This design comes from an exercise in tuning for small area and a short achievable clock period on the open sky130 flow, not from production work.
Where RTL was checked, it was by simulation tests only, not by an equivalence proof against the original.
Not every run is shown, and edits may drop behaviour that the tests do not exercise.
The RTL of runs 2 to 7 was laid out without a check of its function.

===== flow/design.v =====
module alu (
    input               i_clk,
    input               i_rst_n,
    input               i_valid,
    input signed [11:0] i_data_a,
    input signed [11:0] i_data_b,
    input        [2:0]  i_inst,
    output              o_valid,
    output       [11:0] o_data,
    output              o_overflow
);
reg  [11:0] o_data_w, o_data_r;
reg         o_valid_w, o_valid_r;
reg         o_overflow_w, o_overflow_r;
reg  [19:0] data_old;
reg         overflow_old;
wire [12:0] data_add, data_sub, data_mean;
wire [23:0] data_mul;
wire [19:0] data_mul_round;
wire [20:0] data_mac;
wire [11:0] data_a_abs, data_b_abs;
assign o_valid = o_valid_r;
assign o_data = o_data_r;
assign o_overflow = o_overflow_r;
assign data_add = {i_data_a[11], i_data_a} + {i_data_b[11], i_data_b};
assign data_sub = {i_data_a[11], i_data_a} - {i_data_b[11], i_data_b};
assign data_mul = {{12{i_data_a[11]}}, i_data_a} * {{12{i_data_b[11]}}, i_data_b};
assign data_mul_round = {data_mul[23], data_mul[23:5]} + {19'd0, data_mul[4]};
assign data_mac = {data_mul_round[19], data_mul_round} + {data_old[19], data_old};
assign data_mean = data_add >> 1;
assign data_a_abs = i_data_a[11]? ~(i_data_a)+12'd1: i_data_a;
assign data_b_abs = i_data_b[11]? ~(i_data_b)+12'd1: i_data_b;
always@(*) begin
  o_data_w = 12'd0;
  o_valid_w = i_valid;
  o_overflow_w = 1'b0;
  case(i_inst)
    3'b000: begin  
      o_overflow_w = ^data_add[12:11];
      o_data_w = data_add[11:0];
    end
    3'b001: begin  
      o_overflow_w = ^data_sub[12:11];
      o_data_w = data_sub[11:0];
    end
    3'b010: begin  
      o_data_w = data_mul_round[11:0];
      o_overflow_w = ~(data_mul_round[19:11] == 9'b1_1111_1111 | data_mul_round[19:11] == 9'b0_0000_0000);
    end
    3'b011: begin  
      o_data_w = data_mac[11:0]; 
      o_overflow_w = ~(data_mac[20:11] == 10'b11_1111_1111 | data_mac[20:11] == 10'b00_0000_0000) | overflow_old;
    end
    3'b100: begin  
      o_data_w = ~(i_data_a ^ i_data_b);
    end
    3'b101: begin  
      o_data_w = ~i_data_a[11]? i_data_a: 12'd0;
    end
    3'b110: begin  
      o_data_w = data_mean[11:0];
    end
    3'b111: begin  
      o_data_w = (data_a_abs >= data_b_abs)? data_a_abs: data_b_abs;
    end
  endcase
end
always@(posedge i_clk or negedge i_rst_n) begin
  if(~i_rst_n) begin
    o_data_r <= 12'd0;
    o_overflow_r <= 1'b0;
    o_valid_r <= 1'b0;
  end 
  else begin
    o_data_r <= o_data_w;
    o_overflow_r <= o_overflow_w;
    o_valid_r <= o_valid_w;
  end
end
always@(posedge i_clk or negedge i_rst_n) begin
  if(~i_rst_n) begin
    data_old <= 20'd0;
    overflow_old <= 1'b0;
  end
  else if(i_valid) begin
    if(i_inst == 3'b011)begin
      data_old <= {{8{o_data_w[11]}}, o_data_w};
      overflow_old <= o_overflow_w;
    end
    else begin
      data_old <= 20'd0;
      overflow_old <= 1'b0;
    end
  end
end
endmodule

===== flow/run.sh =====
#!/bin/bash
# synth_recipe.tcl (not shown) runs the flow's synth.tcl, then flattens the netlist and writes it again
# the make line also repeats each setting of config.mk as NAME=value (left out here)
make -C /OpenROAD-flow-scripts/flow DESIGN_CONFIG=/design/flow/config.mk WORK_HOME=/design/flow/orfs CLKGATE_MAP_FILE= SYNTH_SCRIPT=/design/flow/synth_recipe.tcl finish

===== flow/config.mk =====
export PLATFORM = sky130hd
export DESIGN_NAME = alu
export DESIGN_NICKNAME = alu
export VERILOG_FILES = /design/flow/design.v
export SDC_FILE = /design/flow/constraint.sdc
export NUM_CORES = 4
export LEC_CHECK = 0
export CAP_MARGIN = 20
export CORE_MARGIN = 2
export CORE_UTILIZATION = 40
export SLEW_MARGIN = 20

===== flow/constraint.sdc =====
create_clock -name core_clock -period 10.0 [get_ports {i_clk}]
set_input_delay 2.0000 -clock core_clock [delete_from_list [all_inputs] [get_ports {i_clk}]]
set_output_delay 2.0000 -clock core_clock [all_outputs]
set_load 0.01 [all_outputs]

==> results.txt, run 1 <==
outcome=timing/DRC/antenna clean; die footprint=approximately 27000 µm²; DPL Wire Length=around 27000 µm; CP required=10.11 ns; most frequent cells in the layout=inv_1 (217), buf_4 (192), fa_1 (139); PostCTS Resize Cnt=0; syn nets=1591; async set-reset flop share out of synthesis=100%; met2 routed WL=roughly 16000 µm; Worst path depth=31; Most Crowded Layer GR=met2; worst flop-to-flop path startpoint=data_old[0]$_DFFE_PN0P_; Nets=1787; DRT met1 WL=13600 µm; reg-to-reg setup timing slack=6.47 ns; endpoint type of the worst setup path=flip-flop; design area=13000 µm²; final hold vios=0; Hold Crit Class=flip-flop to flip-flop; M2 GR Usage=42.0%; share of cells above drive strength 1=16.9%; sequential fraction of the synthesis area=6.45%; wire per inst=between 15 and 20 µm; Simple-Gate Fraction of Synth Area=about a fifth; R2R Path End=overflow_old$_DFFE_PN0P_; sequential cell area share=5.20%; Total Wirelength=31300 µm; main combinational cell family by area after synthesis=adder cells; Slowest-stage cell, CP=clkdlybuf4s50_1; CP bufs+invs=5; total global-route track usage=23.4%; Setup crit start kind=input pin; Top FF cell, synth=dfrtp_1; Slew Limit Headroom=31.0%; clock slew at reported path FFs=0.07 ns; Tapcell Cnt=335; most used cell, CP=ha_1; Initial Util=40.4%; Largest area class, layout=multi-input gates; multi-input logic area=8930 µm²; io pins=44; Worst Path Class, Setup=input pin to flip-flop; Synth Cell Area=~10000 µm²; hold endpoint=data_old[5]$_DFFE_PN0P_; GR Overflow Total=0; Crit. Startpoint=i_data_b[1]; Ys Warns=1; vias in the first global route=10200; TritonCTS clock tree=yes; met3 usage=1.38%; dpl ws=-0.195 ns; CP max stage delay=roughly 0.64 ns; initial drt markers=610; area share of xor/xnor cells in the synthesized design=7.26%; CTS Buffer Depth=2; GP Congestion=about 0.9; adder-cell area share of the yosys netlist=39.9%; Max Used Layer=met4; Yosys reg bits=27; Layout non-clock buf frac=approximately 16%; worst-path fanout max=9; row count=59; # diodes=0; hold depth=1; placed cells=1830; Area Growth Syn to Fin=24.1%; global-route wire length before repair=52600 µm; core outline area=25900 µm²; clock-cell share of area=0.607%; #MultiIn Comb=1012; Tcrit/Tclk final=97.0%; # setup viols final=0; post-route ant nets=0; CP Data Arrival Time=9.81 ns; max_cap viols=0; Mapped Avg Cell Area=7.98 µm²; Fill cells=2486; Compound-Gate Fraction of Synth Area=16.2%; worst r2r path cells=15; mux share of post-synthesis cell area=1.45%; delay-heaviest family, CP=adder cells; Clock Sinks=27; CTS Buf Count=3; fraction of area in multi-input gates=between 60% and 70%; DRC viols=0; Die Wd=between 150 and 200 µm; clock root cell=clkbuf_16; routed vias=9809; Avg Vias per Cell=5.33; crit path to=overflow_old$_DFFE_PN0P_; antenna violations before repair=0; Post-Syn Instances=between 1000 and 1500; number of clock buffers in the layout=4; area post-placement=12600 µm²; Buffers excl. clock=~250; setup bufs post-CTS=0; worst hold start=data_old[5]$_DFFE_PN0P_; Tightest Pin Transition=1.03 ns; drt first pass iters=7; invs w/o clock=219; WHS=about 0.52 ns; largest net degree at the start of global routing=30; Max Fclk=103 MHz; # hold bufs at CTS=0; post-synthesis cell type count=73; Seq cells=27; final slew viol count=0; FF/Latch Area=676 µm²; met1 Resource Use GR=30.4%; routed wl met3=1150 µm; H-tree depth=1; Post-synth EDFFs=0
run 1: cells in the mapped netlist (all sizes together) (4+ instances only):
master / instances / area, µm²
a311oi: 4 / 41.3
or4: 4 / 30.0
and2: 35 / 219
o21a: 11 / 82.6
o31a: 4 / 35.0
nor2: 86 / 323
nand2b: 20 / 125
o31ai: 5 / 37.5
and3: 10 / 62.6
ha: 108 / 1350
xnor2: 58 / 508
a22oi: 6 / 45.0
nor2b: 17 / 106
a21o: 16 / 120
a211o: 4 / 35.0
dfrtp: 27 / 676
clkbuf: 51 / 191
xor2: 28 / 253
o21bai: 5 / 37.5
a31oi: 12 / 81.3
o211ai: 14 / 105
inv: 217 / 815
nand3: 28 / 140
a31o: 4 / 35.0
o22ai: 11 / 68.8
or3: 13 / 81.3
nor3: 32 / 176
nand4: 8 / 50.1
nor4: 6 / 43.8
fa: 141 / 2820
a21oi: 73 / 369
a221o: 4 / 40.0
a211oi: 10 / 75.1
mux2i: 5 / 50.1
mux2: 9 / 101
o21ai: 42 / 210
nand2: 135 / 507
run 1: flip-flops by register name, indices dropped and copies added, names as in the netlist:
signal        count
o_valid_r         1
data_old         12
overflow_old      1
o_overflow_r      1
o_data_r         12
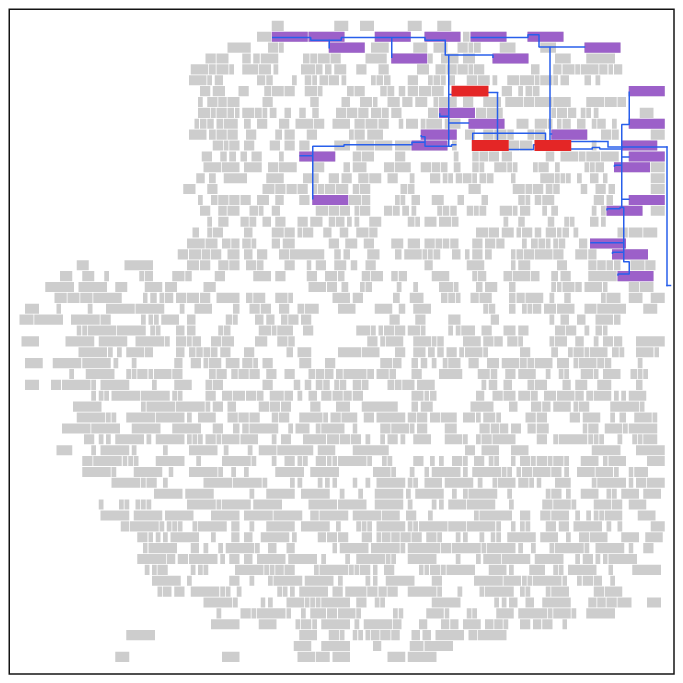
run_1/clk_routes.png
Drawn at 4 px/µm.
[blue] clock wires | length: 441 µm
[purple] flip-flops | count: 27
[red] clock drivers | count: 3
routed clock nets: 4
Fin Clk Skew: 0.00420 ns
clk latency of the worst-skew pair: 0.26 ns

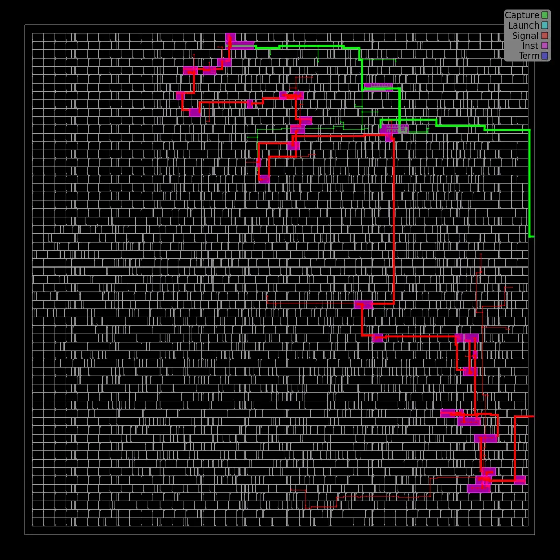
run_1/worst_path.png
final setup margin: 0.302 ns
fin crit period: 9.70 ns
post-layout util: 50.1%
setup TNS: 0 ns

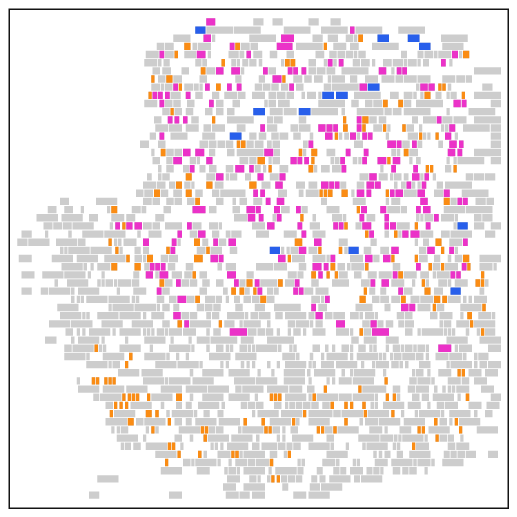
run_1/logic_types.png
Drawn at 3 px/µm.
| colour | family | cells | most used |
|---|---|---|---|
| magenta | aoi and oai cells | 199 | a21oi_1 |
| orange | nand cells | 195 | nand2_1 |
| blue | mux cells | 14 | mux2_2 |
most common cell after layout, fill and taps aside: inv_1
post-route insts no fill: 1842

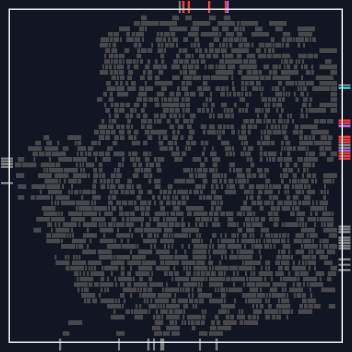
run_1/io_placement.png
Drawn at 2 px/µm. Pins as bars across the die edge, other pins in grey.
| colour | port | pins | direction | edge |
|---|---|---|---|---|
| red | `o_data` | 12 | output | 8 right, 4 top |
| cyan | `o_valid` | 1 | output | right |
| purple | `i_inst` | 3 | input | 2 right, 1 top |
all pins by edge: 25 right, 8 bottom, 6 top, 5 left
height of the die: 166 µm
# port buffers: 43

run_1/placement.png
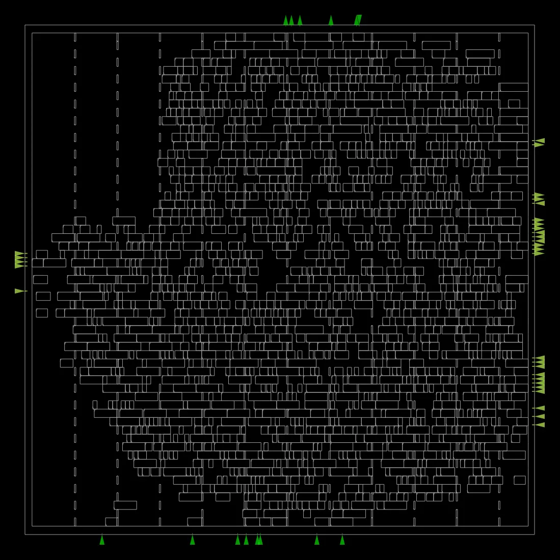

==> run 2, diff against run 1 <==
==> flow/design.v (replaced) <==
module alu (
    input               i_clk,
    input               i_rst_n,
    input               i_valid,
    input signed [11:0] i_data_a,
    input signed [11:0] i_data_b,
    input        [2:0]  i_inst,
    output              o_valid,
    output       [11:0] o_data,
    output              o_overflow
);
reg  [11:0] o_data_r;
reg         o_valid_r, o_overflow_r, mac_r;
reg  [11:0] res;
reg         ovf;
assign o_valid    = o_valid_r;
assign o_data     = o_data_r;
assign o_overflow = o_overflow_r;
wire        is_mac = (i_inst == 3'b011);
wire        acc_en = mac_r & is_mac;
wire [11:0] acc    = o_data_r & {12{acc_en}};
wire        acc_ov = o_overflow_r & acc_en;
wire signed [23:0] prod = i_data_a * i_data_b;
wire [23:0] macc = prod + {{7{acc[11]}}, acc, 5'b10000};
wire [18:0] m    = macc[23:5];
wire        m_ov = ~(&m[18:11] | ~|m[18:11]);
wire [12:0] sum  = {i_data_a[11], i_data_a} + {i_data_b[11], i_data_b};
wire [12:0] dif  = {i_data_a[11], i_data_a} - {i_data_b[11], i_data_b};
wire        a_ge = ~(sum[12] ^ dif[12]);
wire [11:0] x    = a_ge ? i_data_a : i_data_b;
wire [11:0] xabs = x[11] ? (~x + 12'd1) : x;
always @(*) begin
  ovf = 1'b0;
  case (i_inst)
    3'b000: begin res = sum[11:0]; ovf = sum[12] ^ sum[11]; end
    3'b001: begin res = dif[11:0]; ovf = dif[12] ^ dif[11]; end
    3'b010: begin res = m[11:0];   ovf = m_ov; end
    3'b011: begin res = m[11:0];   ovf = m_ov | acc_ov; end
    3'b100: res = ~(i_data_a ^ i_data_b);
    3'b101: res = i_data_a[11] ? 12'd0 : i_data_a;
    3'b110: res = sum[12:1];
    default: res = xabs;
  endcase
end
always @(posedge i_clk or negedge i_rst_n) begin
  if (~i_rst_n) begin
    o_valid_r    <= 1'b0;
    o_data_r     <= 12'd0;
    o_overflow_r <= 1'b0;
    mac_r        <= 1'b0;
  end else begin
    o_valid_r <= i_valid;
    if (i_valid) begin
      o_data_r     <= res;
      o_overflow_r <= ovf;
      mac_r        <= is_mac;
    end
  end
end
endmodule
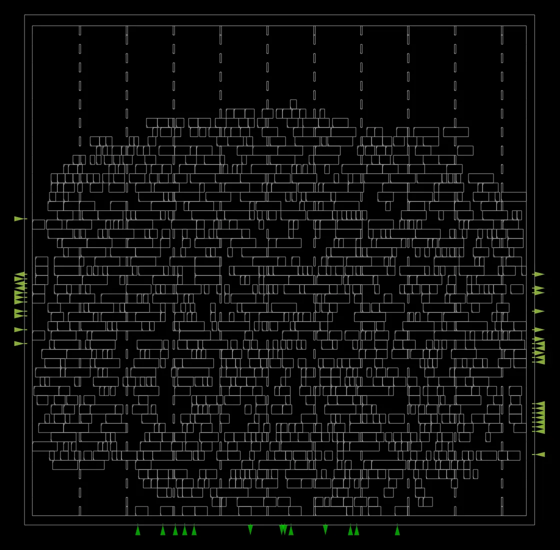
run_2/placement.png
post-route insts no fill: 1310
core outline area: 21000 µm²
Fill cells: 2113
post-layout util: 44.8%

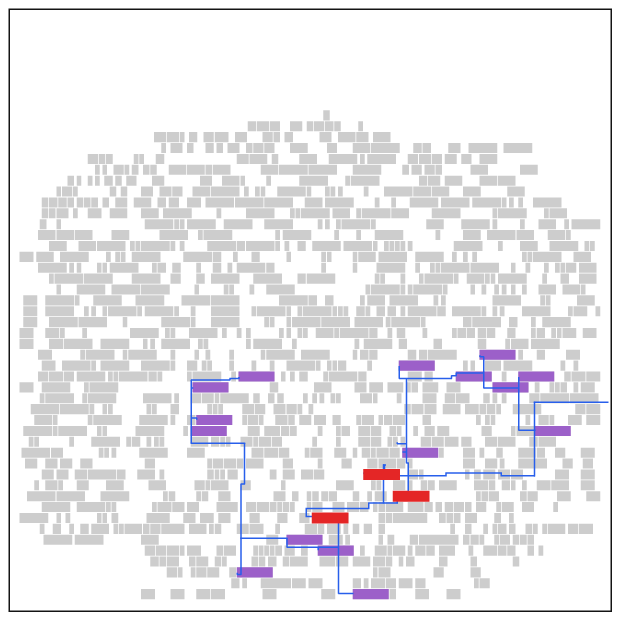
run_2/clk_routes.png
Drawn at 4 px/µm.
Fin Clk Skew: 0.00584 ns

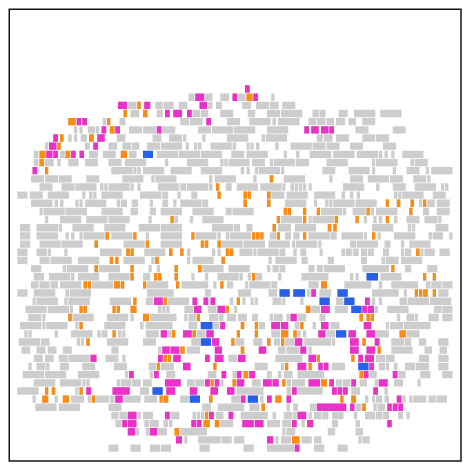
run_2/logic_types.png
Drawn at 3 px/µm.
fraction of area in multi-input gates: 78.1%

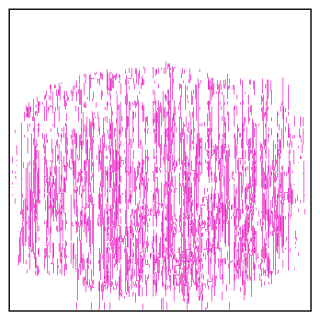
run_2/layer_met2.png
Drawn at 2 px/µm.
longest straight run: 80.2 µm
share of all routed wire: 49%
main direction: vertical
wire length on this layer: 12000 µm
Total Wirelength: 24700 µm
M2 GR Usage: 41.1%
routed vias: 7219

==> results.txt, run 2 <==
outcome=timing/DRC/antenna clean; Post-synth EDFFs=0 (unchanged); commonest cells in the synthesized netlist=inv_1 (173), fa_1 (152), nand2_1 (131); Max Used Layer=met4; Yosys top cell by area=fa_1; met3 usage=2.03% (+0.65 points); share of cells above drive strength 1=4.44% (-12 points); reg-to-reg setup timing slack=3.42 ns (-3.05 ns); sequential fraction of the synthesis area=4.40% (-2.1 points); Clock Sinks=15 (-44%); fin crit period=8.98 ns (-0.719 ns); most used cell, CP=fa_1; most flop-heavy register=o_data_r; FF/Latch Area=375 µm² (-44%); GR Overflow Total=0 (unchanged); Hold Crit Class=flip-flop to flip-flop; CP Data Arrival Time=9.09 ns (-0.72 ns); io pins=44 (unchanged); clock root cell=clkbuf_16; main combinational cell family by area after synthesis=adder cells; Yosys reg bits=15 (-44%); Max Fclk=111 MHz (+8.0%); CP max stage delay=0.56 ns (-0.08 ns); setup bufs post-CTS=0 (unchanged); Die Wd=150 µm (-9.5%); Nets=1297 (-27%); TritonCTS clock tree=yes; endpoint type of the worst setup path=flip-flop; vias in the first global route=7648 (-25%); antenna violations before repair=0 (unchanged); RSZ-0062 raised after global routing=no; CTS Buf Count=3 (unchanged); clk latency of the worst-skew pair=0.26 ns (about the same); Avg Vias per Cell=5.51 (+3.5%); WHS=0.547 ns (+0.0242 ns); most frequent cell after synthesis=inv_1; # setup viols final=0 (unchanged); Post-Syn Instances=1013 (-23%); mux share of post-synthesis cell area=1.80% (+0.36 points); H-tree depth=1 (unchanged); post-synthesis cell type count=67 (-8.2%); Initial Util=40.8% (+0.33 points); die footprint=22500 µm² (-18%); area share of xor/xnor cells in the synthesized design=5.74% (-1.5 points); height of the die=150 µm (-9.5%); delay-heaviest family, CP=adder cells; post-synth top area share=35.6% (+8.7 points); PostCTS Resize Cnt=0 (unchanged); Most Crowded Layer GR=met2; Ys Warns=1 (unchanged); clock slew at reported path FFs=0.06 ns (about the same); row count=53 (-10%); largest net degree at the start of global routing=33 (+10%); CP Cell Sequence=clkdlybuf4s50_1 > buf_4 > nor2b_1 > buf_4 > and3_1 > nand2_1 > fa_1 > inv_1 > fa_1 > inv_1 > fa_1 > inv_1 > fa_1 > ha_1 > ha_1 > and3_1 > a211oi_1 > a211o_1 > nand3_1 > xor2_1 > or4_1 > or4_1 > mux2i_1 > a41oi_1; Tcrit/Tclk final=89.8% (-7.2 points); worst-path fanout max=15 (+6); Area Growth Syn to Fin=9.93%; Slew Limit Headroom=41.1% (+10 points); Setup crit start kind=input pin; CP bufs+invs=6 (+1); Compound-Gate Fraction of Synth Area=13.7% (-2.5 points); max_cap viols=0 (unchanged); max reg flops=12; DRT met1 WL=10400 µm (-23%); GP Congestion=0.955 (+5.5%); CTS Buffer Depth=2 (unchanged); final slew viol count=0 (unchanged); adder-cell area share of the yosys netlist=47.2% (+7.4 points); Worst Path Class, Setup=input pin to flip-flop; Synth Cell Area=8540 µm² (-18%); Top FF cell, synth=dfrtp_1; initial drt markers=508 (-17%); Mapped Avg Cell Area=8.43 µm² (+5.6%); syn nets=1274 (-20%); Tightest Pin Transition=0.881 ns (-0.150 ns); CP required=10.11 ns (about the same); most common cell after layout, fill and taps aside=inv_1; met1 Resource Use GR=31.3% (+0.89 points); # diodes=0 (unchanged); DPL Wire Length=20200 µm (-25%); final hold vios=0 (unchanged); # hold bufs at CTS=0 (unchanged); setup TNS=0 ns (unchanged); wire per inst=18.8 µm (+11%); most frequent cells in the layout=inv_1 (173), fa_1 (152), nand2_1 (131); total global-route track usage=23.5% (+0.12 points); met2 routed WL=12000 µm (-22%); Simple-Gate Fraction of Synth Area=17.1% (-1.9 points); post-route ant nets=0 (unchanged); Slowest-stage cell, CP=and3_1; # port buffers=43 (unchanged); async set-reset flop share out of synthesis=100% (unchanged); top cells by area, synth=fa_1 (36%), ha_1 (12%), inv_1 (7.6%); multi-input logic area=7330 µm² (-18%); routed wl met3=1480 µm (+29%); global-route wire length before repair=41100 µm (-22%); drt first pass iters=6 (-1); DRC viols=0 (unchanged)
[run 2: area by class of cell]
cell class	count	area share, %
inverter	173	6.92
multi-input combinational	776	78.1
clock buffer	4	0.840
timing repair buffer	67	6.50
sequential	15	4.00
tap	275	3.67
[run 2: worst paths after layout]
kind	startpoint	cells past startpoint	endpoint
setup / recovery	i_inst[1]	24	o_overflow_r$_DFFE_PN0P_
setup reg to reg	mac_r$_DFFE_PN0P_	20	o_overflow_r$_DFFE_PN0P_
max in group asynchronous	i_rst_n	1	o_data_r[5]$_DFFE_PN0P_
min in group asynchronous	i_rst_n	1	o_valid_r$_DFF_PN0_
hold / removal	o_data_r[0]$_DFFE_PN0P_	1	o_data_r[0]$_DFFE_PN0P_
hold reg to reg	o_data_r[0]$_DFFE_PN0P_	1	o_data_r[0]$_DFFE_PN0P_
[run 2: metrics by stage]
step	std cells	setup slack (ns)	instance area (µm²)
floorplan	1013	1.89	8540
global placement	1306	0.972	9300
detailed placement	1306	0.805	9300
CTS	1310	1.07	9380
global route	1310	0.592	9390
finish	1310	1.02	9390
run_2/io_placement.png
Drawn at 2 px/µm. Pins as bars across the die edge, other pins in grey.
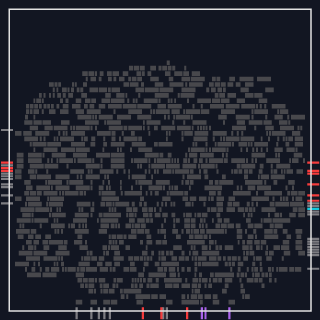

--- run 3 (changed files replaced; the others as in run 2) ---
==> flow/design.v <==
module alu (
    input               i_clk,
    input               i_rst_n,
    input               i_valid,
    input signed [11:0] i_data_a,
    input signed [11:0] i_data_b,
    input        [2:0]  i_inst,
    output              o_valid,
    output       [11:0] o_data,
    output              o_overflow
);
reg  [11:0] o_data_r;
reg         o_valid_r, o_overflow_r, mac_r;
reg  [11:0] res;
reg         ovf;
assign o_valid    = o_valid_r;
assign o_data     = o_data_r;
assign o_overflow = o_overflow_r;
wire        is_mac = (i_inst == 3'b011);
wire        acc_en = mac_r & is_mac;
wire [11:0] acc    = o_data_r & {12{acc_en}};
wire        acc_ov = o_overflow_r & acc_en;
wire one1;
wire two2;
wire neg3;
wire pp4;
wire pp5;
wire pp6;
wire pp7;
wire pp8;
wire pp9;
wire pp10;
wire pp11;
wire pp12;
wire pp13;
wire pp14;
wire pp15;
wire pp16;
wire one17;
wire two18;
wire neg19;
wire pp20;
wire pp21;
wire pp22;
wire pp23;
wire pp24;
wire pp25;
wire pp26;
wire pp27;
wire pp28;
wire pp29;
wire pp30;
wire pp31;
wire pp32;
wire one33;
wire two34;
wire neg35;
wire pp36;
wire pp37;
wire pp38;
wire pp39;
wire pp40;
wire pp41;
wire pp42;
wire pp43;
wire pp44;
wire pp45;
wire pp46;
wire pp47;
wire pp48;
wire one49;
wire two50;
wire neg51;
wire pp52;
wire pp53;
wire pp54;
wire pp55;
wire pp56;
wire pp57;
wire pp58;
wire pp59;
wire pp60;
wire pp61;
wire pp62;
wire pp63;
wire pp64;
wire one65;
wire two66;
wire neg67;
wire pp68;
wire pp69;
wire pp70;
wire pp71;
wire pp72;
wire pp73;
wire pp74;
wire pp75;
wire pp76;
wire pp77;
wire pp78;
wire pp79;
wire pp80;
wire one81;
wire two82;
wire neg83;
wire pp84;
wire pp85;
wire pp86;
wire pp87;
wire pp88;
wire pp89;
wire pp90;
wire pp91;
wire pp92;
wire pp93;
wire pp94;
wire pp95;
wire pp96;
wire s97;
wire c98;
wire s99;
wire c100;
wire s101;
wire c102;
wire s103;
wire c104;
wire s105;
wire c106;
wire s107;
wire c108;
wire s109;
wire c110;
wire s111;
wire c112;
wire s113;
wire c114;
wire s115;
wire c116;
wire s117;
wire c118;
wire s119;
wire c120;
wire s121;
wire c122;
wire s123;
wire c124;
wire s125;
wire c126;
wire s127;
wire c128;
wire s129;
wire c130;
wire s131;
wire c132;
wire s133;
wire c134;
wire s135;
wire c136;
wire s137;
wire c138;
wire s139;
wire c140;
wire s141;
wire c142;
wire s143;
wire c144;
wire s145;
wire c146;
wire s147;
wire c148;
wire s149;
wire c150;
wire s151;
wire c152;
wire s153;
wire c154;
wire s155;
wire c156;
wire s157;
wire c158;
wire s159;
wire c160;
wire s161;
wire c162;
wire s163;
wire c164;
wire s165;
wire c166;
wire s167;
wire c168;
wire s169;
wire c170;
wire s171;
wire c172;
wire s173;
wire c174;
wire s175;
wire c176;
wire s177;
wire c178;
wire s179;
wire c180;
wire s181;
wire c182;
wire s183;
wire c184;
wire s185;
wire c186;
wire s187;
wire c188;
wire s189;
wire c190;
wire s191;
wire c192;
wire s193;
wire c194;
wire s195;
wire c196;
wire s197;
wire c198;
wire s199;
wire c200;
wire s201;
wire c202;
wire s203;
wire c204;
wire s205;
wire c206;
wire s207;
wire c208;
wire s209;
wire c210;
wire s211;
wire c212;
wire s213;
wire c214;
wire s215;
wire c216;
wire s217;
wire c218;
wire s219;
wire c220;
wire s221;
wire c222;
wire s223;
wire c224;
wire s225;
wire c226;
wire s227;
wire c228;
wire s229;
wire c230;
wire s231;
wire c232;
wire s233;
wire c234;
wire s235;
wire c236;
wire s237;
wire c238;
wire s239;
wire c240;
wire s241;
wire c242;
wire s243;
wire c244;
assign one1 = i_data_b[0] ^ 1'b0;
assign two2 = (i_data_b[1] & ~i_data_b[0] & ~1'b0) | (~i_data_b[1] & i_data_b[0] & 1'b0);
assign neg3 = i_data_b[1] & ~(i_data_b[0] & 1'b0);
assign pp4 = (i_data_a[0] & one1) ^ neg3;
assign pp5 = ((i_data_a[1] & one1) | (i_data_a[0] & two2)) ^ neg3;
assign pp6 = ((i_data_a[2] & one1) | (i_data_a[1] & two2)) ^ neg3;
assign pp7 = ((i_data_a[3] & one1) | (i_data_a[2] & two2)) ^ neg3;
assign pp8 = ((i_data_a[4] & one1) | (i_data_a[3] & two2)) ^ neg3;
assign pp9 = ((i_data_a[5] & one1) | (i_data_a[4] & two2)) ^ neg3;
assign pp10 = ((i_data_a[6] & one1) | (i_data_a[5] & two2)) ^ neg3;
assign pp11 = ((i_data_a[7] & one1) | (i_data_a[6] & two2)) ^ neg3;
assign pp12 = ((i_data_a[8] & one1) | (i_data_a[7] & two2)) ^ neg3;
assign pp13 = ((i_data_a[9] & one1) | (i_data_a[8] & two2)) ^ neg3;
assign pp14 = ((i_data_a[10] & one1) | (i_data_a[9] & two2)) ^ neg3;
assign pp15 = ((i_data_a[11] & one1) | (i_data_a[10] & two2)) ^ neg3;
assign pp16 = ~(((i_data_a[11] & one1) | (i_data_a[11] & two2)) ^ neg3);
assign one17 = i_data_b[2] ^ i_data_b[1];
assign two18 = (i_data_b[3] & ~i_data_b[2] & ~i_data_b[1]) | (~i_data_b[3] & i_data_b[2] & i_data_b[1]);
assign neg19 = i_data_b[3] & ~(i_data_b[2] & i_data_b[1]);
assign pp20 = (i_data_a[0] & one17) ^ neg19;
assign pp21 = ((i_data_a[1] & one17) | (i_data_a[0] & two18)) ^ neg19;
assign pp22 = ((i_data_a[2] & one17) | (i_data_a[1] & two18)) ^ neg19;
assign pp23 = ((i_data_a[3] & one17) | (i_data_a[2] & two18)) ^ neg19;
assign pp24 = ((i_data_a[4] & one17) | (i_data_a[3] & two18)) ^ neg19;
assign pp25 = ((i_data_a[5] & one17) | (i_data_a[4] & two18)) ^ neg19;
assign pp26 = ((i_data_a[6] & one17) | (i_data_a[5] & two18)) ^ neg19;
assign pp27 = ((i_data_a[7] & one17) | (i_data_a[6] & two18)) ^ neg19;
assign pp28 = ((i_data_a[8] & one17) | (i_data_a[7] & two18)) ^ neg19;
assign pp29 = ((i_data_a[9] & one17) | (i_data_a[8] & two18)) ^ neg19;
assign pp30 = ((i_data_a[10] & one17) | (i_data_a[9] & two18)) ^ neg19;
assign pp31 = ((i_data_a[11] & one17) | (i_data_a[10] & two18)) ^ neg19;
assign pp32 = ~(((i_data_a[11] & one17) | (i_data_a[11] & two18)) ^ neg19);
assign one33 = i_data_b[4] ^ i_data_b[3];
assign two34 = (i_data_b[5] & ~i_data_b[4] & ~i_data_b[3]) | (~i_data_b[5] & i_data_b[4] & i_data_b[3]);
assign neg35 = i_data_b[5] & ~(i_data_b[4] & i_data_b[3]);
assign pp36 = (i_data_a[0] & one33) ^ neg35;
assign pp37 = ((i_data_a[1] & one33) | (i_data_a[0] & two34)) ^ neg35;
assign pp38 = ((i_data_a[2] & one33) | (i_data_a[1] & two34)) ^ neg35;
assign pp39 = ((i_data_a[3] & one33) | (i_data_a[2] & two34)) ^ neg35;
assign pp40 = ((i_data_a[4] & one33) | (i_data_a[3] & two34)) ^ neg35;
assign pp41 = ((i_data_a[5] & one33) | (i_data_a[4] & two34)) ^ neg35;
assign pp42 = ((i_data_a[6] & one33) | (i_data_a[5] & two34)) ^ neg35;
assign pp43 = ((i_data_a[7] & one33) | (i_data_a[6] & two34)) ^ neg35;
assign pp44 = ((i_data_a[8] & one33) | (i_data_a[7] & two34)) ^ neg35;
assign pp45 = ((i_data_a[9] & one33) | (i_data_a[8] & two34)) ^ neg35;
assign pp46 = ((i_data_a[10] & one33) | (i_data_a[9] & two34)) ^ neg35;
assign pp47 = ((i_data_a[11] & one33) | (i_data_a[10] & two34)) ^ neg35;
assign pp48 = ~(((i_data_a[11] & one33) | (i_data_a[11] & two34)) ^ neg35);
assign one49 = i_data_b[6] ^ i_data_b[5];
assign two50 = (i_data_b[7] & ~i_data_b[6] & ~i_data_b[5]) | (~i_data_b[7] & i_data_b[6] & i_data_b[5]);
assign neg51 = i_data_b[7] & ~(i_data_b[6] & i_data_b[5]);
assign pp52 = (i_data_a[0] & one49) ^ neg51;
assign pp53 = ((i_data_a[1] & one49) | (i_data_a[0] & two50)) ^ neg51;
assign pp54 = ((i_data_a[2] & one49) | (i_data_a[1] & two50)) ^ neg51;
assign pp55 = ((i_data_a[3] & one49) | (i_data_a[2] & two50)) ^ neg51;
assign pp56 = ((i_data_a[4] & one49) | (i_data_a[3] & two50)) ^ neg51;
assign pp57 = ((i_data_a[5] & one49) | (i_data_a[4] & two50)) ^ neg51;
assign pp58 = ((i_data_a[6] & one49) | (i_data_a[5] & two50)) ^ neg51;
assign pp59 = ((i_data_a[7] & one49) | (i_data_a[6] & two50)) ^ neg51;
assign pp60 = ((i_data_a[8] & one49) | (i_data_a[7] & two50)) ^ neg51;
assign pp61 = ((i_data_a[9] & one49) | (i_data_a[8] & two50)) ^ neg51;
assign pp62 = ((i_data_a[10] & one49) | (i_data_a[9] & two50)) ^ neg51;
assign pp63 = ((i_data_a[11] & one49) | (i_data_a[10] & two50)) ^ neg51;
assign pp64 = ~(((i_data_a[11] & one49) | (i_data_a[11] & two50)) ^ neg51);
assign one65 = i_data_b[8] ^ i_data_b[7];
assign two66 = (i_data_b[9] & ~i_data_b[8] & ~i_data_b[7]) | (~i_data_b[9] & i_data_b[8] & i_data_b[7]);
assign neg67 = i_data_b[9] & ~(i_data_b[8] & i_data_b[7]);
assign pp68 = (i_data_a[0] & one65) ^ neg67;
assign pp69 = ((i_data_a[1] & one65) | (i_data_a[0] & two66)) ^ neg67;
assign pp70 = ((i_data_a[2] & one65) | (i_data_a[1] & two66)) ^ neg67;
assign pp71 = ((i_data_a[3] & one65) | (i_data_a[2] & two66)) ^ neg67;
assign pp72 = ((i_data_a[4] & one65) | (i_data_a[3] & two66)) ^ neg67;
assign pp73 = ((i_data_a[5] & one65) | (i_data_a[4] & two66)) ^ neg67;
assign pp74 = ((i_data_a[6] & one65) | (i_data_a[5] & two66)) ^ neg67;
assign pp75 = ((i_data_a[7] & one65) | (i_data_a[6] & two66)) ^ neg67;
assign pp76 = ((i_data_a[8] & one65) | (i_data_a[7] & two66)) ^ neg67;
assign pp77 = ((i_data_a[9] & one65) | (i_data_a[8] & two66)) ^ neg67;
assign pp78 = ((i_data_a[10] & one65) | (i_data_a[9] & two66)) ^ neg67;
assign pp79 = ((i_data_a[11] & one65) | (i_data_a[10] & two66)) ^ neg67;
assign pp80 = ~(((i_data_a[11] & one65) | (i_data_a[11] & two66)) ^ neg67);
assign one81 = i_data_b[10] ^ i_data_b[9];
assign two82 = (i_data_b[11] & ~i_data_b[10] & ~i_data_b[9]) | (~i_data_b[11] & i_data_b[10] & i_data_b[9]);
assign neg83 = i_data_b[11] & ~(i_data_b[10] & i_data_b[9]);
assign pp84 = (i_data_a[0] & one81) ^ neg83;
assign pp85 = ((i_data_a[1] & one81) | (i_data_a[0] & two82)) ^ neg83;
assign pp86 = ((i_data_a[2] & one81) | (i_data_a[1] & two82)) ^ neg83;
assign pp87 = ((i_data_a[3] & one81) | (i_data_a[2] & two82)) ^ neg83;
assign pp88 = ((i_data_a[4] & one81) | (i_data_a[3] & two82)) ^ neg83;
assign pp89 = ((i_data_a[5] & one81) | (i_data_a[4] & two82)) ^ neg83;
assign pp90 = ((i_data_a[6] & one81) | (i_data_a[5] & two82)) ^ neg83;
assign pp91 = ((i_data_a[7] & one81) | (i_data_a[6] & two82)) ^ neg83;
assign pp92 = ((i_data_a[8] & one81) | (i_data_a[7] & two82)) ^ neg83;
assign pp93 = ((i_data_a[9] & one81) | (i_data_a[8] & two82)) ^ neg83;
assign pp94 = ((i_data_a[10] & one81) | (i_data_a[9] & two82)) ^ neg83;
assign pp95 = ((i_data_a[11] & one81) | (i_data_a[10] & two82)) ^ neg83;
assign pp96 = ~(((i_data_a[11] & one81) | (i_data_a[11] & two82)) ^ neg83);
assign s97 = acc[3] ^ neg67;
assign c98 = acc[3] & neg67;
assign s99 = acc[4] ^ pp13;
assign c100 = acc[4] & pp13;
assign s101 = acc[5] ^ neg83 ^ pp14;
assign c102 = (acc[5] & neg83) | (pp14 & (acc[5] ^ neg83));
assign s103 = pp28 ^ pp42;
assign c104 = pp28 & pp42;
assign s105 = acc[6] ^ pp15 ^ pp29;
assign c106 = (acc[6] & pp15) | (pp29 & (acc[6] ^ pp15));
assign s107 = pp43 ^ pp57;
assign c108 = pp43 & pp57;
assign s109 = 1'b1 ^ acc[7] ^ pp16;
assign c110 = (1'b1 & acc[7]) | (pp16 & (1'b1 ^ acc[7]));
assign s111 = pp30 ^ pp44 ^ pp58;
assign c112 = (pp30 & pp44) | (pp58 & (pp30 ^ pp44));
assign s113 = 1'b1 ^ acc[8] ^ pp31;
assign c114 = (1'b1 & acc[8]) | (pp31 & (1'b1 ^ acc[8]));
assign s115 = pp45 ^ pp59;
assign c116 = pp45 & pp59;
assign s117 = acc[9] ^ pp32 ^ pp46;
assign c118 = (acc[9] & pp32) | (pp46 & (acc[9] ^ pp32));
assign s119 = 1'b1 ^ acc[10];
assign c120 = 1'b1 & acc[10];
assign s121 = 1'b1 ^ ~acc[11];
assign c122 = 1'b1 & ~acc[11];
assign s123 = 1'b1 ^ neg35;
assign c124 = 1'b1 & neg35;
assign s125 = acc[0] ^ pp23;
assign c126 = acc[0] & pp23;
assign s127 = acc[1] ^ neg51 ^ pp10;
assign c128 = (acc[1] & neg51) | (pp10 & (acc[1] ^ neg51));
assign s129 = pp24 ^ pp38;
assign c130 = pp24 & pp38;
assign s131 = acc[2] ^ pp11 ^ pp25;
assign c132 = (acc[2] & pp11) | (pp25 & (acc[2] ^ pp11));
assign s133 = pp39 ^ pp53;
assign c134 = pp39 & pp53;
assign s135 = s97 ^ pp12 ^ pp26;
assign c136 = (s97 & pp12) | (pp26 & (s97 ^ pp12));
assign s137 = pp40 ^ pp54 ^ pp68;
assign c138 = (pp40 & pp54) | (pp68 & (pp40 ^ pp54));
assign s139 = c98 ^ pp27 ^ pp41;
assign c140 = (c98 & pp27) | (pp41 & (c98 ^ pp27));
assign s141 = pp55 ^ pp69 ^ s99;
assign c142 = (pp55 & pp69) | (s99 & (pp55 ^ pp69));
assign s143 = pp56 ^ pp70 ^ pp84;
assign c144 = (pp56 & pp70) | (pp84 & (pp56 ^ pp70));
assign s145 = c100 ^ s103 ^ s101;
assign c146 = (c100 & s103) | (s101 & (c100 ^ s103));
assign s147 = pp71 ^ pp85 ^ c104;
assign c148 = (pp71 & pp85) | (c104 & (pp71 ^ pp85));
assign s149 = s107 ^ c102 ^ s105;
assign c150 = (s107 & c102) | (s105 & (s107 ^ c102));
assign s151 = pp72 ^ pp86 ^ c108;
assign c152 = (pp72 & pp86) | (c108 & (pp72 ^ pp86));
assign s153 = c106 ^ s109 ^ s111;
assign c154 = (c106 & s109) | (s111 & (c106 ^ s109));
assign s155 = pp73 ^ pp87 ^ s115;
assign c156 = (pp73 & pp87) | (s115 & (pp73 ^ pp87));
assign s157 = c110 ^ c112 ^ s113;
assign c158 = (c110 & c112) | (s113 & (c110 ^ c112));
assign s159 = pp60 ^ pp74 ^ pp88;
assign c160 = (pp60 & pp74) | (pp88 & (pp60 ^ pp74));
assign s161 = c116 ^ c114 ^ s117;
assign c162 = (c116 & c114) | (s117 & (c116 ^ c114));
assign s163 = s119 ^ pp47 ^ pp61;
assign c164 = (s119 & pp47) | (pp61 & (s119 ^ pp47));
assign s165 = pp75 ^ pp89 ^ c118;
assign c166 = (pp75 & pp89) | (c118 & (pp75 ^ pp89));
assign s167 = c120 ^ s121 ^ pp48;
assign c168 = (c120 & s121) | (pp48 & (c120 ^ s121));
assign s169 = pp62 ^ pp76 ^ pp90;
assign c170 = (pp62 & pp76) | (pp90 & (pp62 ^ pp76));
assign s171 = c122 ^ pp63 ^ pp77;
assign c172 = (c122 & pp63) | (pp77 & (c122 ^ pp63));
assign s173 = s123 ^ pp22;
assign c174 = s123 & pp22;
assign s175 = c124 ^ pp37 ^ pp9;
assign c176 = (c124 & pp37) | (pp9 & (c124 ^ pp37));
assign s177 = pp52 ^ c126 ^ s129;
assign c178 = (pp52 & c126) | (s129 & (pp52 ^ c126));
assign s179 = c130 ^ s133 ^ c128;
assign c180 = (c130 & s133) | (c128 & (c130 ^ s133));
assign s181 = c134 ^ c132 ^ s135;
assign c182 = (c134 & c132) | (s135 & (c134 ^ c132));
assign s183 = c136 ^ c138 ^ s139;
assign c184 = (c136 & c138) | (s139 & (c136 ^ c138));
assign s185 = c140 ^ s143 ^ c142;
assign c186 = (c140 & s143) | (c142 & (c140 ^ s143));
assign s187 = c144 ^ s147 ^ c146;
assign c188 = (c144 & s147) | (c146 & (c144 ^ s147));
assign s189 = c148 ^ s151 ^ c150;
assign c190 = (c148 & s151) | (c150 & (c148 ^ s151));
assign s191 = c152 ^ s155 ^ c154;
assign c192 = (c152 & s155) | (c154 & (c152 ^ s155));
assign s193 = s159 ^ c156 ^ c158;
assign c194 = (s159 & c156) | (c158 & (s159 ^ c156));
assign s195 = c160 ^ s163 ^ c162;
assign c196 = (c160 & s163) | (c162 & (c160 ^ s163));
assign s197 = c164 ^ s167 ^ s169;
assign c198 = (c164 & s167) | (s169 & (c164 ^ s167));
assign s199 = pp91 ^ c168 ^ c170;
assign c200 = (pp91 & c168) | (c170 & (pp91 ^ c168));
assign s201 = pp64 ^ pp78 ^ pp92;
assign c202 = (pp64 & pp78) | (pp92 & (pp64 ^ pp78));
assign s203 = 1'b1 ^ pp79;
assign c204 = 1'b1 & pp79;
assign s205 = neg19 ^ pp20;
assign c206 = neg19 & pp20;
assign s207 = pp21 ^ pp7;
assign c208 = pp21 & pp7;
assign s209 = pp36 ^ pp8 ^ s173;
assign c210 = (pp36 & pp8) | (s173 & (pp36 ^ pp8));
assign s211 = c174 ^ s125 ^ s175;
assign c212 = (c174 & s125) | (s175 & (c174 ^ s125));
assign s213 = c176 ^ s127 ^ s177;
assign c214 = (c176 & s127) | (s177 & (c176 ^ s127));
assign s215 = s131 ^ c178 ^ s179;
assign c216 = (s131 & c178) | (s179 & (s131 ^ c178));
assign s217 = s137 ^ c180 ^ s181;
assign c218 = (s137 & c180) | (s181 & (s137 ^ c180));
assign s219 = s141 ^ c182 ^ s183;
assign c220 = (s141 & c182) | (s183 & (s141 ^ c182));
assign s221 = c184 ^ s145 ^ s185;
assign c222 = (c184 & s145) | (s185 & (c184 ^ s145));
assign s223 = s149 ^ c186 ^ s187;
assign c224 = (s149 & c186) | (s187 & (s149 ^ c186));
assign s225 = s153 ^ c188 ^ s189;
assign c226 = (s153 & c188) | (s189 & (s153 ^ c188));
assign s227 = s157 ^ c190 ^ s191;
assign c228 = (s157 & c190) | (s191 & (s157 ^ c190));
assign s229 = s161 ^ c192 ^ s193;
assign c230 = (s161 & c192) | (s193 & (s161 ^ c192));
assign s231 = s165 ^ c194 ^ s195;
assign c232 = (s165 & c194) | (s195 & (s165 ^ c194));
assign s233 = c166 ^ s197 ^ c196;
assign c234 = (c166 & s197) | (c196 & (c166 ^ s197));
assign s235 = s171 ^ c198 ^ s199;
assign c236 = (s171 & c198) | (s199 & (s171 ^ c198));
assign s237 = c172 ^ s201 ^ c200;
assign c238 = (c172 & s201) | (c200 & (c172 ^ s201));
assign s239 = pp93 ^ s203 ^ c202;
assign c240 = (pp93 & s203) | (c202 & (pp93 ^ s203));
assign s241 = pp80 ^ pp94 ^ c204;
assign c242 = (pp80 & pp94) | (c204 & (pp80 ^ pp94));
assign s243 = 1'b1 ^ pp95;
assign c244 = 1'b1 & pp95;
wire [23:0] rx = {1'b1, pp96, s243, s241, s239, c236, s235, c232, c230, c228, c226, c224, c222, c220, c218, c216, c214, c212, c210, c208, c206, pp6, pp5, neg3};
wire [23:0] ry = {1'b0, c244, c242, c240, c238, s237, c234, s233, s231, s229, s227, s225, s223, s221, s219, s217, s215, s213, s211, s209, s207, s205, 1'b0, pp4};
wire [23:0] macc = rx + ry;
wire [18:0] m    = macc[23:5];
wire        m_ov = ~(&m[18:11] | ~|m[18:11]);
wire [12:0] sum  = {i_data_a[11], i_data_a} + {i_data_b[11], i_data_b};
wire [12:0] dif  = {i_data_a[11], i_data_a} - {i_data_b[11], i_data_b};
wire        a_ge = ~(sum[12] ^ dif[12]);
wire [11:0] x    = a_ge ? i_data_a : i_data_b;
wire [11:0] xabs = x[11] ? (~x + 12'd1) : x;
always @(*) begin
  ovf = 1'b0;
  case (i_inst)
    3'b000: begin res = sum[11:0]; ovf = sum[12] ^ sum[11]; end
    3'b001: begin res = dif[11:0]; ovf = dif[12] ^ dif[11]; end
    3'b010: begin res = m[11:0];   ovf = m_ov; end
    3'b011: begin res = m[11:0];   ovf = m_ov | acc_ov; end
    3'b100: res = ~(i_data_a ^ i_data_b);
    3'b101: res = i_data_a[11] ? 12'd0 : i_data_a;
    3'b110: res = sum[12:1];
    default: res = xabs;
  endcase
end
always @(posedge i_clk or negedge i_rst_n) begin
  if (~i_rst_n) begin
    o_valid_r    <= 1'b0;
    o_data_r     <= 12'd0;
    o_overflow_r <= 1'b0;
    mac_r        <= 1'b0;
  end else begin
    o_valid_r <= i_valid;
    if (i_valid) begin
      o_data_r     <= res;
      o_overflow_r <= ovf;
      mac_r        <= is_mac;
    end
  end
end
endmodule
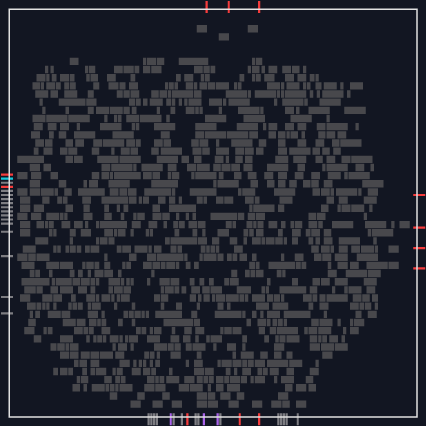
run_3/io_placement.png
Drawn at 3 px/µm. Pins as bars across the die edge, other pins in grey.
| colour | port | pins | direction | edge |
|---|---|---|---|---|
| red | `o_data` | 12 | output | 4 right, 3 bottom, 3 top, 2 left |
| cyan | `o_valid` | 1 | output | left |
| purple | `i_inst` | 3 | input | bottom |
height of the die: 135 µm
Die Wd: 135 µm

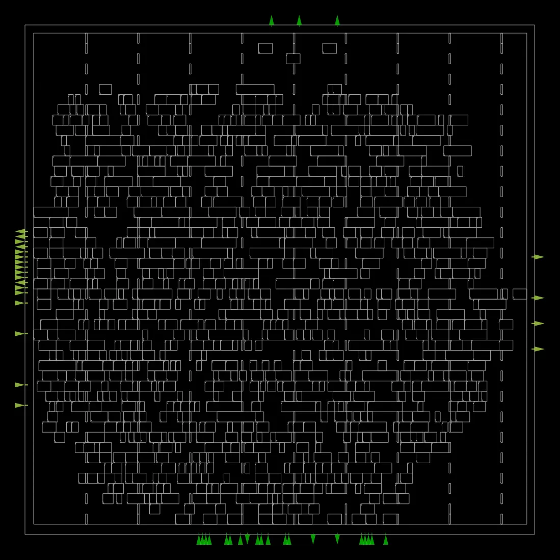
run_3/placement.png
post-route insts no fill: 1118
row count: 48
Tapcell Cnt: 225

==> results.txt, run 3 <==
final setup margin=1.93 ns (+0.907 ns); largest net degree at the start of global routing=29 (-12%); Setup crit start kind=input pin; Area Growth Syn to Fin=9.88% (about the same); Slowest-stage cell, CP=clkdlybuf4s50_1; max reg flops=12 (unchanged); async set-reset flop share out of synthesis=100% (unchanged); CP required=10.14 ns (+0.03 ns); drt first pass iters=5 (-1); Slew Limit Headroom=34.3% (-6.8 points); Tightest Pin Transition=0.983 ns (+0.101 ns); fin crit period=8.07 ns (-0.907 ns); CP max stage delay=0.65 ns (+0.09 ns); H-tree depth=1 (unchanged); most frequent cells in the layout=inv_1 (87), nand2_1 (75), xnor2_1 (67); hold depth=1 (unchanged); Clock Sinks=15 (unchanged); share of cells above drive strength 1=5.26% (+0.82 points); post-synthesis cell type count=73 (+9.0%); routed vias=6514 (-9.8%); GR Overflow Total=0 (unchanged); clock root cell=clkbuf_16; # port buffers=43 (unchanged); crit path to=o_overflow_r$_DFFE_PN0P_; DRC viols=0 (unchanged); Top FF cell, synth=dfrtp_1; io pins=44 (unchanged); Yosys top cell by area=fa_1; Avg Vias per Cell=5.83 (+5.7%); PostCTS Resize Cnt=0 (unchanged); design area=7590 µm² (-19%); WHS=0.588 ns (+0.0408 ns); # setup viols final=0 (unchanged); reg-to-reg setup timing slack=4.75 ns (+1.33 ns); max_cap viols=0 (unchanged); syn nets=1043 (-18%); worst flop-to-flop path startpoint=mac_r$_DFFE_PN0P_; Yosys reg bits=15 (unchanged); worst hold start=o_data_r[0]$_DFFE_PN0P_; setup TNS=0 ns (unchanged); commonest cells in the synthesized netlist=inv_1 (87), nand2_1 (75), xnor2_1 (67); sequential fraction of the synthesis area=5.43% (+1.0 points); post-synth top area share=16.5% (-19 points); Hold Crit Class=flip-flop to flip-flop; Initial Util=40.4% (-0.37 points); vias in the first global route=6294 (-18%); Post-Syn Instances=893 (-12%); Synth Cell Area=6910 µm² (-19%); final slew viol count=0 (unchanged); total global-route track usage=23.5% (about the same); Max Fclk=124 MHz (+11%); # hold bufs at CTS=0 (unchanged); initial drt markers=529 (+4.1%); post-route ant nets=0 (unchanged); endpoint type of the worst setup path=flip-flop; core outline area=17100 µm² (-18%); CP Cell Sequence=clkdlybuf4s50_1 > ha_1 > nand2b_1 > xnor2_1 > fa_1 > fa_1 > fa_1 > fa_1 > inv_1 > ha_1 > a21o_1 > nor2_1 > a31o_2 > a41oi_4 > a221o_1 > nor3_1 > a31oi_1 > nor4_1 > a31oi_1 > a311o_1; TritonCTS clock tree=yes; top cells by area, synth=fa_1 (17%), ha_1 (11%), xnor2_1 (8.5%); CTS Buf Count=3 (unchanged); most flop-heavy register=o_data_r; R2R Path End=o_overflow_r$_DFFE_PN0P_; worst-path fanout max=14 (-1); setup bufs post-CTS=0 (unchanged); clock slew at reported path FFs=0.06 ns (about the same); CTS Buffer Depth=2 (unchanged); most common cell after layout, fill and taps aside=inv_1; CP Data Arrival Time=8.21 ns (-0.88 ns); final hold vios=0 (unchanged); post-layout util=44.4% (-0.43 points); Total Wirelength=21000 µm (-15%); # diodes=0 (unchanged); outcome=timing/DRC/antenna clean; GP Congestion=0.914 (-4.2%); most used cell, CP=fa_1; Tcrit/Tclk final=80.7% (-9.1 points); Crit. Startpoint=i_data_b[3]; RSZ-0062 raised after global routing=no
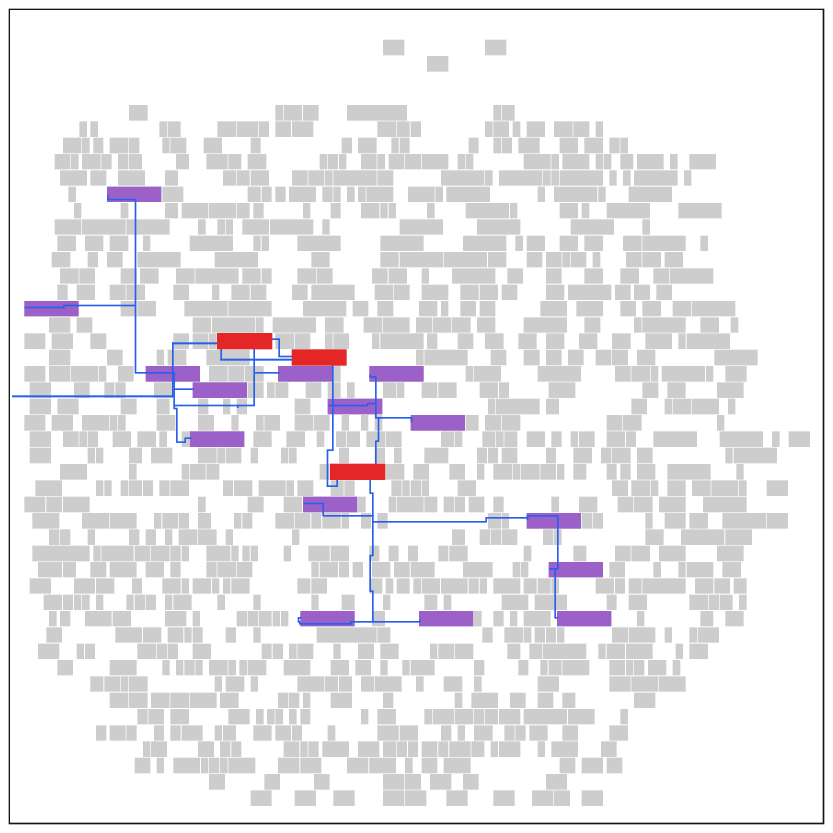
run_3/clk_routes.png
Drawn at 6 px/µm.
Fin Clk Skew: 0.00715 ns

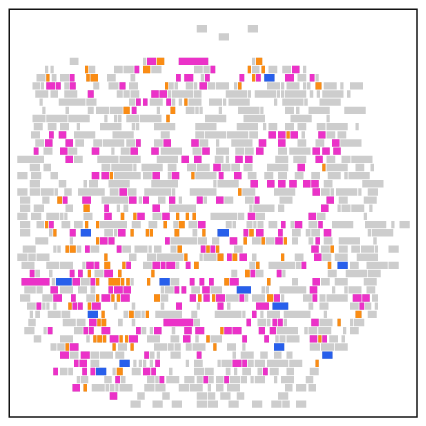
run_3/logic_types.png
Drawn at 3 px/µm.
| colour | family | cells | most used |
|---|---|---|---|
| magenta | aoi and oai cells | 211 | a22oi_1 |
| orange | nand cells | 103 | nand2_1 |
| blue | mux cells | 13 | mux2i_1 |
fraction of area in multi-input gates: 77.9%

[run 3: cells by family after synthesis]
group                    share of synthesized area [%]
multiplexers                                      2.10
XOR/XNOR                                          15.2
AND/OR/NAND/NOR                                   15.0
buffers and inverters                             9.02
AO/OA/AOI/OAI                                     25.3
adder cells (fa/ha/maj)                           27.9
flip-flops                                        5.43
[run 3: final cells by class]
class / instances / area, µm² / area share [%]
clock buffers: 3 / 75.1 / 0.988
clock inverters: 1 / 5.00 / 0.0659
inverters: 89 / 334 / 4.40
multi-input cells: 718 / 5910 / 77.9
flip-flops and latches: 15 / 375 / 4.94
well taps: 225 / 282 / 3.71
repair buffers: 67 / 611 / 8.04
[run 3: critical path, delay by kind of cell]
kind | cells | cell delay [ns]
buf+inv | 2 | 0.69
fa+ha+maj | 6 | 2.47
compound gates | 7 | 1.40
simple gates | 4 | 1.20
xor+xnor | 1 | 0.41
[run 3: routing by layer]
metal / up-vias / GRT usage, % / routed length, µm
met3: 28 / 2.32 / 1120
met2: 208 / 39.0 / 9670
met4: 0 / 4.92 / 523
li1: 3113 / - / -
met5: - / 0 / 0
met1: 3165 / 33.4 / 9680
run_3/worst_path.png
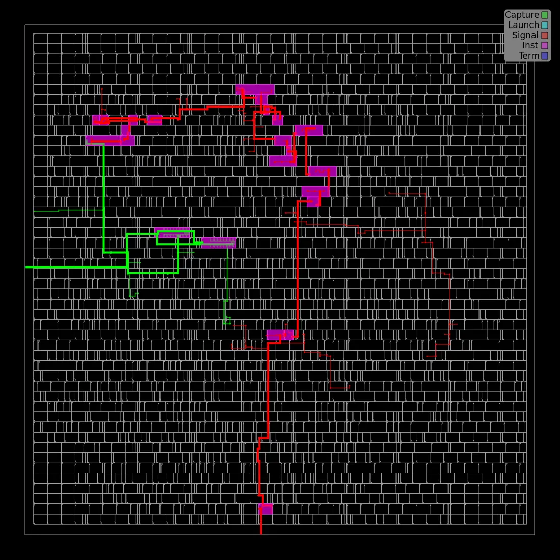

==> run 4, diff against run 3 <==
--- a/flow/config.mk
+++ b/flow/config.mk
@@ -10,2 +10,3 @@
 export CORE_UTILIZATION = 40
+export SETUP_SLACK_MARGIN = 4
 export SLEW_MARGIN = 20
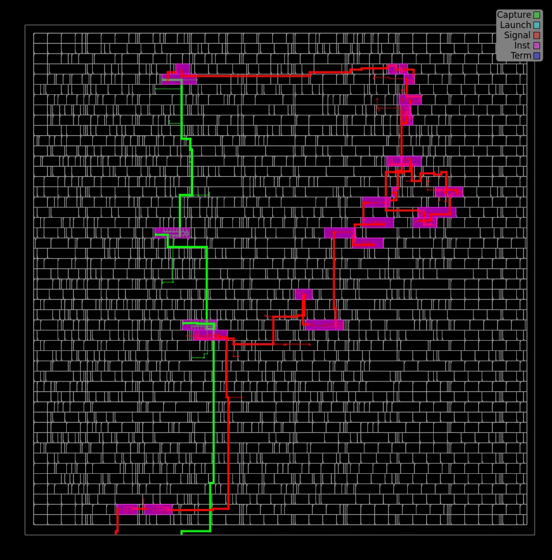
run_4/worst_path.png
fin crit period: 6.87 ns
post-layout util: 51.9%
final setup margin: 3.13 ns
post-route insts no fill: 1183

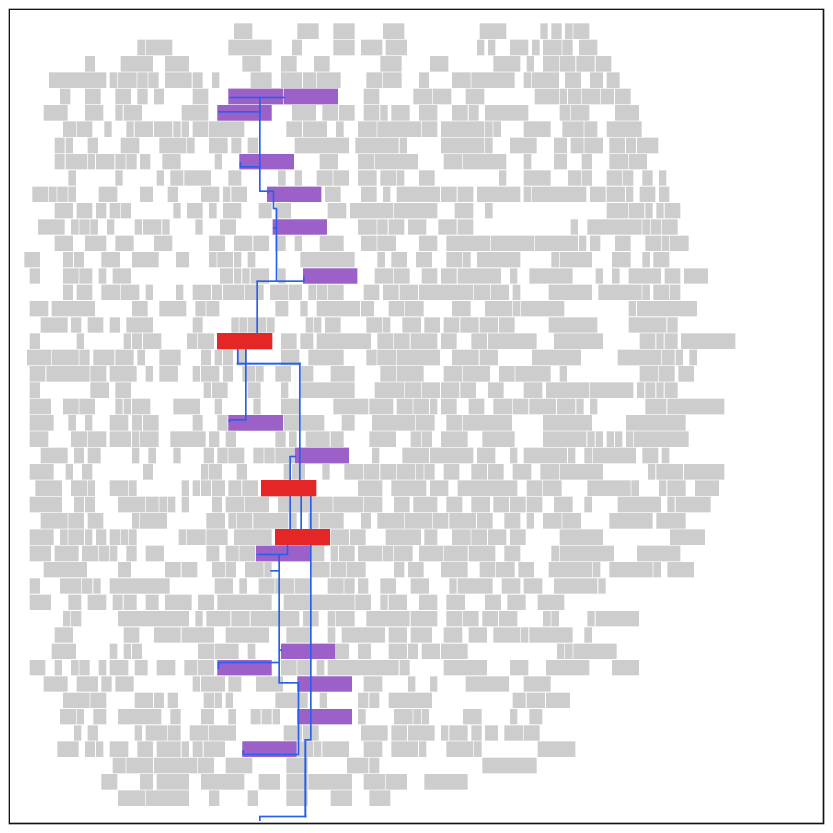
run_4/clk_routes.png
Drawn at 6 px/µm.
[blue] clock wires | length: 302 µm
[purple] flip-flops | count: 15
[red] clock drivers | count: 3
routed clock nets: 4
clk latency of the worst-skew pair: 0.25 ns
Fin Clk Skew: 0.00221 ns

==> results.txt, run 4 <==
outcome=timing/DRC/antenna clean; mux share of post-synthesis cell area=2.10% (unchanged); setup TNS=0 ns (unchanged); met3 usage=1.12% (-1.2 points); post-route ant nets=0 (unchanged); initial drt markers=427 (-19%); wire per inst=just under 20 µm; Area Growth Syn to Fin=28.5%; Seq cells=15 (unchanged); CP max stage delay=0.52 ns (-0.13 ns); row count=48 (unchanged); GP Congestion=0.901 (-1.5%); Compound-Gate Fraction of Synth Area=25.3% (unchanged); most used cell, CP=fa_2; met2 routed WL=11200 µm (+16%); TritonCTS clock tree=yes; sequential cell area share=4.23% (-0.72 points); area share of xor/xnor cells in the synthesized design=15.2% (unchanged); post-synthesis cell type count=73 (unchanged); CP required=10.13 ns (about the same); commonest cells in the synthesized netlist=inv_1 (87), nand2_1 (75), xnor2_1 (67); CTS Buffer Depth=2 (unchanged); final slew viol count=0 (unchanged); final hold vios=0 (unchanged); Yosys reg bits=15 (unchanged); most flop-heavy register=o_data_r; RSZ-0062 raised after global routing=yes; routed vias=6875 (+5.5%); Yosys top cell by area=fa_1; Slew Limit Headroom=32.6% (-1.7 points); clock slew at reported path FFs=0.05 ns (about the same); Synth Cell Area=6910 µm² (unchanged); invs w/o clock=89 (unchanged); Clock Sinks=15 (unchanged); Initial Util=40.4% (unchanged); drt first pass iters=5 (unchanged); GR Overflow Total=0 (unchanged); # port buffers=43 (unchanged); delay-heaviest family, CP=adder cells; largest net degree at the start of global routing=30 (+3.4%); Total Wirelength=23300 µm (+11%); Mapped Avg Cell Area=7.74 µm²; #MultiIn Comb=718 (unchanged); Max Fclk=146 MHz (+18%); most frequent cells in the layout=inv_1 (74), nand2_1 (68), buf_4 (67); Tightest Pin Transition=1.01 ns (+0.0248 ns); DRT met1 WL=10300 µm (+6.2%); DPL Wire Length=16600 µm; adder-cell area share of the yosys netlist=27.9% (unchanged); design area=8880 µm² (+17%); WHS=0.559 ns (-0.0286 ns); reg-to-reg setup timing slack=4.95 ns (+0.20 ns); M2 GR Usage=43.7% (+4.8 points); async set-reset flop share out of synthesis=100% (unchanged); clock root cell=clkbuf_16; FF/Latch Area=375 µm² (unchanged); Tcrit/Tclk final=68.7% (-12 points); DRC viols=0 (unchanged); Die Wd=135 µm (unchanged); post-synth top area share=16.5% (unchanged); # diodes=0 (unchanged); syn nets=1043 (unchanged); CP Cell Sequence=buf_8 > buf_12 > ha_4 > a22oi_2 > xnor2_4 > fa_2 > fa_2 > fa_2 > fa_1 > inv_2 > ha_4 > a21o_1 > nor2_4 > a31o_4 > a41oi_4 > buf_4 > a21oi_2 > xnor2_2 > nand3b_1 > nor4_1 > a31oi_1 > a311o_1; CTS Buf Count=3 (unchanged); CP Data Arrival Time=7.00 ns (-1.21 ns); Simple-Gate Fraction of Synth Area=15.0% (unchanged); Avg Vias per Cell=5.81 (-0.26%); number of clock buffers in the layout=4 (+1); CP bufs+invs=4 (+2); Largest area class, layout=multi-input gates; sequential fraction of the synthesis area=5.43% (unchanged); max_cap viols=0 (unchanged); Slowest-stage cell, CP=fa_1; total global-route track usage=25.5% (+2.0 points); height of the die=135 µm (unchanged); vias in the first global route=6641 (+5.5%); met1 Resource Use GR=34.6% (+1.2 points); top cells by area, synth=fa_1 (17%), ha_1 (11%), xnor2_1 (8.5%); Max Used Layer=met4; multi-input logic area=6510 µm² (+10%); max reg flops=12 (unchanged); Most Crowded Layer GR=met2; Layout non-clock buf frac=14.4% (+6.3 points); routed wl met3=1160 µm (+3.1%); share of cells above drive strength 1=23.2% (+18 points); Ys Warns=1; most common cell after layout, fill and taps aside=inv_1; Setup crit start kind=input pin; clock-cell share of area=0.887% (-0.17 points); H-tree depth=1 (unchanged); # setup viols final=0 (unchanged)
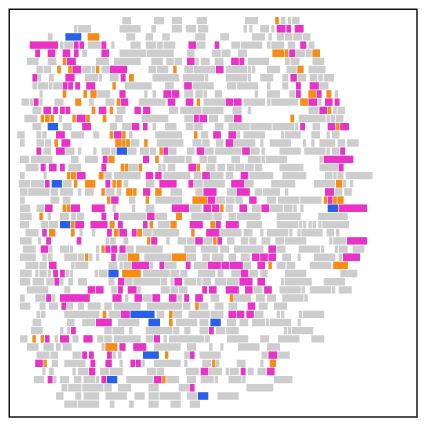
run_4/logic_types.png
Drawn at 3 px/µm.
| colour | family | cells | most used |
|---|---|---|---|
| magenta | aoi and oai cells | 211 | a22oi_1 |
| blue | mux cells | 13 | mux2i_1 |
| orange | nand cells | 103 | nand2_1 |
fraction of area in multi-input gates: 73.3%

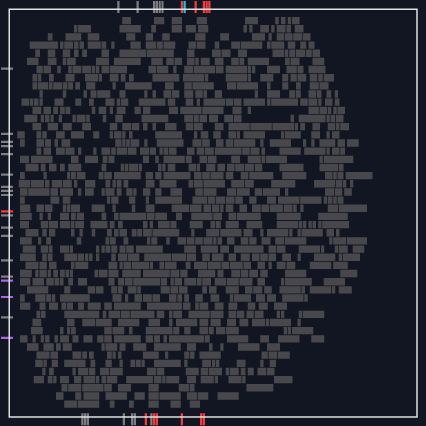
run_4/io_placement.png
Drawn at 3 px/µm. Pins as bars across the die edge, other pins in grey.
| colour | port | pins | direction | edge |
|---|---|---|---|---|
| cyan | `o_valid` | 1 | output | top |
| purple | `i_inst` | 3 | input | left |
| red | `o_data` | 12 | output | 6 bottom, 5 top, 1 left |
all pins by edge: 19 left, 13 bottom, 12 top

-- run 4: path summary, 6_finish.rpt --
kind	from	end	cells past startpoint
setup / recovery	i_data_b[1]	o_overflow_r$_DFFE_PN0P_	22
hold / removal	o_data_r[0]$_DFFE_PN0P_	o_data_r[0]$_DFFE_PN0P_	1
setup reg to reg	mac_r$_DFFE_PN0P_	o_overflow_r$_DFFE_PN0P_	19
hold reg to reg	o_data_r[0]$_DFFE_PN0P_	o_data_r[0]$_DFFE_PN0P_	1
max in group asynchronous	i_rst_n	o_valid_r$_DFF_PN0_	1
min in group asynchronous	i_rst_n	o_data_r[1]$_DFFE_PN0P_	1
-- run 4: logic make-up (layout without fill, tap and decap cells) --
logic type	after synthesis	count (layout)
compound gates	245	245
simple gates	220	220
buf+inv	160	225
fa+ha+maj	120	120
xor+xnor	120	120
flops	15	15
mux	13	13
-- run 4: what timing repair did --
item	4_1_cts	5_1_grt
resized for setup	184	49
hold buffers	0	0
setup endpoints to repair	13	11
setup buffers	54	18
hold endpoints to repair	0	0
cloned	3	0
pin swaps	56	40
==> run 5, diff against run 4 <==
--- a/flow/config.mk
+++ b/flow/config.mk
@@ -7,2 +7,3 @@
 export LEC_CHECK = 0
+export ABC_CLOCK_PERIOD_IN_PS = 4000
 export CAP_MARGIN = 20
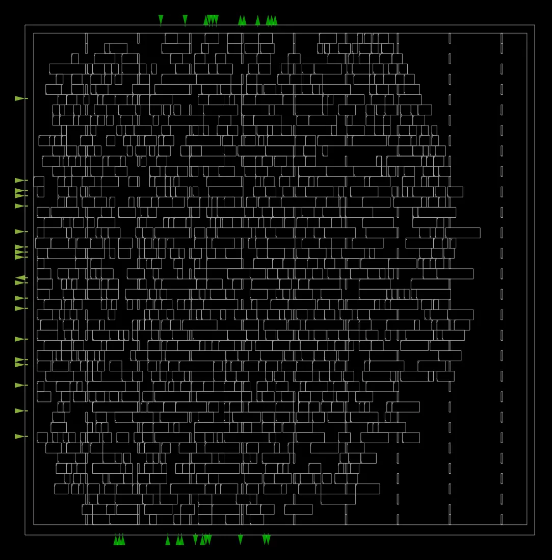
run_5/placement.png
sequential cell area share: 4.23%
core outline area: 17100 µm²
Fill cells: 1647

==> results.txt, run 5 <==
outcome=timing/DRC/antenna clean; global-route wire length before repair=36700 µm; design area=8880 µm² (unchanged); max reg flops=12 (unchanged); DRC viols=0 (unchanged); async set-reset flop share out of synthesis=100% (unchanged); endpoint type of the worst setup path=flip-flop; CTS Buf Count=3 (unchanged); fin crit period=6.87 ns (unchanged); Fin Clk Skew=0.00221 ns (unchanged); Mapped Avg Cell Area=7.74 µm² (unchanged); Max Fclk=146 MHz (unchanged); most used cell, CP=fa_2; max_cap viols=0 (unchanged); sequential fraction of the synthesis area=5.43% (unchanged); antenna violations before repair=0; post-route insts no fill=1183 (unchanged); placed cells=1104; Tcrit/Tclk final=68.7% (unchanged); top cells by area, synth=fa_1 (17%), ha_1 (11%), xnor2_1 (8.5%); Avg Vias per Cell=5.81 (unchanged); commonest cells in the synthesized netlist=inv_1 (87), nand2_1 (75), xnor2_1 (67); area post-placement=about 7600 µm²; final slew viol count=0 (unchanged); met3 usage=1.12% (unchanged); CP Data Arrival Time=7.00 ns (about the same); met2 routed WL=11200 µm (unchanged); CP Cell Sequence=buf_8 > buf_12 > ha_4 > a22oi_2 > xnor2_4 > fa_2 > fa_2 > fa_2 > fa_1 > inv_2 > ha_4 > a21o_1 > nor2_4 > a31o_4 > a41oi_4 > buf_4 > a21oi_2 > xnor2_2 > nand3b_1 > nor4_1 > a31oi_1 > a311o_1; DPL Wire Length=16600 µm (unchanged); clock slew at reported path FFs=0.05 ns (about the same); share of cells above drive strength 1=23.2% (unchanged); height of the die=135 µm (unchanged); # port buffers=43 (unchanged); setup TNS=0 ns (unchanged); CP required=10.13 ns (about the same); CP bufs+invs=4 (unchanged); # diodes=0 (unchanged); post-synth top area share=16.5% (unchanged); initial drt markers=427 (unchanged); Max Used Layer=met4; TritonCTS clock tree=yes; post-route ant nets=0 (unchanged); final hold vios=0 (unchanged); syn nets=1043 (unchanged); H-tree depth=1 (unchanged); Most Crowded Layer GR=met2; DRT met1 WL=10300 µm (unchanged); Die Wd=135 µm (unchanged); Ys Warns=1 (unchanged); met1 Resource Use GR=34.6% (unchanged); most common cell after layout, fill and taps aside=inv_1; Clock Sinks=15 (unchanged); Hold Crit Class=flip-flop to flip-flop; GR Overflow Total=0 (unchanged); Tightest Pin Transition=1.01 ns (unchanged); dpl ws=between 1.5 and 2 ns; wire per inst=19.7 µm (unchanged); GP Congestion=0.901 (unchanged); Nets=between 1000 and 1500; post-layout util=51.9% (unchanged); vias in the first global route=6641 (unchanged); Slowest-stage cell, CP=fa_1; CTS Buffer Depth=2 (unchanged); most flop-heavy register=o_data_r; Top FF cell, synth=dfrtp_1; row count=48 (unchanged); most frequent cell after synthesis=inv_1; Slew Limit Headroom=32.6% (unchanged); RSZ-0062 raised after global routing=yes; largest net degree at the start of global routing=30 (unchanged); Initial Util=40.4% (unchanged); die footprint=18300 µm²; total global-route track usage=25.5% (unchanged); PostCTS Resize Cnt=184 (unchanged); Post-synth EDFFs=0; routed wl met3=1160 µm (unchanged); post-synthesis cell type count=73 (unchanged); most frequent cells in the layout=inv_1 (74), nand2_1 (68), buf_4 (67); Post-Syn Instances=893; clock root cell=clkbuf_16; final setup margin=3.13 ns (unchanged); drt first pass iters=5 (unchanged); worst-path fanout max=7; io pins=44; delay-heaviest family, CP=adder cells; CP max stage delay=0.52 ns (about the same); Synth Cell Area=6910 µm² (unchanged); Yosys reg bits=15 (unchanged); clk latency of the worst-skew pair=0.25 ns (about the same); # hold bufs at CTS=0 (unchanged); # setup viols final=0 (unchanged); Area Growth Syn to Fin=28.5% (unchanged); setup bufs post-CTS=54 (unchanged); Yosys top cell by area=fa_1; Worst Path Class, Setup=input pin to flip-flop; WHS=0.559 ns (unchanged); Setup crit start kind=input pin
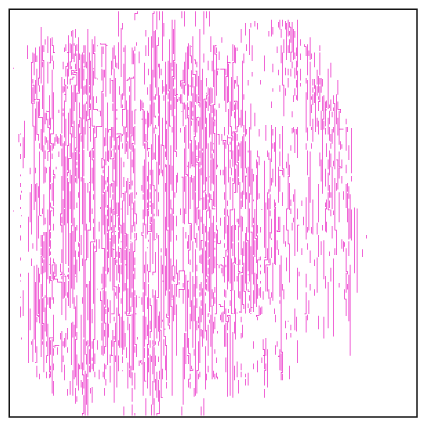
run_5/layer_met2.png
Drawn at 3 px/µm.
wire length on this layer: 11200 µm
main direction: vertical
nets with wire on the layer: 885
longest straight run: 63.6 µm
share of all routed wire: 48%
Total Wirelength: 23300 µm
routed vias: 6875
M2 GR Usage: 43.7%

==> run 5: final cells by class <==
class	count	area, µm²
flip-flops and latches	15	375
clock buffers	4	78.8
multi-input cells	718	6510
inverters	89	360
repair buffers	132	1280
well taps	225	282
fillers	1647	8230
==> run 5: logic make-up after synthesis <==
group / Yosys count / share of synthesized area, %
buffers and inverters: 160 / 9.02
xor gates and xnor gates: 120 / 15.2
AOI/OAI and AO/OA: 245 / 25.3
DFF: 15 / 5.43
muxes: 13 / 2.10
and+or+nand+nor: 220 / 15.0
adders and majority gates: 120 / 27.9
==> run 5: path summary, 6_finish.rpt <==
path	start	endpoint	slack, ns	cells after the start
worst max-delay path	i_data_b[1]	o_overflow_r$_DFFE_PN0P_	3.13	22
worst max register to register	mac_r$_DFFE_PN0P_	o_overflow_r$_DFFE_PN0P_	4.95	19
max in group asynchronous	i_rst_n	o_valid_r$_DFF_PN0_	7.33	1
worst min register to register	o_data_r[0]$_DFFE_PN0P_	o_data_r[0]$_DFFE_PN0P_	0.56	1
worst min-delay path	o_data_r[0]$_DFFE_PN0P_	o_data_r[0]$_DFFE_PN0P_	0.56	1
min in group asynchronous	i_rst_n	o_data_r[1]$_DFFE_PN0P_	2.19	1
==> run 6: a larger rewrite; changed files in full <==
==> flow/design.v <==
module alu (
    input               i_clk,
    input               i_rst_n,
    input               i_valid,
    input signed [11:0] i_data_a,
    input signed [11:0] i_data_b,
    input        [2:0]  i_inst,
    output              o_valid,
    output       [11:0] o_data,
    output              o_overflow
);
reg  [18:0] x_r, y_r;
reg         o_valid_r, ovf_r, mul_r, mac_r;
wire [18:0] z = x_r + y_r;
wire        m_ov = ~(&z[18:11] | ~|z[18:11]);
assign o_valid    = o_valid_r;
assign o_data     = z[11:0];
assign o_overflow = (m_ov & mul_r) | ovf_r;
wire        is_mul = (i_inst[2:1] == 2'b01);
wire        is_mac = (i_inst == 3'b011);
wire        mul_en = i_valid & is_mul;
wire        acc_en = mac_r & (is_mac | ~i_valid);
wire        oth_en = i_valid & ~is_mul;
wire        ovf_old = mac_r & (m_ov | ovf_r);
wire [12:0] sum  = {i_data_a[11], i_data_a} + {i_data_b[11], i_data_b};
wire [12:0] dif  = {i_data_a[11], i_data_a} - {i_data_b[11], i_data_b};
wire        a_ge = ~(sum[12] ^ dif[12]);
wire [11:0] x    = a_ge ? i_data_a : i_data_b;
reg  [11:0] oth;
always @(*) begin
  case (i_inst)
    3'b000:  oth = sum[11:0];
    3'b001:  oth = dif[11:0];
    3'b100:  oth = ~(i_data_a ^ i_data_b);
    3'b101:  oth = i_data_a[11] ? 12'd0 : i_data_a;
    3'b110:  oth = sum[12:1];
    default: oth = x ^ {12{x[11]}};    
  endcase
end
wire [11:0] row   = acc_en ? o_data : (oth & {12{oth_en}});
wire        row_c = oth_en & (i_inst == 3'b111) & x[11];
wire one1;
wire two2;
wire neg3;
wire pp4;
wire pp5;
wire pp6;
wire pp7;
wire pp8;
wire pp9;
wire pp10;
wire pp11;
wire pp12;
wire pp13;
wire pp14;
wire pp15;
wire pp16;
wire one17;
wire two18;
wire neg19;
wire pp20;
wire pp21;
wire pp22;
wire pp23;
wire pp24;
wire pp25;
wire pp26;
wire pp27;
wire pp28;
wire pp29;
wire pp30;
wire pp31;
wire pp32;
wire one33;
wire two34;
wire neg35;
wire pp36;
wire pp37;
wire pp38;
wire pp39;
wire pp40;
wire pp41;
wire pp42;
wire pp43;
wire pp44;
wire pp45;
wire pp46;
wire pp47;
wire pp48;
wire one49;
wire two50;
wire neg51;
wire pp52;
wire pp53;
wire pp54;
wire pp55;
wire pp56;
wire pp57;
wire pp58;
wire pp59;
wire pp60;
wire pp61;
wire pp62;
wire pp63;
wire pp64;
wire one65;
wire two66;
wire neg67;
wire pp68;
wire pp69;
wire pp70;
wire pp71;
wire pp72;
wire pp73;
wire pp74;
wire pp75;
wire pp76;
wire pp77;
wire pp78;
wire pp79;
wire pp80;
wire one81;
wire two82;
wire neg83;
wire pp84;
wire pp85;
wire pp86;
wire pp87;
wire pp88;
wire pp89;
wire pp90;
wire pp91;
wire pp92;
wire pp93;
wire pp94;
wire pp95;
wire pp96;
wire s97;
wire c98;
wire s99;
wire c100;
wire s101;
wire c102;
wire s103;
wire c104;
wire s105;
wire c106;
wire s107;
wire c108;
wire s109;
wire c110;
wire s111;
wire c112;
wire s113;
wire c114;
wire s115;
wire c116;
wire s117;
wire c118;
wire s119;
wire c120;
wire s121;
wire c122;
wire s123;
wire c124;
wire s125;
wire c126;
wire s127;
wire c128;
wire s129;
wire c130;
wire s131;
wire c132;
wire s133;
wire c134;
wire s135;
wire c136;
wire s137;
wire c138;
wire s139;
wire c140;
wire s141;
wire c142;
wire s143;
wire c144;
wire s145;
wire c146;
wire s147;
wire c148;
wire s149;
wire c150;
wire s151;
wire c152;
wire s153;
wire c154;
wire s155;
wire c156;
wire s157;
wire c158;
wire s159;
wire c160;
wire s161;
wire c162;
wire s163;
wire c164;
wire s165;
wire c166;
wire s167;
wire c168;
wire s169;
wire c170;
wire s171;
wire c172;
wire s173;
wire c174;
wire s175;
wire c176;
wire s177;
wire c178;
wire s179;
wire c180;
wire s181;
wire c182;
wire s183;
wire c184;
wire s185;
wire c186;
wire s187;
wire c188;
wire s189;
wire c190;
wire s191;
wire c192;
wire s193;
wire c194;
wire s195;
wire c196;
wire s197;
wire c198;
wire s199;
wire c200;
wire s201;
wire c202;
wire s203;
wire c204;
wire s205;
wire c206;
wire s207;
wire c208;
wire s209;
wire c210;
wire s211;
wire c212;
wire s213;
wire c214;
wire s215;
wire c216;
wire s217;
wire c218;
wire s219;
wire c220;
wire s221;
wire c222;
wire s223;
wire c224;
wire s225;
wire c226;
wire s227;
wire c228;
wire s229;
wire c230;
wire s231;
wire c232;
wire s233;
wire c234;
wire s235;
wire c236;
wire s237;
wire c238;
wire s239;
wire c240;
wire s241;
wire c242;
wire s243;
wire c244;
wire s245;
wire c246;
wire s247;
wire c248;
wire s249;
wire c250;
wire s251;
wire c252;
assign one1 = mul_en & (i_data_b[0] ^ 1'b0);
assign two2 = mul_en & ((i_data_b[1] & ~i_data_b[0] & ~1'b0) | (~i_data_b[1] & i_data_b[0] & 1'b0));
assign neg3 = mul_en & i_data_b[1] & ~(i_data_b[0] & 1'b0);
assign pp4 = (i_data_a[0] & one1) ^ neg3;
assign pp5 = ((i_data_a[1] & one1) | (i_data_a[0] & two2)) ^ neg3;
assign pp6 = ((i_data_a[2] & one1) | (i_data_a[1] & two2)) ^ neg3;
assign pp7 = ((i_data_a[3] & one1) | (i_data_a[2] & two2)) ^ neg3;
assign pp8 = ((i_data_a[4] & one1) | (i_data_a[3] & two2)) ^ neg3;
assign pp9 = ((i_data_a[5] & one1) | (i_data_a[4] & two2)) ^ neg3;
assign pp10 = ((i_data_a[6] & one1) | (i_data_a[5] & two2)) ^ neg3;
assign pp11 = ((i_data_a[7] & one1) | (i_data_a[6] & two2)) ^ neg3;
assign pp12 = ((i_data_a[8] & one1) | (i_data_a[7] & two2)) ^ neg3;
assign pp13 = ((i_data_a[9] & one1) | (i_data_a[8] & two2)) ^ neg3;
assign pp14 = ((i_data_a[10] & one1) | (i_data_a[9] & two2)) ^ neg3;
assign pp15 = ((i_data_a[11] & one1) | (i_data_a[10] & two2)) ^ neg3;
assign pp16 = ~(((i_data_a[11] & one1) | (i_data_a[11] & two2)) ^ neg3);
assign one17 = mul_en & (i_data_b[2] ^ i_data_b[1]);
assign two18 = mul_en & ((i_data_b[3] & ~i_data_b[2] & ~i_data_b[1]) | (~i_data_b[3] & i_data_b[2] & i_data_b[1]));
assign neg19 = mul_en & i_data_b[3] & ~(i_data_b[2] & i_data_b[1]);
assign pp20 = (i_data_a[0] & one17) ^ neg19;
assign pp21 = ((i_data_a[1] & one17) | (i_data_a[0] & two18)) ^ neg19;
assign pp22 = ((i_data_a[2] & one17) | (i_data_a[1] & two18)) ^ neg19;
assign pp23 = ((i_data_a[3] & one17) | (i_data_a[2] & two18)) ^ neg19;
assign pp24 = ((i_data_a[4] & one17) | (i_data_a[3] & two18)) ^ neg19;
assign pp25 = ((i_data_a[5] & one17) | (i_data_a[4] & two18)) ^ neg19;
assign pp26 = ((i_data_a[6] & one17) | (i_data_a[5] & two18)) ^ neg19;
assign pp27 = ((i_data_a[7] & one17) | (i_data_a[6] & two18)) ^ neg19;
assign pp28 = ((i_data_a[8] & one17) | (i_data_a[7] & two18)) ^ neg19;
assign pp29 = ((i_data_a[9] & one17) | (i_data_a[8] & two18)) ^ neg19;
assign pp30 = ((i_data_a[10] & one17) | (i_data_a[9] & two18)) ^ neg19;
assign pp31 = ((i_data_a[11] & one17) | (i_data_a[10] & two18)) ^ neg19;
assign pp32 = ~(((i_data_a[11] & one17) | (i_data_a[11] & two18)) ^ neg19);
assign one33 = mul_en & (i_data_b[4] ^ i_data_b[3]);
assign two34 = mul_en & ((i_data_b[5] & ~i_data_b[4] & ~i_data_b[3]) | (~i_data_b[5] & i_data_b[4] & i_data_b[3]));
assign neg35 = mul_en & i_data_b[5] & ~(i_data_b[4] & i_data_b[3]);
assign pp36 = (i_data_a[0] & one33) ^ neg35;
assign pp37 = ((i_data_a[1] & one33) | (i_data_a[0] & two34)) ^ neg35;
assign pp38 = ((i_data_a[2] & one33) | (i_data_a[1] & two34)) ^ neg35;
assign pp39 = ((i_data_a[3] & one33) | (i_data_a[2] & two34)) ^ neg35;
assign pp40 = ((i_data_a[4] & one33) | (i_data_a[3] & two34)) ^ neg35;
assign pp41 = ((i_data_a[5] & one33) | (i_data_a[4] & two34)) ^ neg35;
assign pp42 = ((i_data_a[6] & one33) | (i_data_a[5] & two34)) ^ neg35;
assign pp43 = ((i_data_a[7] & one33) | (i_data_a[6] & two34)) ^ neg35;
assign pp44 = ((i_data_a[8] & one33) | (i_data_a[7] & two34)) ^ neg35;
assign pp45 = ((i_data_a[9] & one33) | (i_data_a[8] & two34)) ^ neg35;
assign pp46 = ((i_data_a[10] & one33) | (i_data_a[9] & two34)) ^ neg35;
assign pp47 = ((i_data_a[11] & one33) | (i_data_a[10] & two34)) ^ neg35;
assign pp48 = ~(((i_data_a[11] & one33) | (i_data_a[11] & two34)) ^ neg35);
assign one49 = mul_en & (i_data_b[6] ^ i_data_b[5]);
assign two50 = mul_en & ((i_data_b[7] & ~i_data_b[6] & ~i_data_b[5]) | (~i_data_b[7] & i_data_b[6] & i_data_b[5]));
assign neg51 = mul_en & i_data_b[7] & ~(i_data_b[6] & i_data_b[5]);
assign pp52 = (i_data_a[0] & one49) ^ neg51;
assign pp53 = ((i_data_a[1] & one49) | (i_data_a[0] & two50)) ^ neg51;
assign pp54 = ((i_data_a[2] & one49) | (i_data_a[1] & two50)) ^ neg51;
assign pp55 = ((i_data_a[3] & one49) | (i_data_a[2] & two50)) ^ neg51;
assign pp56 = ((i_data_a[4] & one49) | (i_data_a[3] & two50)) ^ neg51;
assign pp57 = ((i_data_a[5] & one49) | (i_data_a[4] & two50)) ^ neg51;
assign pp58 = ((i_data_a[6] & one49) | (i_data_a[5] & two50)) ^ neg51;
assign pp59 = ((i_data_a[7] & one49) | (i_data_a[6] & two50)) ^ neg51;
assign pp60 = ((i_data_a[8] & one49) | (i_data_a[7] & two50)) ^ neg51;
assign pp61 = ((i_data_a[9] & one49) | (i_data_a[8] & two50)) ^ neg51;
assign pp62 = ((i_data_a[10] & one49) | (i_data_a[9] & two50)) ^ neg51;
assign pp63 = ((i_data_a[11] & one49) | (i_data_a[10] & two50)) ^ neg51;
assign pp64 = ~(((i_data_a[11] & one49) | (i_data_a[11] & two50)) ^ neg51);
assign one65 = mul_en & (i_data_b[8] ^ i_data_b[7]);
assign two66 = mul_en & ((i_data_b[9] & ~i_data_b[8] & ~i_data_b[7]) | (~i_data_b[9] & i_data_b[8] & i_data_b[7]));
assign neg67 = mul_en & i_data_b[9] & ~(i_data_b[8] & i_data_b[7]);
assign pp68 = (i_data_a[0] & one65) ^ neg67;
assign pp69 = ((i_data_a[1] & one65) | (i_data_a[0] & two66)) ^ neg67;
assign pp70 = ((i_data_a[2] & one65) | (i_data_a[1] & two66)) ^ neg67;
assign pp71 = ((i_data_a[3] & one65) | (i_data_a[2] & two66)) ^ neg67;
assign pp72 = ((i_data_a[4] & one65) | (i_data_a[3] & two66)) ^ neg67;
assign pp73 = ((i_data_a[5] & one65) | (i_data_a[4] & two66)) ^ neg67;
assign pp74 = ((i_data_a[6] & one65) | (i_data_a[5] & two66)) ^ neg67;
assign pp75 = ((i_data_a[7] & one65) | (i_data_a[6] & two66)) ^ neg67;
assign pp76 = ((i_data_a[8] & one65) | (i_data_a[7] & two66)) ^ neg67;
assign pp77 = ((i_data_a[9] & one65) | (i_data_a[8] & two66)) ^ neg67;
assign pp78 = ((i_data_a[10] & one65) | (i_data_a[9] & two66)) ^ neg67;
assign pp79 = ((i_data_a[11] & one65) | (i_data_a[10] & two66)) ^ neg67;
assign pp80 = ~(((i_data_a[11] & one65) | (i_data_a[11] & two66)) ^ neg67);
assign one81 = mul_en & (i_data_b[10] ^ i_data_b[9]);
assign two82 = mul_en & ((i_data_b[11] & ~i_data_b[10] & ~i_data_b[9]) | (~i_data_b[11] & i_data_b[10] & i_data_b[9]));
assign neg83 = mul_en & i_data_b[11] & ~(i_data_b[10] & i_data_b[9]);
assign pp84 = (i_data_a[0] & one81) ^ neg83;
assign pp85 = ((i_data_a[1] & one81) | (i_data_a[0] & two82)) ^ neg83;
assign pp86 = ((i_data_a[2] & one81) | (i_data_a[1] & two82)) ^ neg83;
assign pp87 = ((i_data_a[3] & one81) | (i_data_a[2] & two82)) ^ neg83;
assign pp88 = ((i_data_a[4] & one81) | (i_data_a[3] & two82)) ^ neg83;
assign pp89 = ((i_data_a[5] & one81) | (i_data_a[4] & two82)) ^ neg83;
assign pp90 = ((i_data_a[6] & one81) | (i_data_a[5] & two82)) ^ neg83;
assign pp91 = ((i_data_a[7] & one81) | (i_data_a[6] & two82)) ^ neg83;
assign pp92 = ((i_data_a[8] & one81) | (i_data_a[7] & two82)) ^ neg83;
assign pp93 = ((i_data_a[9] & one81) | (i_data_a[8] & two82)) ^ neg83;
assign pp94 = ((i_data_a[10] & one81) | (i_data_a[9] & two82)) ^ neg83;
assign pp95 = ((i_data_a[11] & one81) | (i_data_a[10] & two82)) ^ neg83;
assign pp96 = ~(((i_data_a[11] & one81) | (i_data_a[11] & two82)) ^ neg83);
assign s97 = neg3 ^ pp4;
assign c98 = neg3 & pp4;
assign s99 = pp5 ^ c98;
assign c100 = pp5 & c98;
assign s101 = neg19 ^ pp20 ^ pp6;
assign c102 = (neg19 & pp20) | (pp6 & (neg19 ^ pp20));
assign s103 = c100 ^ s101;
assign c104 = c100 & s101;
assign s105 = pp21 ^ pp7 ^ c102;
assign c106 = (pp21 & pp7) | (c102 & (pp21 ^ pp7));
assign s107 = c104 ^ s105;
assign c108 = c104 & s105;
assign s109 = 1'b1 ^ neg35 ^ pp22;
assign c110 = (1'b1 & neg35) | (pp22 & (1'b1 ^ neg35));
assign s111 = pp36 ^ pp8 ^ s109;
assign c112 = (pp36 & pp8) | (s109 & (pp36 ^ pp8));
assign s113 = c106 ^ s111 ^ c108;
assign c114 = (c106 & s111) | (c108 & (c106 ^ s111));
assign s115 = pp23 ^ pp37 ^ pp9;
assign c116 = (pp23 & pp37) | (pp9 & (pp23 ^ pp37));
assign s117 = c110 ^ s115 ^ c112;
assign c118 = (c110 & s115) | (c112 & (c110 ^ s115));
assign s119 = row[0] ^ row_c ^ s117;
assign c120 = (row[0] & row_c) | (s117 & (row[0] ^ row_c));
assign s121 = neg51 ^ pp10 ^ pp24;
assign c122 = (neg51 & pp10) | (pp24 & (neg51 ^ pp10));
assign s123 = pp38 ^ pp52 ^ c116;
assign c124 = (pp38 & pp52) | (c116 & (pp38 ^ pp52));
assign s125 = s121 ^ s123 ^ row[1];
assign c126 = (s121 & s123) | (row[1] & (s121 ^ s123));
assign s127 = c118 ^ s125;
assign c128 = c118 & s125;
assign s129 = pp11 ^ pp25 ^ pp39;
assign c130 = (pp11 & pp25) | (pp39 & (pp11 ^ pp25));
assign s131 = pp53 ^ c122 ^ s129;
assign c132 = (pp53 & c122) | (s129 & (pp53 ^ c122));
assign s133 = c124 ^ row[2] ^ s131;
assign c134 = (c124 & row[2]) | (s131 & (c124 ^ row[2]));
assign s135 = c126 ^ s133;
assign c136 = c126 & s133;
assign s137 = neg67 ^ pp12 ^ pp26;
assign c138 = (neg67 & pp12) | (pp26 & (neg67 ^ pp12));
assign s139 = pp40 ^ pp54 ^ pp68;
assign c140 = (pp40 & pp54) | (pp68 & (pp40 ^ pp54));
assign s141 = c130 ^ s137 ^ s139;
assign c142 = (c130 & s137) | (s139 & (c130 ^ s137));
assign s143 = c132 ^ row[3] ^ s141;
assign c144 = (c132 & row[3]) | (s141 & (c132 ^ row[3]));
assign s145 = c134 ^ s143;
assign c146 = c134 & s143;
assign s147 = pp13 ^ pp27 ^ pp41;
assign c148 = (pp13 & pp27) | (pp41 & (pp13 ^ pp27));
assign s149 = pp55 ^ pp69 ^ c138;
assign c150 = (pp55 & pp69) | (c138 & (pp55 ^ pp69));
assign s151 = c140 ^ s147 ^ c142;
assign c152 = (c140 & s147) | (c142 & (c140 ^ s147));
assign s153 = s149 ^ row[4] ^ c144;
assign c154 = (s149 & row[4]) | (c144 & (s149 ^ row[4]));
assign s155 = s151 ^ c146;
assign c156 = s151 & c146;
assign s157 = neg83 ^ pp14 ^ pp28;
assign c158 = (neg83 & pp14) | (pp28 & (neg83 ^ pp14));
assign s159 = pp42 ^ pp56 ^ pp70;
assign c160 = (pp42 & pp56) | (pp70 & (pp42 ^ pp56));
assign s161 = pp84 ^ c148 ^ s157;
assign c162 = (pp84 & c148) | (s157 & (pp84 ^ c148));
assign s163 = s159 ^ c150 ^ row[5];
assign c164 = (s159 & c150) | (row[5] & (s159 ^ c150));
assign s165 = s161 ^ c152 ^ s163;
assign c166 = (s161 & c152) | (s163 & (s161 ^ c152));
assign s167 = c154 ^ c156;
assign c168 = c154 & c156;
assign s169 = pp15 ^ pp29 ^ pp43;
assign c170 = (pp15 & pp29) | (pp43 & (pp15 ^ pp29));
assign s171 = pp57 ^ pp71 ^ pp85;
assign c172 = (pp57 & pp71) | (pp85 & (pp57 ^ pp71));
assign s173 = c158 ^ c160 ^ s169;
assign c174 = (c158 & c160) | (s169 & (c158 ^ c160));
assign s175 = s171 ^ c162 ^ row[6];
assign c176 = (s171 & c162) | (row[6] & (s171 ^ c162));
assign s177 = s173 ^ c164 ^ s175;
assign c178 = (s173 & c164) | (s175 & (s173 ^ c164));
assign s179 = c166 ^ s177;
assign c180 = c166 & s177;
assign s181 = 1'b1 ^ pp16 ^ pp30;
assign c182 = (1'b1 & pp16) | (pp30 & (1'b1 ^ pp16));
assign s183 = pp44 ^ pp58 ^ pp72;
assign c184 = (pp44 & pp58) | (pp72 & (pp44 ^ pp58));
assign s185 = pp86 ^ c170 ^ c172;
assign c186 = (pp86 & c170) | (c172 & (pp86 ^ c170));
assign s187 = s181 ^ s183 ^ c174;
assign c188 = (s181 & s183) | (c174 & (s181 ^ s183));
assign s189 = s185 ^ row[7] ^ c176;
assign c190 = (s185 & row[7]) | (c176 & (s185 ^ row[7]));
assign s191 = s187 ^ c178 ^ s189;
assign c192 = (s187 & c178) | (s189 & (s187 ^ c178));
assign s193 = 1'b1 ^ pp31 ^ pp45;
assign c194 = (1'b1 & pp31) | (pp45 & (1'b1 ^ pp31));
assign s195 = pp59 ^ pp73 ^ pp87;
assign c196 = (pp59 & pp73) | (pp87 & (pp59 ^ pp73));
assign s197 = c182 ^ c184 ^ s193;
assign c198 = (c182 & c184) | (s193 & (c182 ^ c184));
assign s199 = s195 ^ c186 ^ row[8];
assign c200 = (s195 & c186) | (row[8] & (s195 ^ c186));
assign s201 = s197 ^ c188 ^ s199;
assign c202 = (s197 & c188) | (s199 & (s197 ^ c188));
assign s203 = c190 ^ s201;
assign c204 = c190 & s201;
assign s205 = pp32 ^ pp46 ^ pp60;
assign c206 = (pp32 & pp46) | (pp60 & (pp32 ^ pp46));
assign s207 = pp74 ^ pp88 ^ c194;
assign c208 = (pp74 & pp88) | (c194 & (pp74 ^ pp88));
assign s209 = c196 ^ s205 ^ c198;
assign c210 = (c196 & s205) | (c198 & (c196 ^ s205));
assign s211 = s207 ^ row[9] ^ c200;
assign c212 = (s207 & row[9]) | (c200 & (s207 ^ row[9]));
assign s213 = s209 ^ c202 ^ s211;
assign c214 = (s209 & c202) | (s211 & (s209 ^ c202));
assign s215 = 1'b1 ^ pp47 ^ pp61;
assign c216 = (1'b1 & pp47) | (pp61 & (1'b1 ^ pp47));
assign s217 = pp75 ^ pp89 ^ c206;
assign c218 = (pp75 & pp89) | (c206 & (pp75 ^ pp89));
assign s219 = s215 ^ c208 ^ s217;
assign c220 = (s215 & c208) | (s217 & (s215 ^ c208));
assign s221 = row[10] ^ c210 ^ s219;
assign c222 = (row[10] & c210) | (s219 & (row[10] ^ c210));
assign s223 = c212 ^ s221;
assign c224 = c212 & s221;
assign s225 = 1'b1 ^ pp48 ^ pp62;
assign c226 = (1'b1 & pp48) | (pp62 & (1'b1 ^ pp48));
assign s227 = pp76 ^ pp90 ^ c216;
assign c228 = (pp76 & pp90) | (c216 & (pp76 ^ pp90));
assign s229 = s225 ^ c218 ^ s227;
assign c230 = (s225 & c218) | (s227 & (s225 ^ c218));
assign s231 = ~row[11] ^ c220 ^ s229;
assign c232 = (~row[11] & c220) | (s229 & (~row[11] ^ c220));
assign s233 = c222 ^ s231;
assign c234 = c222 & s231;
assign s235 = pp63 ^ pp77 ^ pp91;
assign c236 = (pp63 & pp77) | (pp91 & (pp63 ^ pp77));
assign s237 = c226 ^ s235 ^ c228;
assign c238 = (c226 & s235) | (c228 & (c226 ^ s235));
assign s239 = c230 ^ s237 ^ c232;
assign c240 = (c230 & s237) | (c232 & (c230 ^ s237));
assign s241 = pp64 ^ pp78 ^ pp92;
assign c242 = (pp64 & pp78) | (pp92 & (pp64 ^ pp78));
assign s243 = c236 ^ s241 ^ c238;
assign c244 = (c236 & s241) | (c238 & (c236 ^ s241));
assign s245 = 1'b1 ^ pp79 ^ pp93;
assign c246 = (1'b1 & pp79) | (pp93 & (1'b1 ^ pp79));
assign s247 = c242 ^ s245;
assign c248 = c242 & s245;
assign s249 = pp80 ^ pp94 ^ c246;
assign c250 = (pp80 & pp94) | (c246 & (pp80 ^ pp94));
assign s251 = 1'b1 ^ pp95;
assign c252 = 1'b1 & pp95;
always @(posedge i_clk or negedge i_rst_n) begin
  if (~i_rst_n) begin
    o_valid_r <= 1'b0;
    x_r       <= 19'd0;
    y_r       <= 19'd0;
    ovf_r     <= 1'b0;
    mul_r     <= 1'b0;
    mac_r     <= 1'b0;
  end else begin
    o_valid_r <= i_valid;
    x_r       <= {1'b1, pp96, s251, c248, s247, s243, c234, c224, s223, c204, c192, c180, c168, s165, s153, c136, c128, c120, c114};
    y_r       <= {1'b0, c252, c250, s249, c244, c240, s239, s233, c214, s213, s203, s191, s179, s167, s155, s145, s135, s127, s119};
    mul_r     <= is_mul;
    if (i_valid) begin
      mac_r <= is_mac;
      case (i_inst)
        3'b000:  ovf_r <= sum[12] ^ sum[11];
        3'b001:  ovf_r <= dif[12] ^ dif[11];
        3'b011:  ovf_r <= ovf_old;
        default: ovf_r <= 1'b0;
      endcase
    end else begin
      ovf_r <= ovf_old;
    end
  end
end
endmodule
==> flow/config.mk <==
export PLATFORM = sky130hd
export DESIGN_NAME = alu
export DESIGN_NICKNAME = alu
export VERILOG_FILES = /design/flow/design.v
export SDC_FILE = /design/flow/constraint.sdc
export NUM_CORES = 4
export LEC_CHECK = 0
export CAP_MARGIN = 20
export CORE_MARGIN = 2
export CORE_UTILIZATION = 40
export SLEW_MARGIN = 20
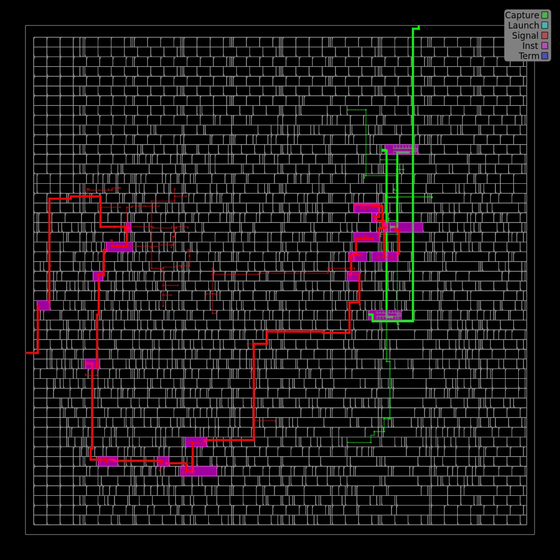
run_6/worst_path.png
fin crit period: 7.77 ns
post-route insts no fill: 1141
post-layout util: 44.3%

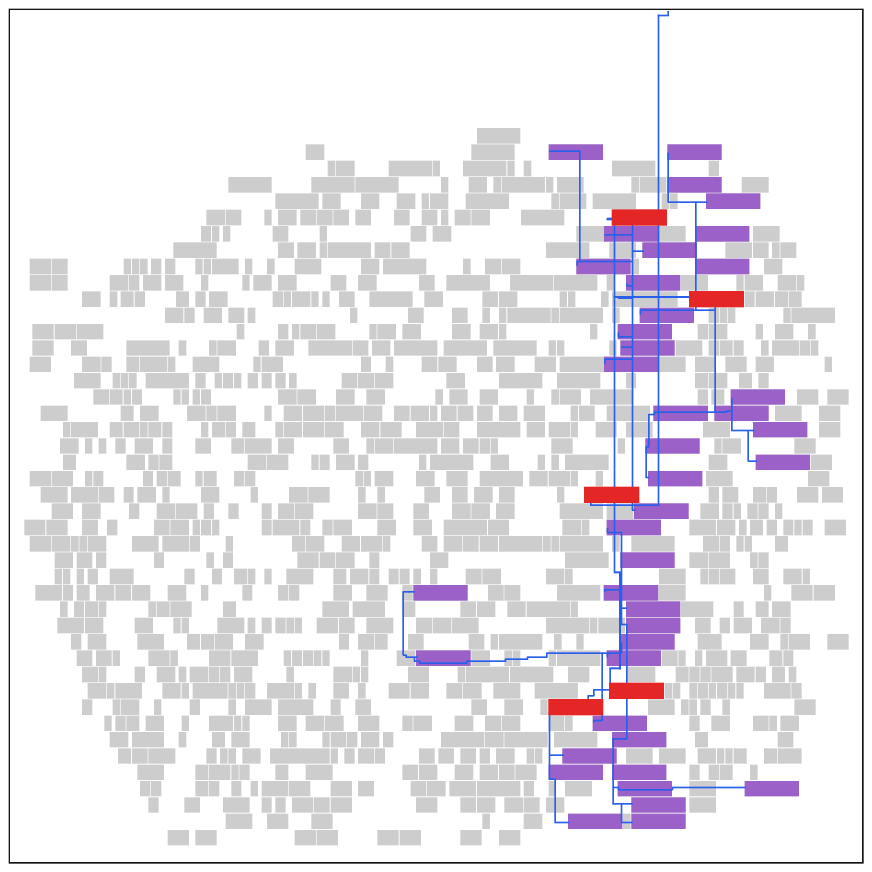
run_6/clk_routes.png
Drawn at 6 px/µm.
[red] clock drivers | count: 5
[purple] flip-flops | count: 41
[blue] clock wires | length: 609 µm
flops lie: a column on the right
clk latency of the worst-skew pair: 0.28 ns
Fin Clk Skew: 0.00218 ns

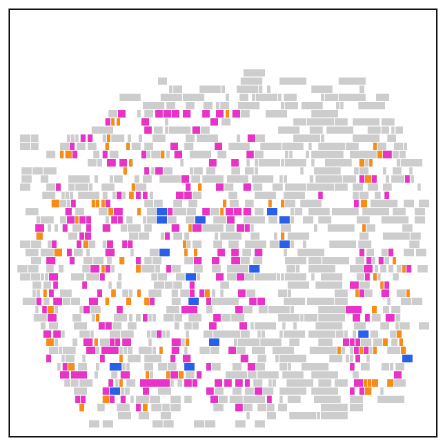
run_6/logic_types.png
Drawn at 3 px/µm.
fraction of area in multi-input gates: 71.2%

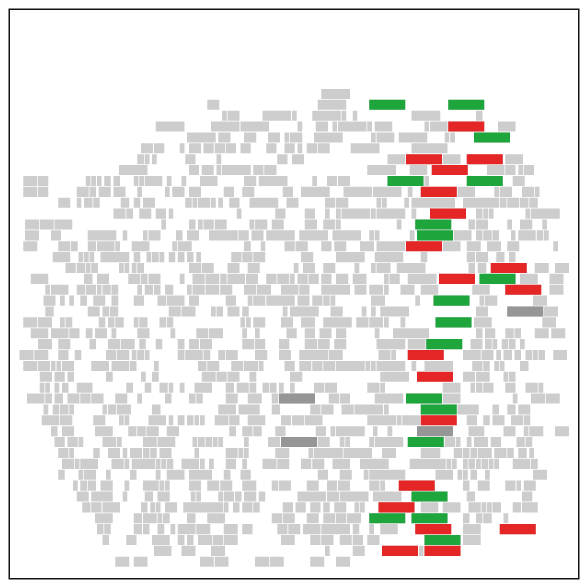
run_6/flops_by_reg.png
Drawn at 4 px/µm.
| colour | name in the netlist | placed flops |
|---|---|---|
| red | `x_r` | 19 |
| green | `y_r` | 18 |
sequential cell area share: 12.4%
FF/Latch Area: 1030 µm²

==> results.txt, run 6 <==
outcome=timing/DRC/antenna clean; share of cells above drive strength 1=4.74% (-18 points); Nets=1058 (-4.6%); endpoint type of the worst setup path=flip-flop; io pins=44 (unchanged); largest net degree at the start of global routing=42 (+40%); clock slew at reported path FFs=0.06 ns (about the same); met3 usage=2.73% (+1.6 points); # hold bufs at CTS=0 (unchanged); most used cell, CP=fa_1; RSZ-0062 raised after global routing=no; Max Fclk=129 MHz (-12%); GR Overflow Total=0 (unchanged); Max Used Layer=met4; final slew viol count=0 (unchanged); Die Wd=142 µm (+4.9%); post-route ant nets=0 (unchanged); Ys Warns=1 (unchanged); initial drt markers=487 (+14%); Initial Util=40.7% (+0.36 points); height of the die=142 µm (+4.9%); CP bufs+invs=4 (unchanged); Post-Syn Instances=905 (+1.3%); Avg Vias per Cell=5.82 (+0.12%); CP max stage delay=1.09 ns (+0.57 ns); Total Wirelength=22300 µm (-4.6%); TritonCTS clock tree=yes; Mapped Avg Cell Area=8.42 µm² (+8.8%); die footprint=20200 µm² (+9.9%); # diodes=0 (unchanged); Crit. Startpoint=i_data_b[1]; R2R Path End=y_r[12]$_DFF_PN0_; Yosys top cell by area=fa_1; hold endpoint=mac_r$_DFFE_PN0P_; reg-to-reg setup timing slack=6.32 ns (+1.37 ns); # setup viols final=0 (unchanged); adder-cell area share of the yosys netlist=25.7% (-2.2 points); post-synthesis cell type count=82 (+12%); Setup crit start kind=input pin; top cells by area, synth=fa_1 (15%), dfrtp_1 (13%), ha_1 (11%); final hold vios=0 (unchanged); max_cap viols=0 (unchanged); M2 GR Usage=35.2% (-8.6 points); setup TNS=0 ns (unchanged); Hold Crit Class=flip-flop to flip-flop; Compound-Gate Fraction of Synth Area=21.8% (-3.6 points); sequential fraction of the synthesis area=13.5% (+8.0 points); setup bufs post-CTS=0 (-100%); CP required=10.16 ns (+0.03 ns); delay-heaviest family, CP=adder cells; Simple-Gate Fraction of Synth Area=12.6% (-2.4 points); placed cells=1133 (+2.6%); Slew Limit Headroom=21.1% (-11 points); Yosys reg bits=41 (+26); most common cell after layout, fill and taps aside=inv_1; CP Cell Sequence=clkdlybuf4s50_1 > clkinv_1 > fa_1 > o21bai_1 > a2111o_1 > o221ai_2 > a21oi_2 > o41ai_4 > xor2_2 > mux2i_1 > nand2_1 > a32o_1 > fa_1 > inv_1 > fa_1 > inv_1 > fa_1; PostCTS Resize Cnt=0 (-100%); DRT met1 WL=10300 µm (+0.27%); CTS Buffer Depth=2 (unchanged); wire per inst=19.5 µm (-1.1%); met2 routed WL=9870 µm (-12%); main combinational cell family by area after synthesis=adder cells; post-synth top area share=15.2% (-1.3 points); worst r2r path cells=11 (-8); DRC viols=0 (unchanged); global-route wire length before repair=35200 µm (-4.1%); routed wl met3=1580 µm (+36%); WHS=0.534 ns (-0.0251 ns)
## run 6: cell types whose count changed after synthesis, moves of 6 or more
cell and delta:
xor2_1 +10, a32o_1 +7, o31ai_1 -11, mux2i_1 +6, nand3_1 +6, inv_1 +13, dfrtp_1 +26, a31oi_1 -7
clkbuf_1 -13, o211ai_1 -7, nand2_1 -22, clkbuf_8 +6
## run 6: stage by stage
step	instance area (µm²)	setup WS [ns]	utilization [%]
floorplan	7620	3.83	-
global placement	8100	2.01	43.3
detailed placement	8100	1.88	43.3
CTS	8280	2.19	44.3
global route	8280	1.88	44.3
finish	8280	2.23	44.3
## run 6: area by class of cell
| type | count | area [µm²] | share of cell area (%) |
|---|---|---|---|
| timing repair buffer | 53 | 500 | 6.05 |
| clock inverter | 2 | 37.5 | 0.453 |
| tap | 234 | 293 | 3.54 |
| sequential | 41 | 1030 | 12.4 |
| inverter | 103 | 387 | 4.67 |
| multi-input combinational | 702 | 5900 | 71.2 |
| clock buffer | 6 | 139 | 1.68 |
## run 6: worst min-delay path: stages, from the launching register on
cell	delay (ns)
dfrtp_1	0.36
inv_1	0.06
o21ai_0	0.07
run_6/placement.png
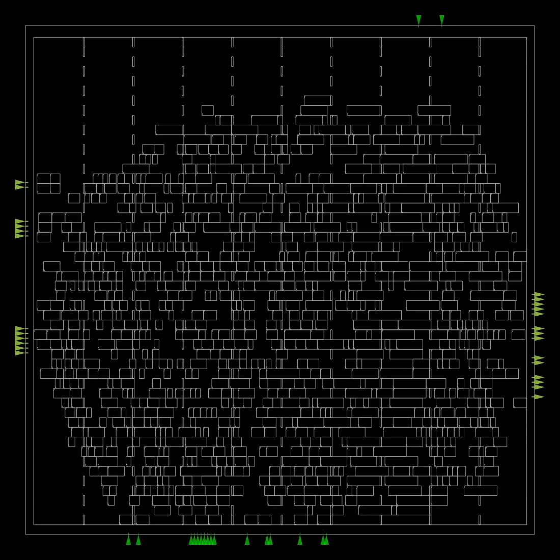

==> run 7, diff against run 6 <==
--- a/flow/design.v
+++ b/flow/design.v
@@ -27,3 +27,4 @@
 wire        a_ge = ~(sum[12] ^ dif[12]);
-wire [11:0] x    = a_ge ? i_data_a : i_data_b;
+wire [11:0] ra   = i_data_a ^ {12{i_data_a[11]}};    
+wire [11:0] rb   = i_data_b ^ {12{i_data_b[11]}};
 reg  [11:0] oth;
@@ -36,3 +37,3 @@
     3'b110:  oth = sum[12:1];
-    default: oth = x ^ {12{x[11]}};    
+    default: oth = a_ge ? ra : rb;
   endcase
@@ -40,3 +41,3 @@
 wire [11:0] row   = acc_en ? o_data : (oth & {12{oth_en}});
-wire        row_c = oth_en & (i_inst == 3'b111) & x[11];
+wire        row_c = oth_en & (i_inst == 3'b111) & (a_ge ? i_data_a[11] : i_data_b[11]);
 wire one1;
@@ -395,4 +396,4 @@
 assign c102 = (neg19 & pp20) | (pp6 & (neg19 ^ pp20));
-assign s103 = c100 ^ s101;
-assign c104 = c100 & s101;
+assign s103 = s101 ^ c100;
+assign c104 = s101 & c100;
 assign s105 = pp21 ^ pp7 ^ c102;
@@ -409,6 +410,6 @@
 assign c116 = (pp23 & pp37) | (pp9 & (pp23 ^ pp37));
-assign s117 = c110 ^ s115 ^ c112;
-assign c118 = (c110 & s115) | (c112 & (c110 ^ s115));
-assign s119 = row[0] ^ row_c ^ s117;
-assign c120 = (row[0] & row_c) | (s117 & (row[0] ^ row_c));
+assign s117 = c110 ^ s115 ^ row[0];
+assign c118 = (c110 & s115) | (row[0] & (c110 ^ s115));
+assign s119 = row_c ^ c112 ^ s117;
+assign c120 = (row_c & c112) | (s117 & (row_c ^ c112));
 assign s121 = neg51 ^ pp10 ^ pp24;
@@ -417,4 +418,4 @@
 assign c124 = (pp38 & pp52) | (c116 & (pp38 ^ pp52));
-assign s125 = s121 ^ s123 ^ row[1];
-assign c126 = (s121 & s123) | (row[1] & (s121 ^ s123));
+assign s125 = s121 ^ row[1] ^ s123;
+assign c126 = (s121 & row[1]) | (s123 & (s121 ^ row[1]));
 assign s127 = c118 ^ s125;
@@ -435,4 +436,4 @@
 assign c142 = (c130 & s137) | (s139 & (c130 ^ s137));
-assign s143 = c132 ^ row[3] ^ s141;
-assign c144 = (c132 & row[3]) | (s141 & (c132 ^ row[3]));
+assign s143 = row[3] ^ c132 ^ s141;
+assign c144 = (row[3] & c132) | (s141 & (row[3] ^ c132));
 assign s145 = c134 ^ s143;
@@ -443,8 +444,8 @@
 assign c150 = (pp55 & pp69) | (c138 & (pp55 ^ pp69));
-assign s151 = c140 ^ s147 ^ c142;
-assign c152 = (c140 & s147) | (c142 & (c140 ^ s147));
-assign s153 = s149 ^ row[4] ^ c144;
-assign c154 = (s149 & row[4]) | (c144 & (s149 ^ row[4]));
-assign s155 = s151 ^ c146;
-assign c156 = s151 & c146;
+assign s151 = c140 ^ s147 ^ row[4];
+assign c152 = (c140 & s147) | (row[4] & (c140 ^ s147));
+assign s153 = s149 ^ c142 ^ s151;
+assign c154 = (s149 & c142) | (s151 & (s149 ^ c142));
+assign s155 = c144 ^ c146;
+assign c156 = c144 & c146;
 assign s157 = neg83 ^ pp14 ^ pp28;
@@ -459,4 +460,4 @@
 assign c166 = (s161 & c152) | (s163 & (s161 ^ c152));
-assign s167 = c154 ^ c156;
-assign c168 = c154 & c156;
+assign s167 = c154 ^ s165;
+assign c168 = c154 & s165;
 assign s169 = pp15 ^ pp29 ^ pp43;
@@ -467,4 +468,4 @@
 assign c174 = (c158 & c160) | (s169 & (c158 ^ c160));
-assign s175 = s171 ^ c162 ^ row[6];
-assign c176 = (s171 & c162) | (row[6] & (s171 ^ c162));
+assign s175 = s171 ^ row[6] ^ c162;
+assign c176 = (s171 & row[6]) | (c162 & (s171 ^ row[6]));
 assign s177 = s173 ^ c164 ^ s175;
@@ -479,6 +480,6 @@
 assign c186 = (pp86 & c170) | (c172 & (pp86 ^ c170));
-assign s187 = s181 ^ s183 ^ c174;
-assign c188 = (s181 & s183) | (c174 & (s181 ^ s183));
-assign s189 = s185 ^ row[7] ^ c176;
-assign c190 = (s185 & row[7]) | (c176 & (s185 ^ row[7]));
+assign s187 = s181 ^ s183 ^ row[7];
+assign c188 = (s181 & s183) | (row[7] & (s181 ^ s183));
+assign s189 = s185 ^ c174 ^ c176;
+assign c190 = (s185 & c174) | (c176 & (s185 ^ c174));
 assign s191 = s187 ^ c178 ^ s189;
@@ -501,6 +502,6 @@
 assign c208 = (pp74 & pp88) | (c194 & (pp74 ^ pp88));
-assign s209 = c196 ^ s205 ^ c198;
-assign c210 = (c196 & s205) | (c198 & (c196 ^ s205));
-assign s211 = s207 ^ row[9] ^ c200;
-assign c212 = (s207 & row[9]) | (c200 & (s207 ^ row[9]));
+assign s209 = c196 ^ s205 ^ row[9];
+assign c210 = (c196 & s205) | (row[9] & (c196 ^ s205));
+assign s211 = s207 ^ c198 ^ c200;
+assign c212 = (s207 & c198) | (c200 & (s207 ^ c198));
 assign s213 = s209 ^ c202 ^ s211;
@@ -511,6 +512,6 @@
 assign c218 = (pp75 & pp89) | (c206 & (pp75 ^ pp89));
-assign s219 = s215 ^ c208 ^ s217;
-assign c220 = (s215 & c208) | (s217 & (s215 ^ c208));
-assign s221 = row[10] ^ c210 ^ s219;
-assign c222 = (row[10] & c210) | (s219 & (row[10] ^ c210));
+assign s219 = s215 ^ c208 ^ row[10];
+assign c220 = (s215 & c208) | (row[10] & (s215 ^ c208));
+assign s221 = s217 ^ c210 ^ s219;
+assign c222 = (s217 & c210) | (s219 & (s217 ^ c210));
 assign s223 = c212 ^ s221;
@@ -521,6 +522,6 @@
 assign c228 = (pp76 & pp90) | (c216 & (pp76 ^ pp90));
-assign s229 = s225 ^ c218 ^ s227;
-assign c230 = (s225 & c218) | (s227 & (s225 ^ c218));
-assign s231 = ~row[11] ^ c220 ^ s229;
-assign c232 = (~row[11] & c220) | (s229 & (~row[11] ^ c220));
+assign s229 = s225 ^ c218 ^ ~row[11];
+assign c230 = (s225 & c218) | (~row[11] & (s225 ^ c218));
+assign s231 = s227 ^ c220 ^ s229;
+assign c232 = (s227 & c220) | (s229 & (s227 ^ c220));
 assign s233 = c222 ^ s231;
@@ -555,4 +556,4 @@
     o_valid_r <= i_valid;
-    x_r       <= {1'b1, pp96, s251, c248, s247, s243, c234, c224, s223, c204, c192, c180, c168, s165, s153, c136, c128, c120, c114};
-    y_r       <= {1'b0, c252, c250, s249, c244, c240, s239, s233, c214, s213, s203, s191, s179, s167, s155, s145, s135, s127, s119};
+    x_r       <= {1'b1, pp96, s251, c248, s247, s243, c234, c224, s223, c204, s203, c180, c168, c156, s153, c136, c128, s127, c114};
+    y_r       <= {1'b0, c252, c250, s249, c244, c240, s239, s233, c214, s213, c192, s191, s179, s167, s155, s145, s135, c120, s119};
     mul_r     <= is_mul;
--- a/flow/config.mk
+++ b/flow/config.mk
@@ -10,2 +10,3 @@
 export CORE_UTILIZATION = 40
+export SETUP_SLACK_MARGIN = 4
 export SLEW_MARGIN = 20
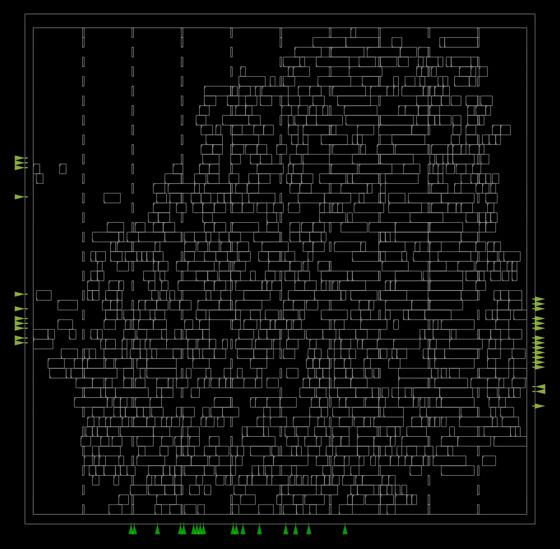
run_7/placement.png
post-layout util: 46.9%
Fill cells: 1822
Tapcell Cnt: 234

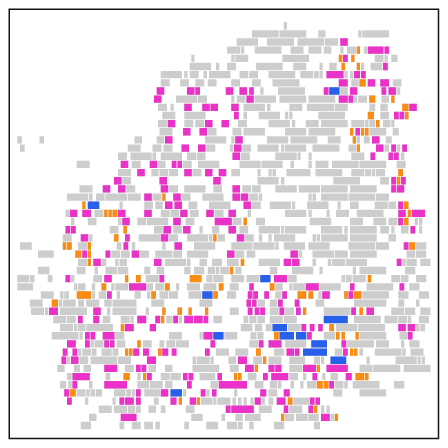
run_7/logic_types.png
Drawn at 3 px/µm.
| colour | family | cells | most used |
|---|---|---|---|
| orange | nand cells | 94 | nand2_1 |
| blue | mux cells | 13 | mux2i_1 |
| magenta | aoi and oai cells | 232 | a22oi_1 |
fraction of area in multi-input gates: 72.1%
post-route insts no fill: 1178

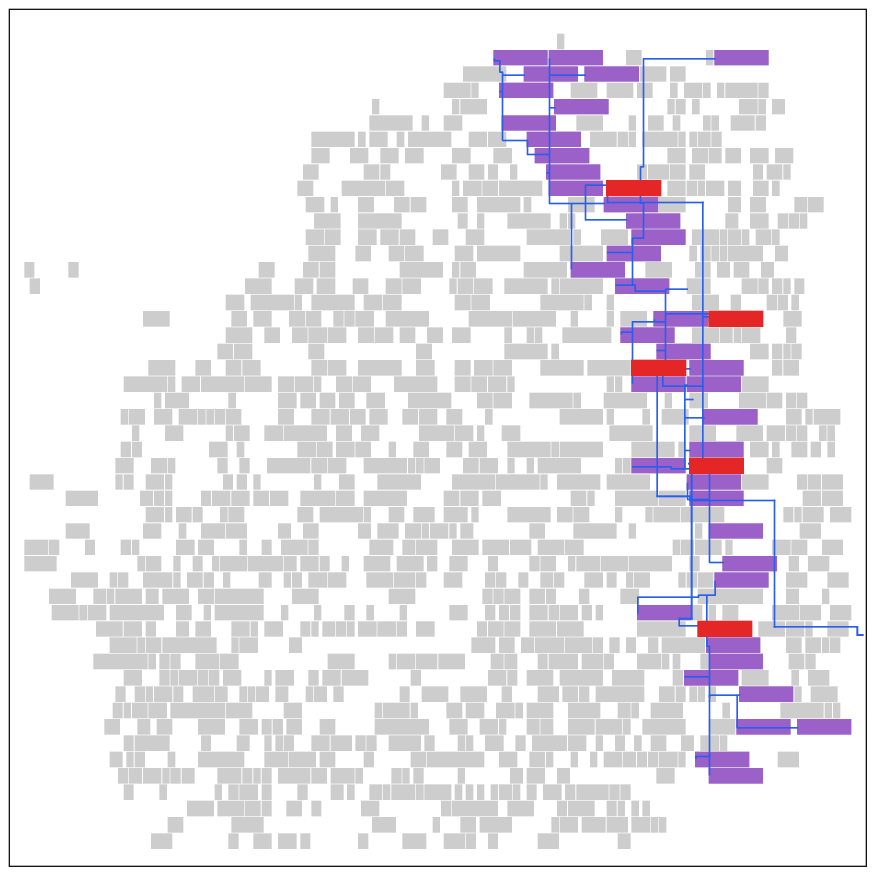
run_7/clk_routes.png
Drawn at 6 px/µm.
clk latency of the worst-skew pair: 0.29 ns
Fin Clk Skew: 0.00793 ns

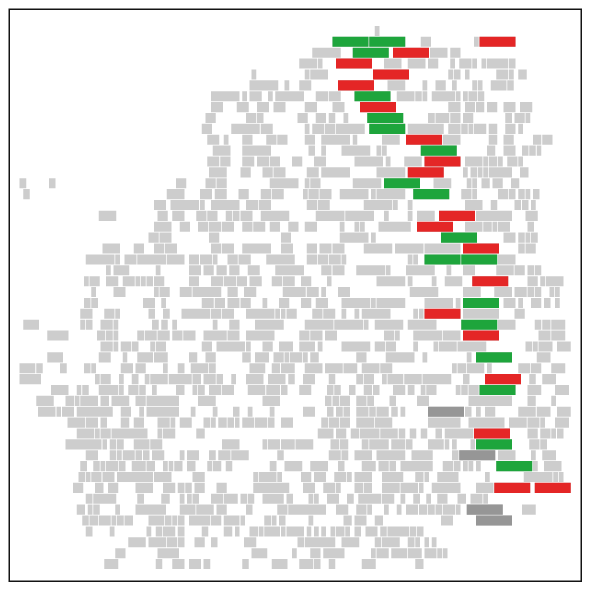
run_7/flops_by_reg.png
Drawn at 4 px/µm.
sequential cell area share: 11.7%

==> results.txt, run 7 <==
endpoint type of the worst setup path=flip-flop; WHS=0.537 ns (+0.00261 ns); Largest area class, layout=multi-input gates; die footprint=20300 µm² (+0.81%); clock-cell share of area=1.95% (-0.18 points); CTS Buffer Depth=2 (unchanged); H-tree depth=2; multi-input logic area=6340 µm² (+7.6%); most frequent cells in the layout=inv_1 (89), ha_1 (67), a22oi_1 (60); area post-placement=8210 µm² (+1.3%); delay-heaviest family, CP=adder cells; CP Data Arrival Time=6.03 ns; setup bufs post-CTS=14 (+14); Nets=1108 (+4.7%); CP max stage delay=0.76 ns (-0.33 ns); antenna violations before repair=1; Seq cells=41 (unchanged); mux share of post-synthesis cell area=1.60%; max_cap viols=0 (unchanged); final slew viol count=0 (unchanged); GP Congestion=between 1 and 1.5; #MultiIn Comb=730 (+4.0%); main combinational cell family by area after synthesis=adder cells; placed cells=1148 (+1.3%); Ys Warns=1 (unchanged); Hold Crit Class=flip-flop to flip-flop; routed vias=between 6000 and 7000; Buffers excl. clock=71 (+34%); Mapped Avg Cell Area=8.31 µm² (-1.3%); number of clock buffers in the layout=5 (-1); Yosys reg bits=41 (unchanged); commonest cells in the synthesized netlist=inv_1 (92), ha_1 (77), a22oi_1 (61); biggest regs=x_r x19, y_r x18; Synth Cell Area=7680 µm²; post-synth top area share=15.1% (-0.13 points); Avg Vias per Cell=5.88 (+1.1%); Simple-Gate Fraction of Synth Area=13.0% (+0.37 points); row count=50; Setup crit start kind=input pin; GR Overflow Total=0 (unchanged); Top FF cell, synth=dfrtp_1; CP bufs+invs=6 (+2); Post-synth EDFFs=0; initial drt markers=601 (+23%); PostCTS Resize Cnt=109 (+109); DPL Wire Length=~18000 µm; most frequent cell after synthesis=inv_1; most common cell after layout, fill and taps aside=inv_1; syn nets=1090; invs w/o clock=94 (-8.7%); Layout non-clock buf frac=6.84% (+0.80 points); TritonCTS clock tree=yes; Tightest Pin Transition=around 0.95 ns; final hold vios=0 (unchanged); fin crit period=5.87 ns (-1.90 ns); io pins=44 (unchanged); largest net degree at the start of global routing=42 (unchanged); post-synthesis cell type count=74 (-9.8%); area share of xor/xnor cells in the synthesized design=12.7%; Slew Limit Headroom=36.7% (+16 points); adder-cell area share of the yosys netlist=27.7% (+1.9 points); sequential fraction of the synthesis area=13.4% (-0.11 points); dpl ws=1.91 ns (+0.0223 ns); Initial Util=40.9% (+0.20 points); drt first pass iters=5; share of cells above drive strength 1=13.1% (+8.4 points); Clock Sinks=between 40 and 50; Compound-Gate Fraction of Synth Area=23.7% (+2.0 points); DRC viols=0 (unchanged); global-route wire length before repair=37300 µm (+5.9%); worst-path fanout max=19; async set-reset flop share out of synthesis=100%; # hold bufs at CTS=0 (unchanged); setup TNS=0 ns (unchanged); top cells by area, synth=fa_1 (15%), dfrtp_1 (13%), ha_1 (13%); CP Cell Sequence=dlygate4sd2_1 > nand2_4 > nor3_4 > clkinvlp_4 > buf_4 > xnor2_1 > fa_1 > fa_1 > inv_1 > fa_1 > inv_1 > fa_1 > inv_1 > ha_1; reg-to-reg setup timing slack=6.09 ns (-0.23 ns); CTS Buf Count=5; Die Wd=143 µm (+0.40%); clock slew at reported path FFs=0.06 ns (about the same); design area=8800 µm² (+6.3%); CP required=10.16 ns (about the same); Yosys top cell by area=fa_1; final setup margin=4.13 ns (+1.90 ns); wire per inst=20.0 µm (+2.6%); Post-Syn Instances=925 (+2.2%); RSZ-0062 raised after global routing=yes; Slowest-stage cell, CP=dlygate4sd2_1; height of the die=143 µm (+0.40%); Max Fclk=170 MHz (+32%); Total Wirelength=23600 µm (+6.0%); core outline area=between 15000 and 20000 µm²; Area Growth Syn to Fin=14.5%; outcome=timing/DRC/antenna clean; # diodes=0 (unchanged); post-route ant nets=0 (unchanged); vias in the first global route=~6500; max reg flops=19; most flop-heavy register=x_r; Worst Path Class, Setup=input pin to flip-flop; # setup viols final=0 (unchanged); FF/Latch Area=1030 µm² (unchanged); total global-route track usage=23.5%; # port buffers=43; clock root cell=clkbuf_16; Tcrit/Tclk final=around three fifths; most used cell, CP=fa_1
-- run 7: changes by cell type after synthesis, moves of 8 or more --
| cell | delta |
|---|---|
| inv_1 | -8 |
| nor3_1 | -8 |
| o21ai_1 | +11 |
| mux2i_1 | -8 |
| ha_1 | +13 |
| xnor2_1 | -11 |
-- run 7: path summary, 6_finish.rpt --
kind | startpoint | end | depth (start not counted)
worst max-delay path | i_valid | y_r[6]$_DFF_PN0_ | 14
worst min-delay path | ovf_r$_DFF_PN0_ | ovf_r$_DFF_PN0_ | 2
worst max register to register | x_r[0]$_DFF_PN0_ | y_r[12]$_DFF_PN0_ | 13
worst min register to register | ovf_r$_DFF_PN0_ | ovf_r$_DFF_PN0_ | 2
max in group asynchronous | i_rst_n | x_r[16]$_DFF_PN0_ | 1
min in group asynchronous | i_rst_n | x_r[0]$_DFF_PN0_ | 1
-- run 7: routing by layer --
layer / GRT usage (%) / part of all wire, % / vias up
met5: 0 / 0 / -
met4: 5.73 / 1.6 / 0
met3: 2.46 / 7.4 / 30
met2: 35.5 / 44 / 284
met1: 35.9 / 47 / 3351
li1: - / - / 3265

[re-timing with driven ports]
Ports are ideal in the flow. The routed layouts listed here were re-timed in OpenROAD. Step 1, drivers: a clkbuf_16 drives i_clk and a buf_2 each remaining input, both assumed. Step 2 moves the port delays by t, midway between the first and last clock arrival at a register: inputs arrive t later, outputs are due t later. That takes back most of the time a late clock gives input paths. Slacks: ideal / step 1 / step 2; pairs: ideal / step 1.
run	shift t [ns]	setup slack, ns	hold WS [ns]	latest minus earliest clock arrival (ns)	worst slew at a driven data input, ns
run 1	0.299	0.302 / 0.303 / 0.004	0.523 / 0.523 / 0.523	0.005 / 0.004	0.04
run 2	0.291	1.021 / 1.033 / 0.742	0.547 / 0.547 / 0.547	0.005 / 0.006	0.04
run 3	0.288	1.928 / 1.939 / 1.651	0.588 / 0.588 / 0.588	0.007 / 0.008	0.04
run 4	0.286	3.133 / 3.122 / 2.836	0.559 / 0.559 / 0.559	0.003 / 0.002	0.05
run 5	0.286	3.133 / 3.122 / 2.836	0.559 / 0.559 / 0.559	0.003 / 0.002	0.05
run 6	0.320	2.230 / 2.237 / 1.917	0.534 / 0.534 / 0.534	0.003 / 0.002	0.04
run 7	0.320	4.130 / 4.128 / 3.809	0.537 / 0.537 / 0.537	0.008 / 0.009	0.05
After both steps every run listed still meets setup and hold. The setup slack of run 7, which loses most, moves by -0.002 ns with the drivers and by -0.321 ns with both steps.
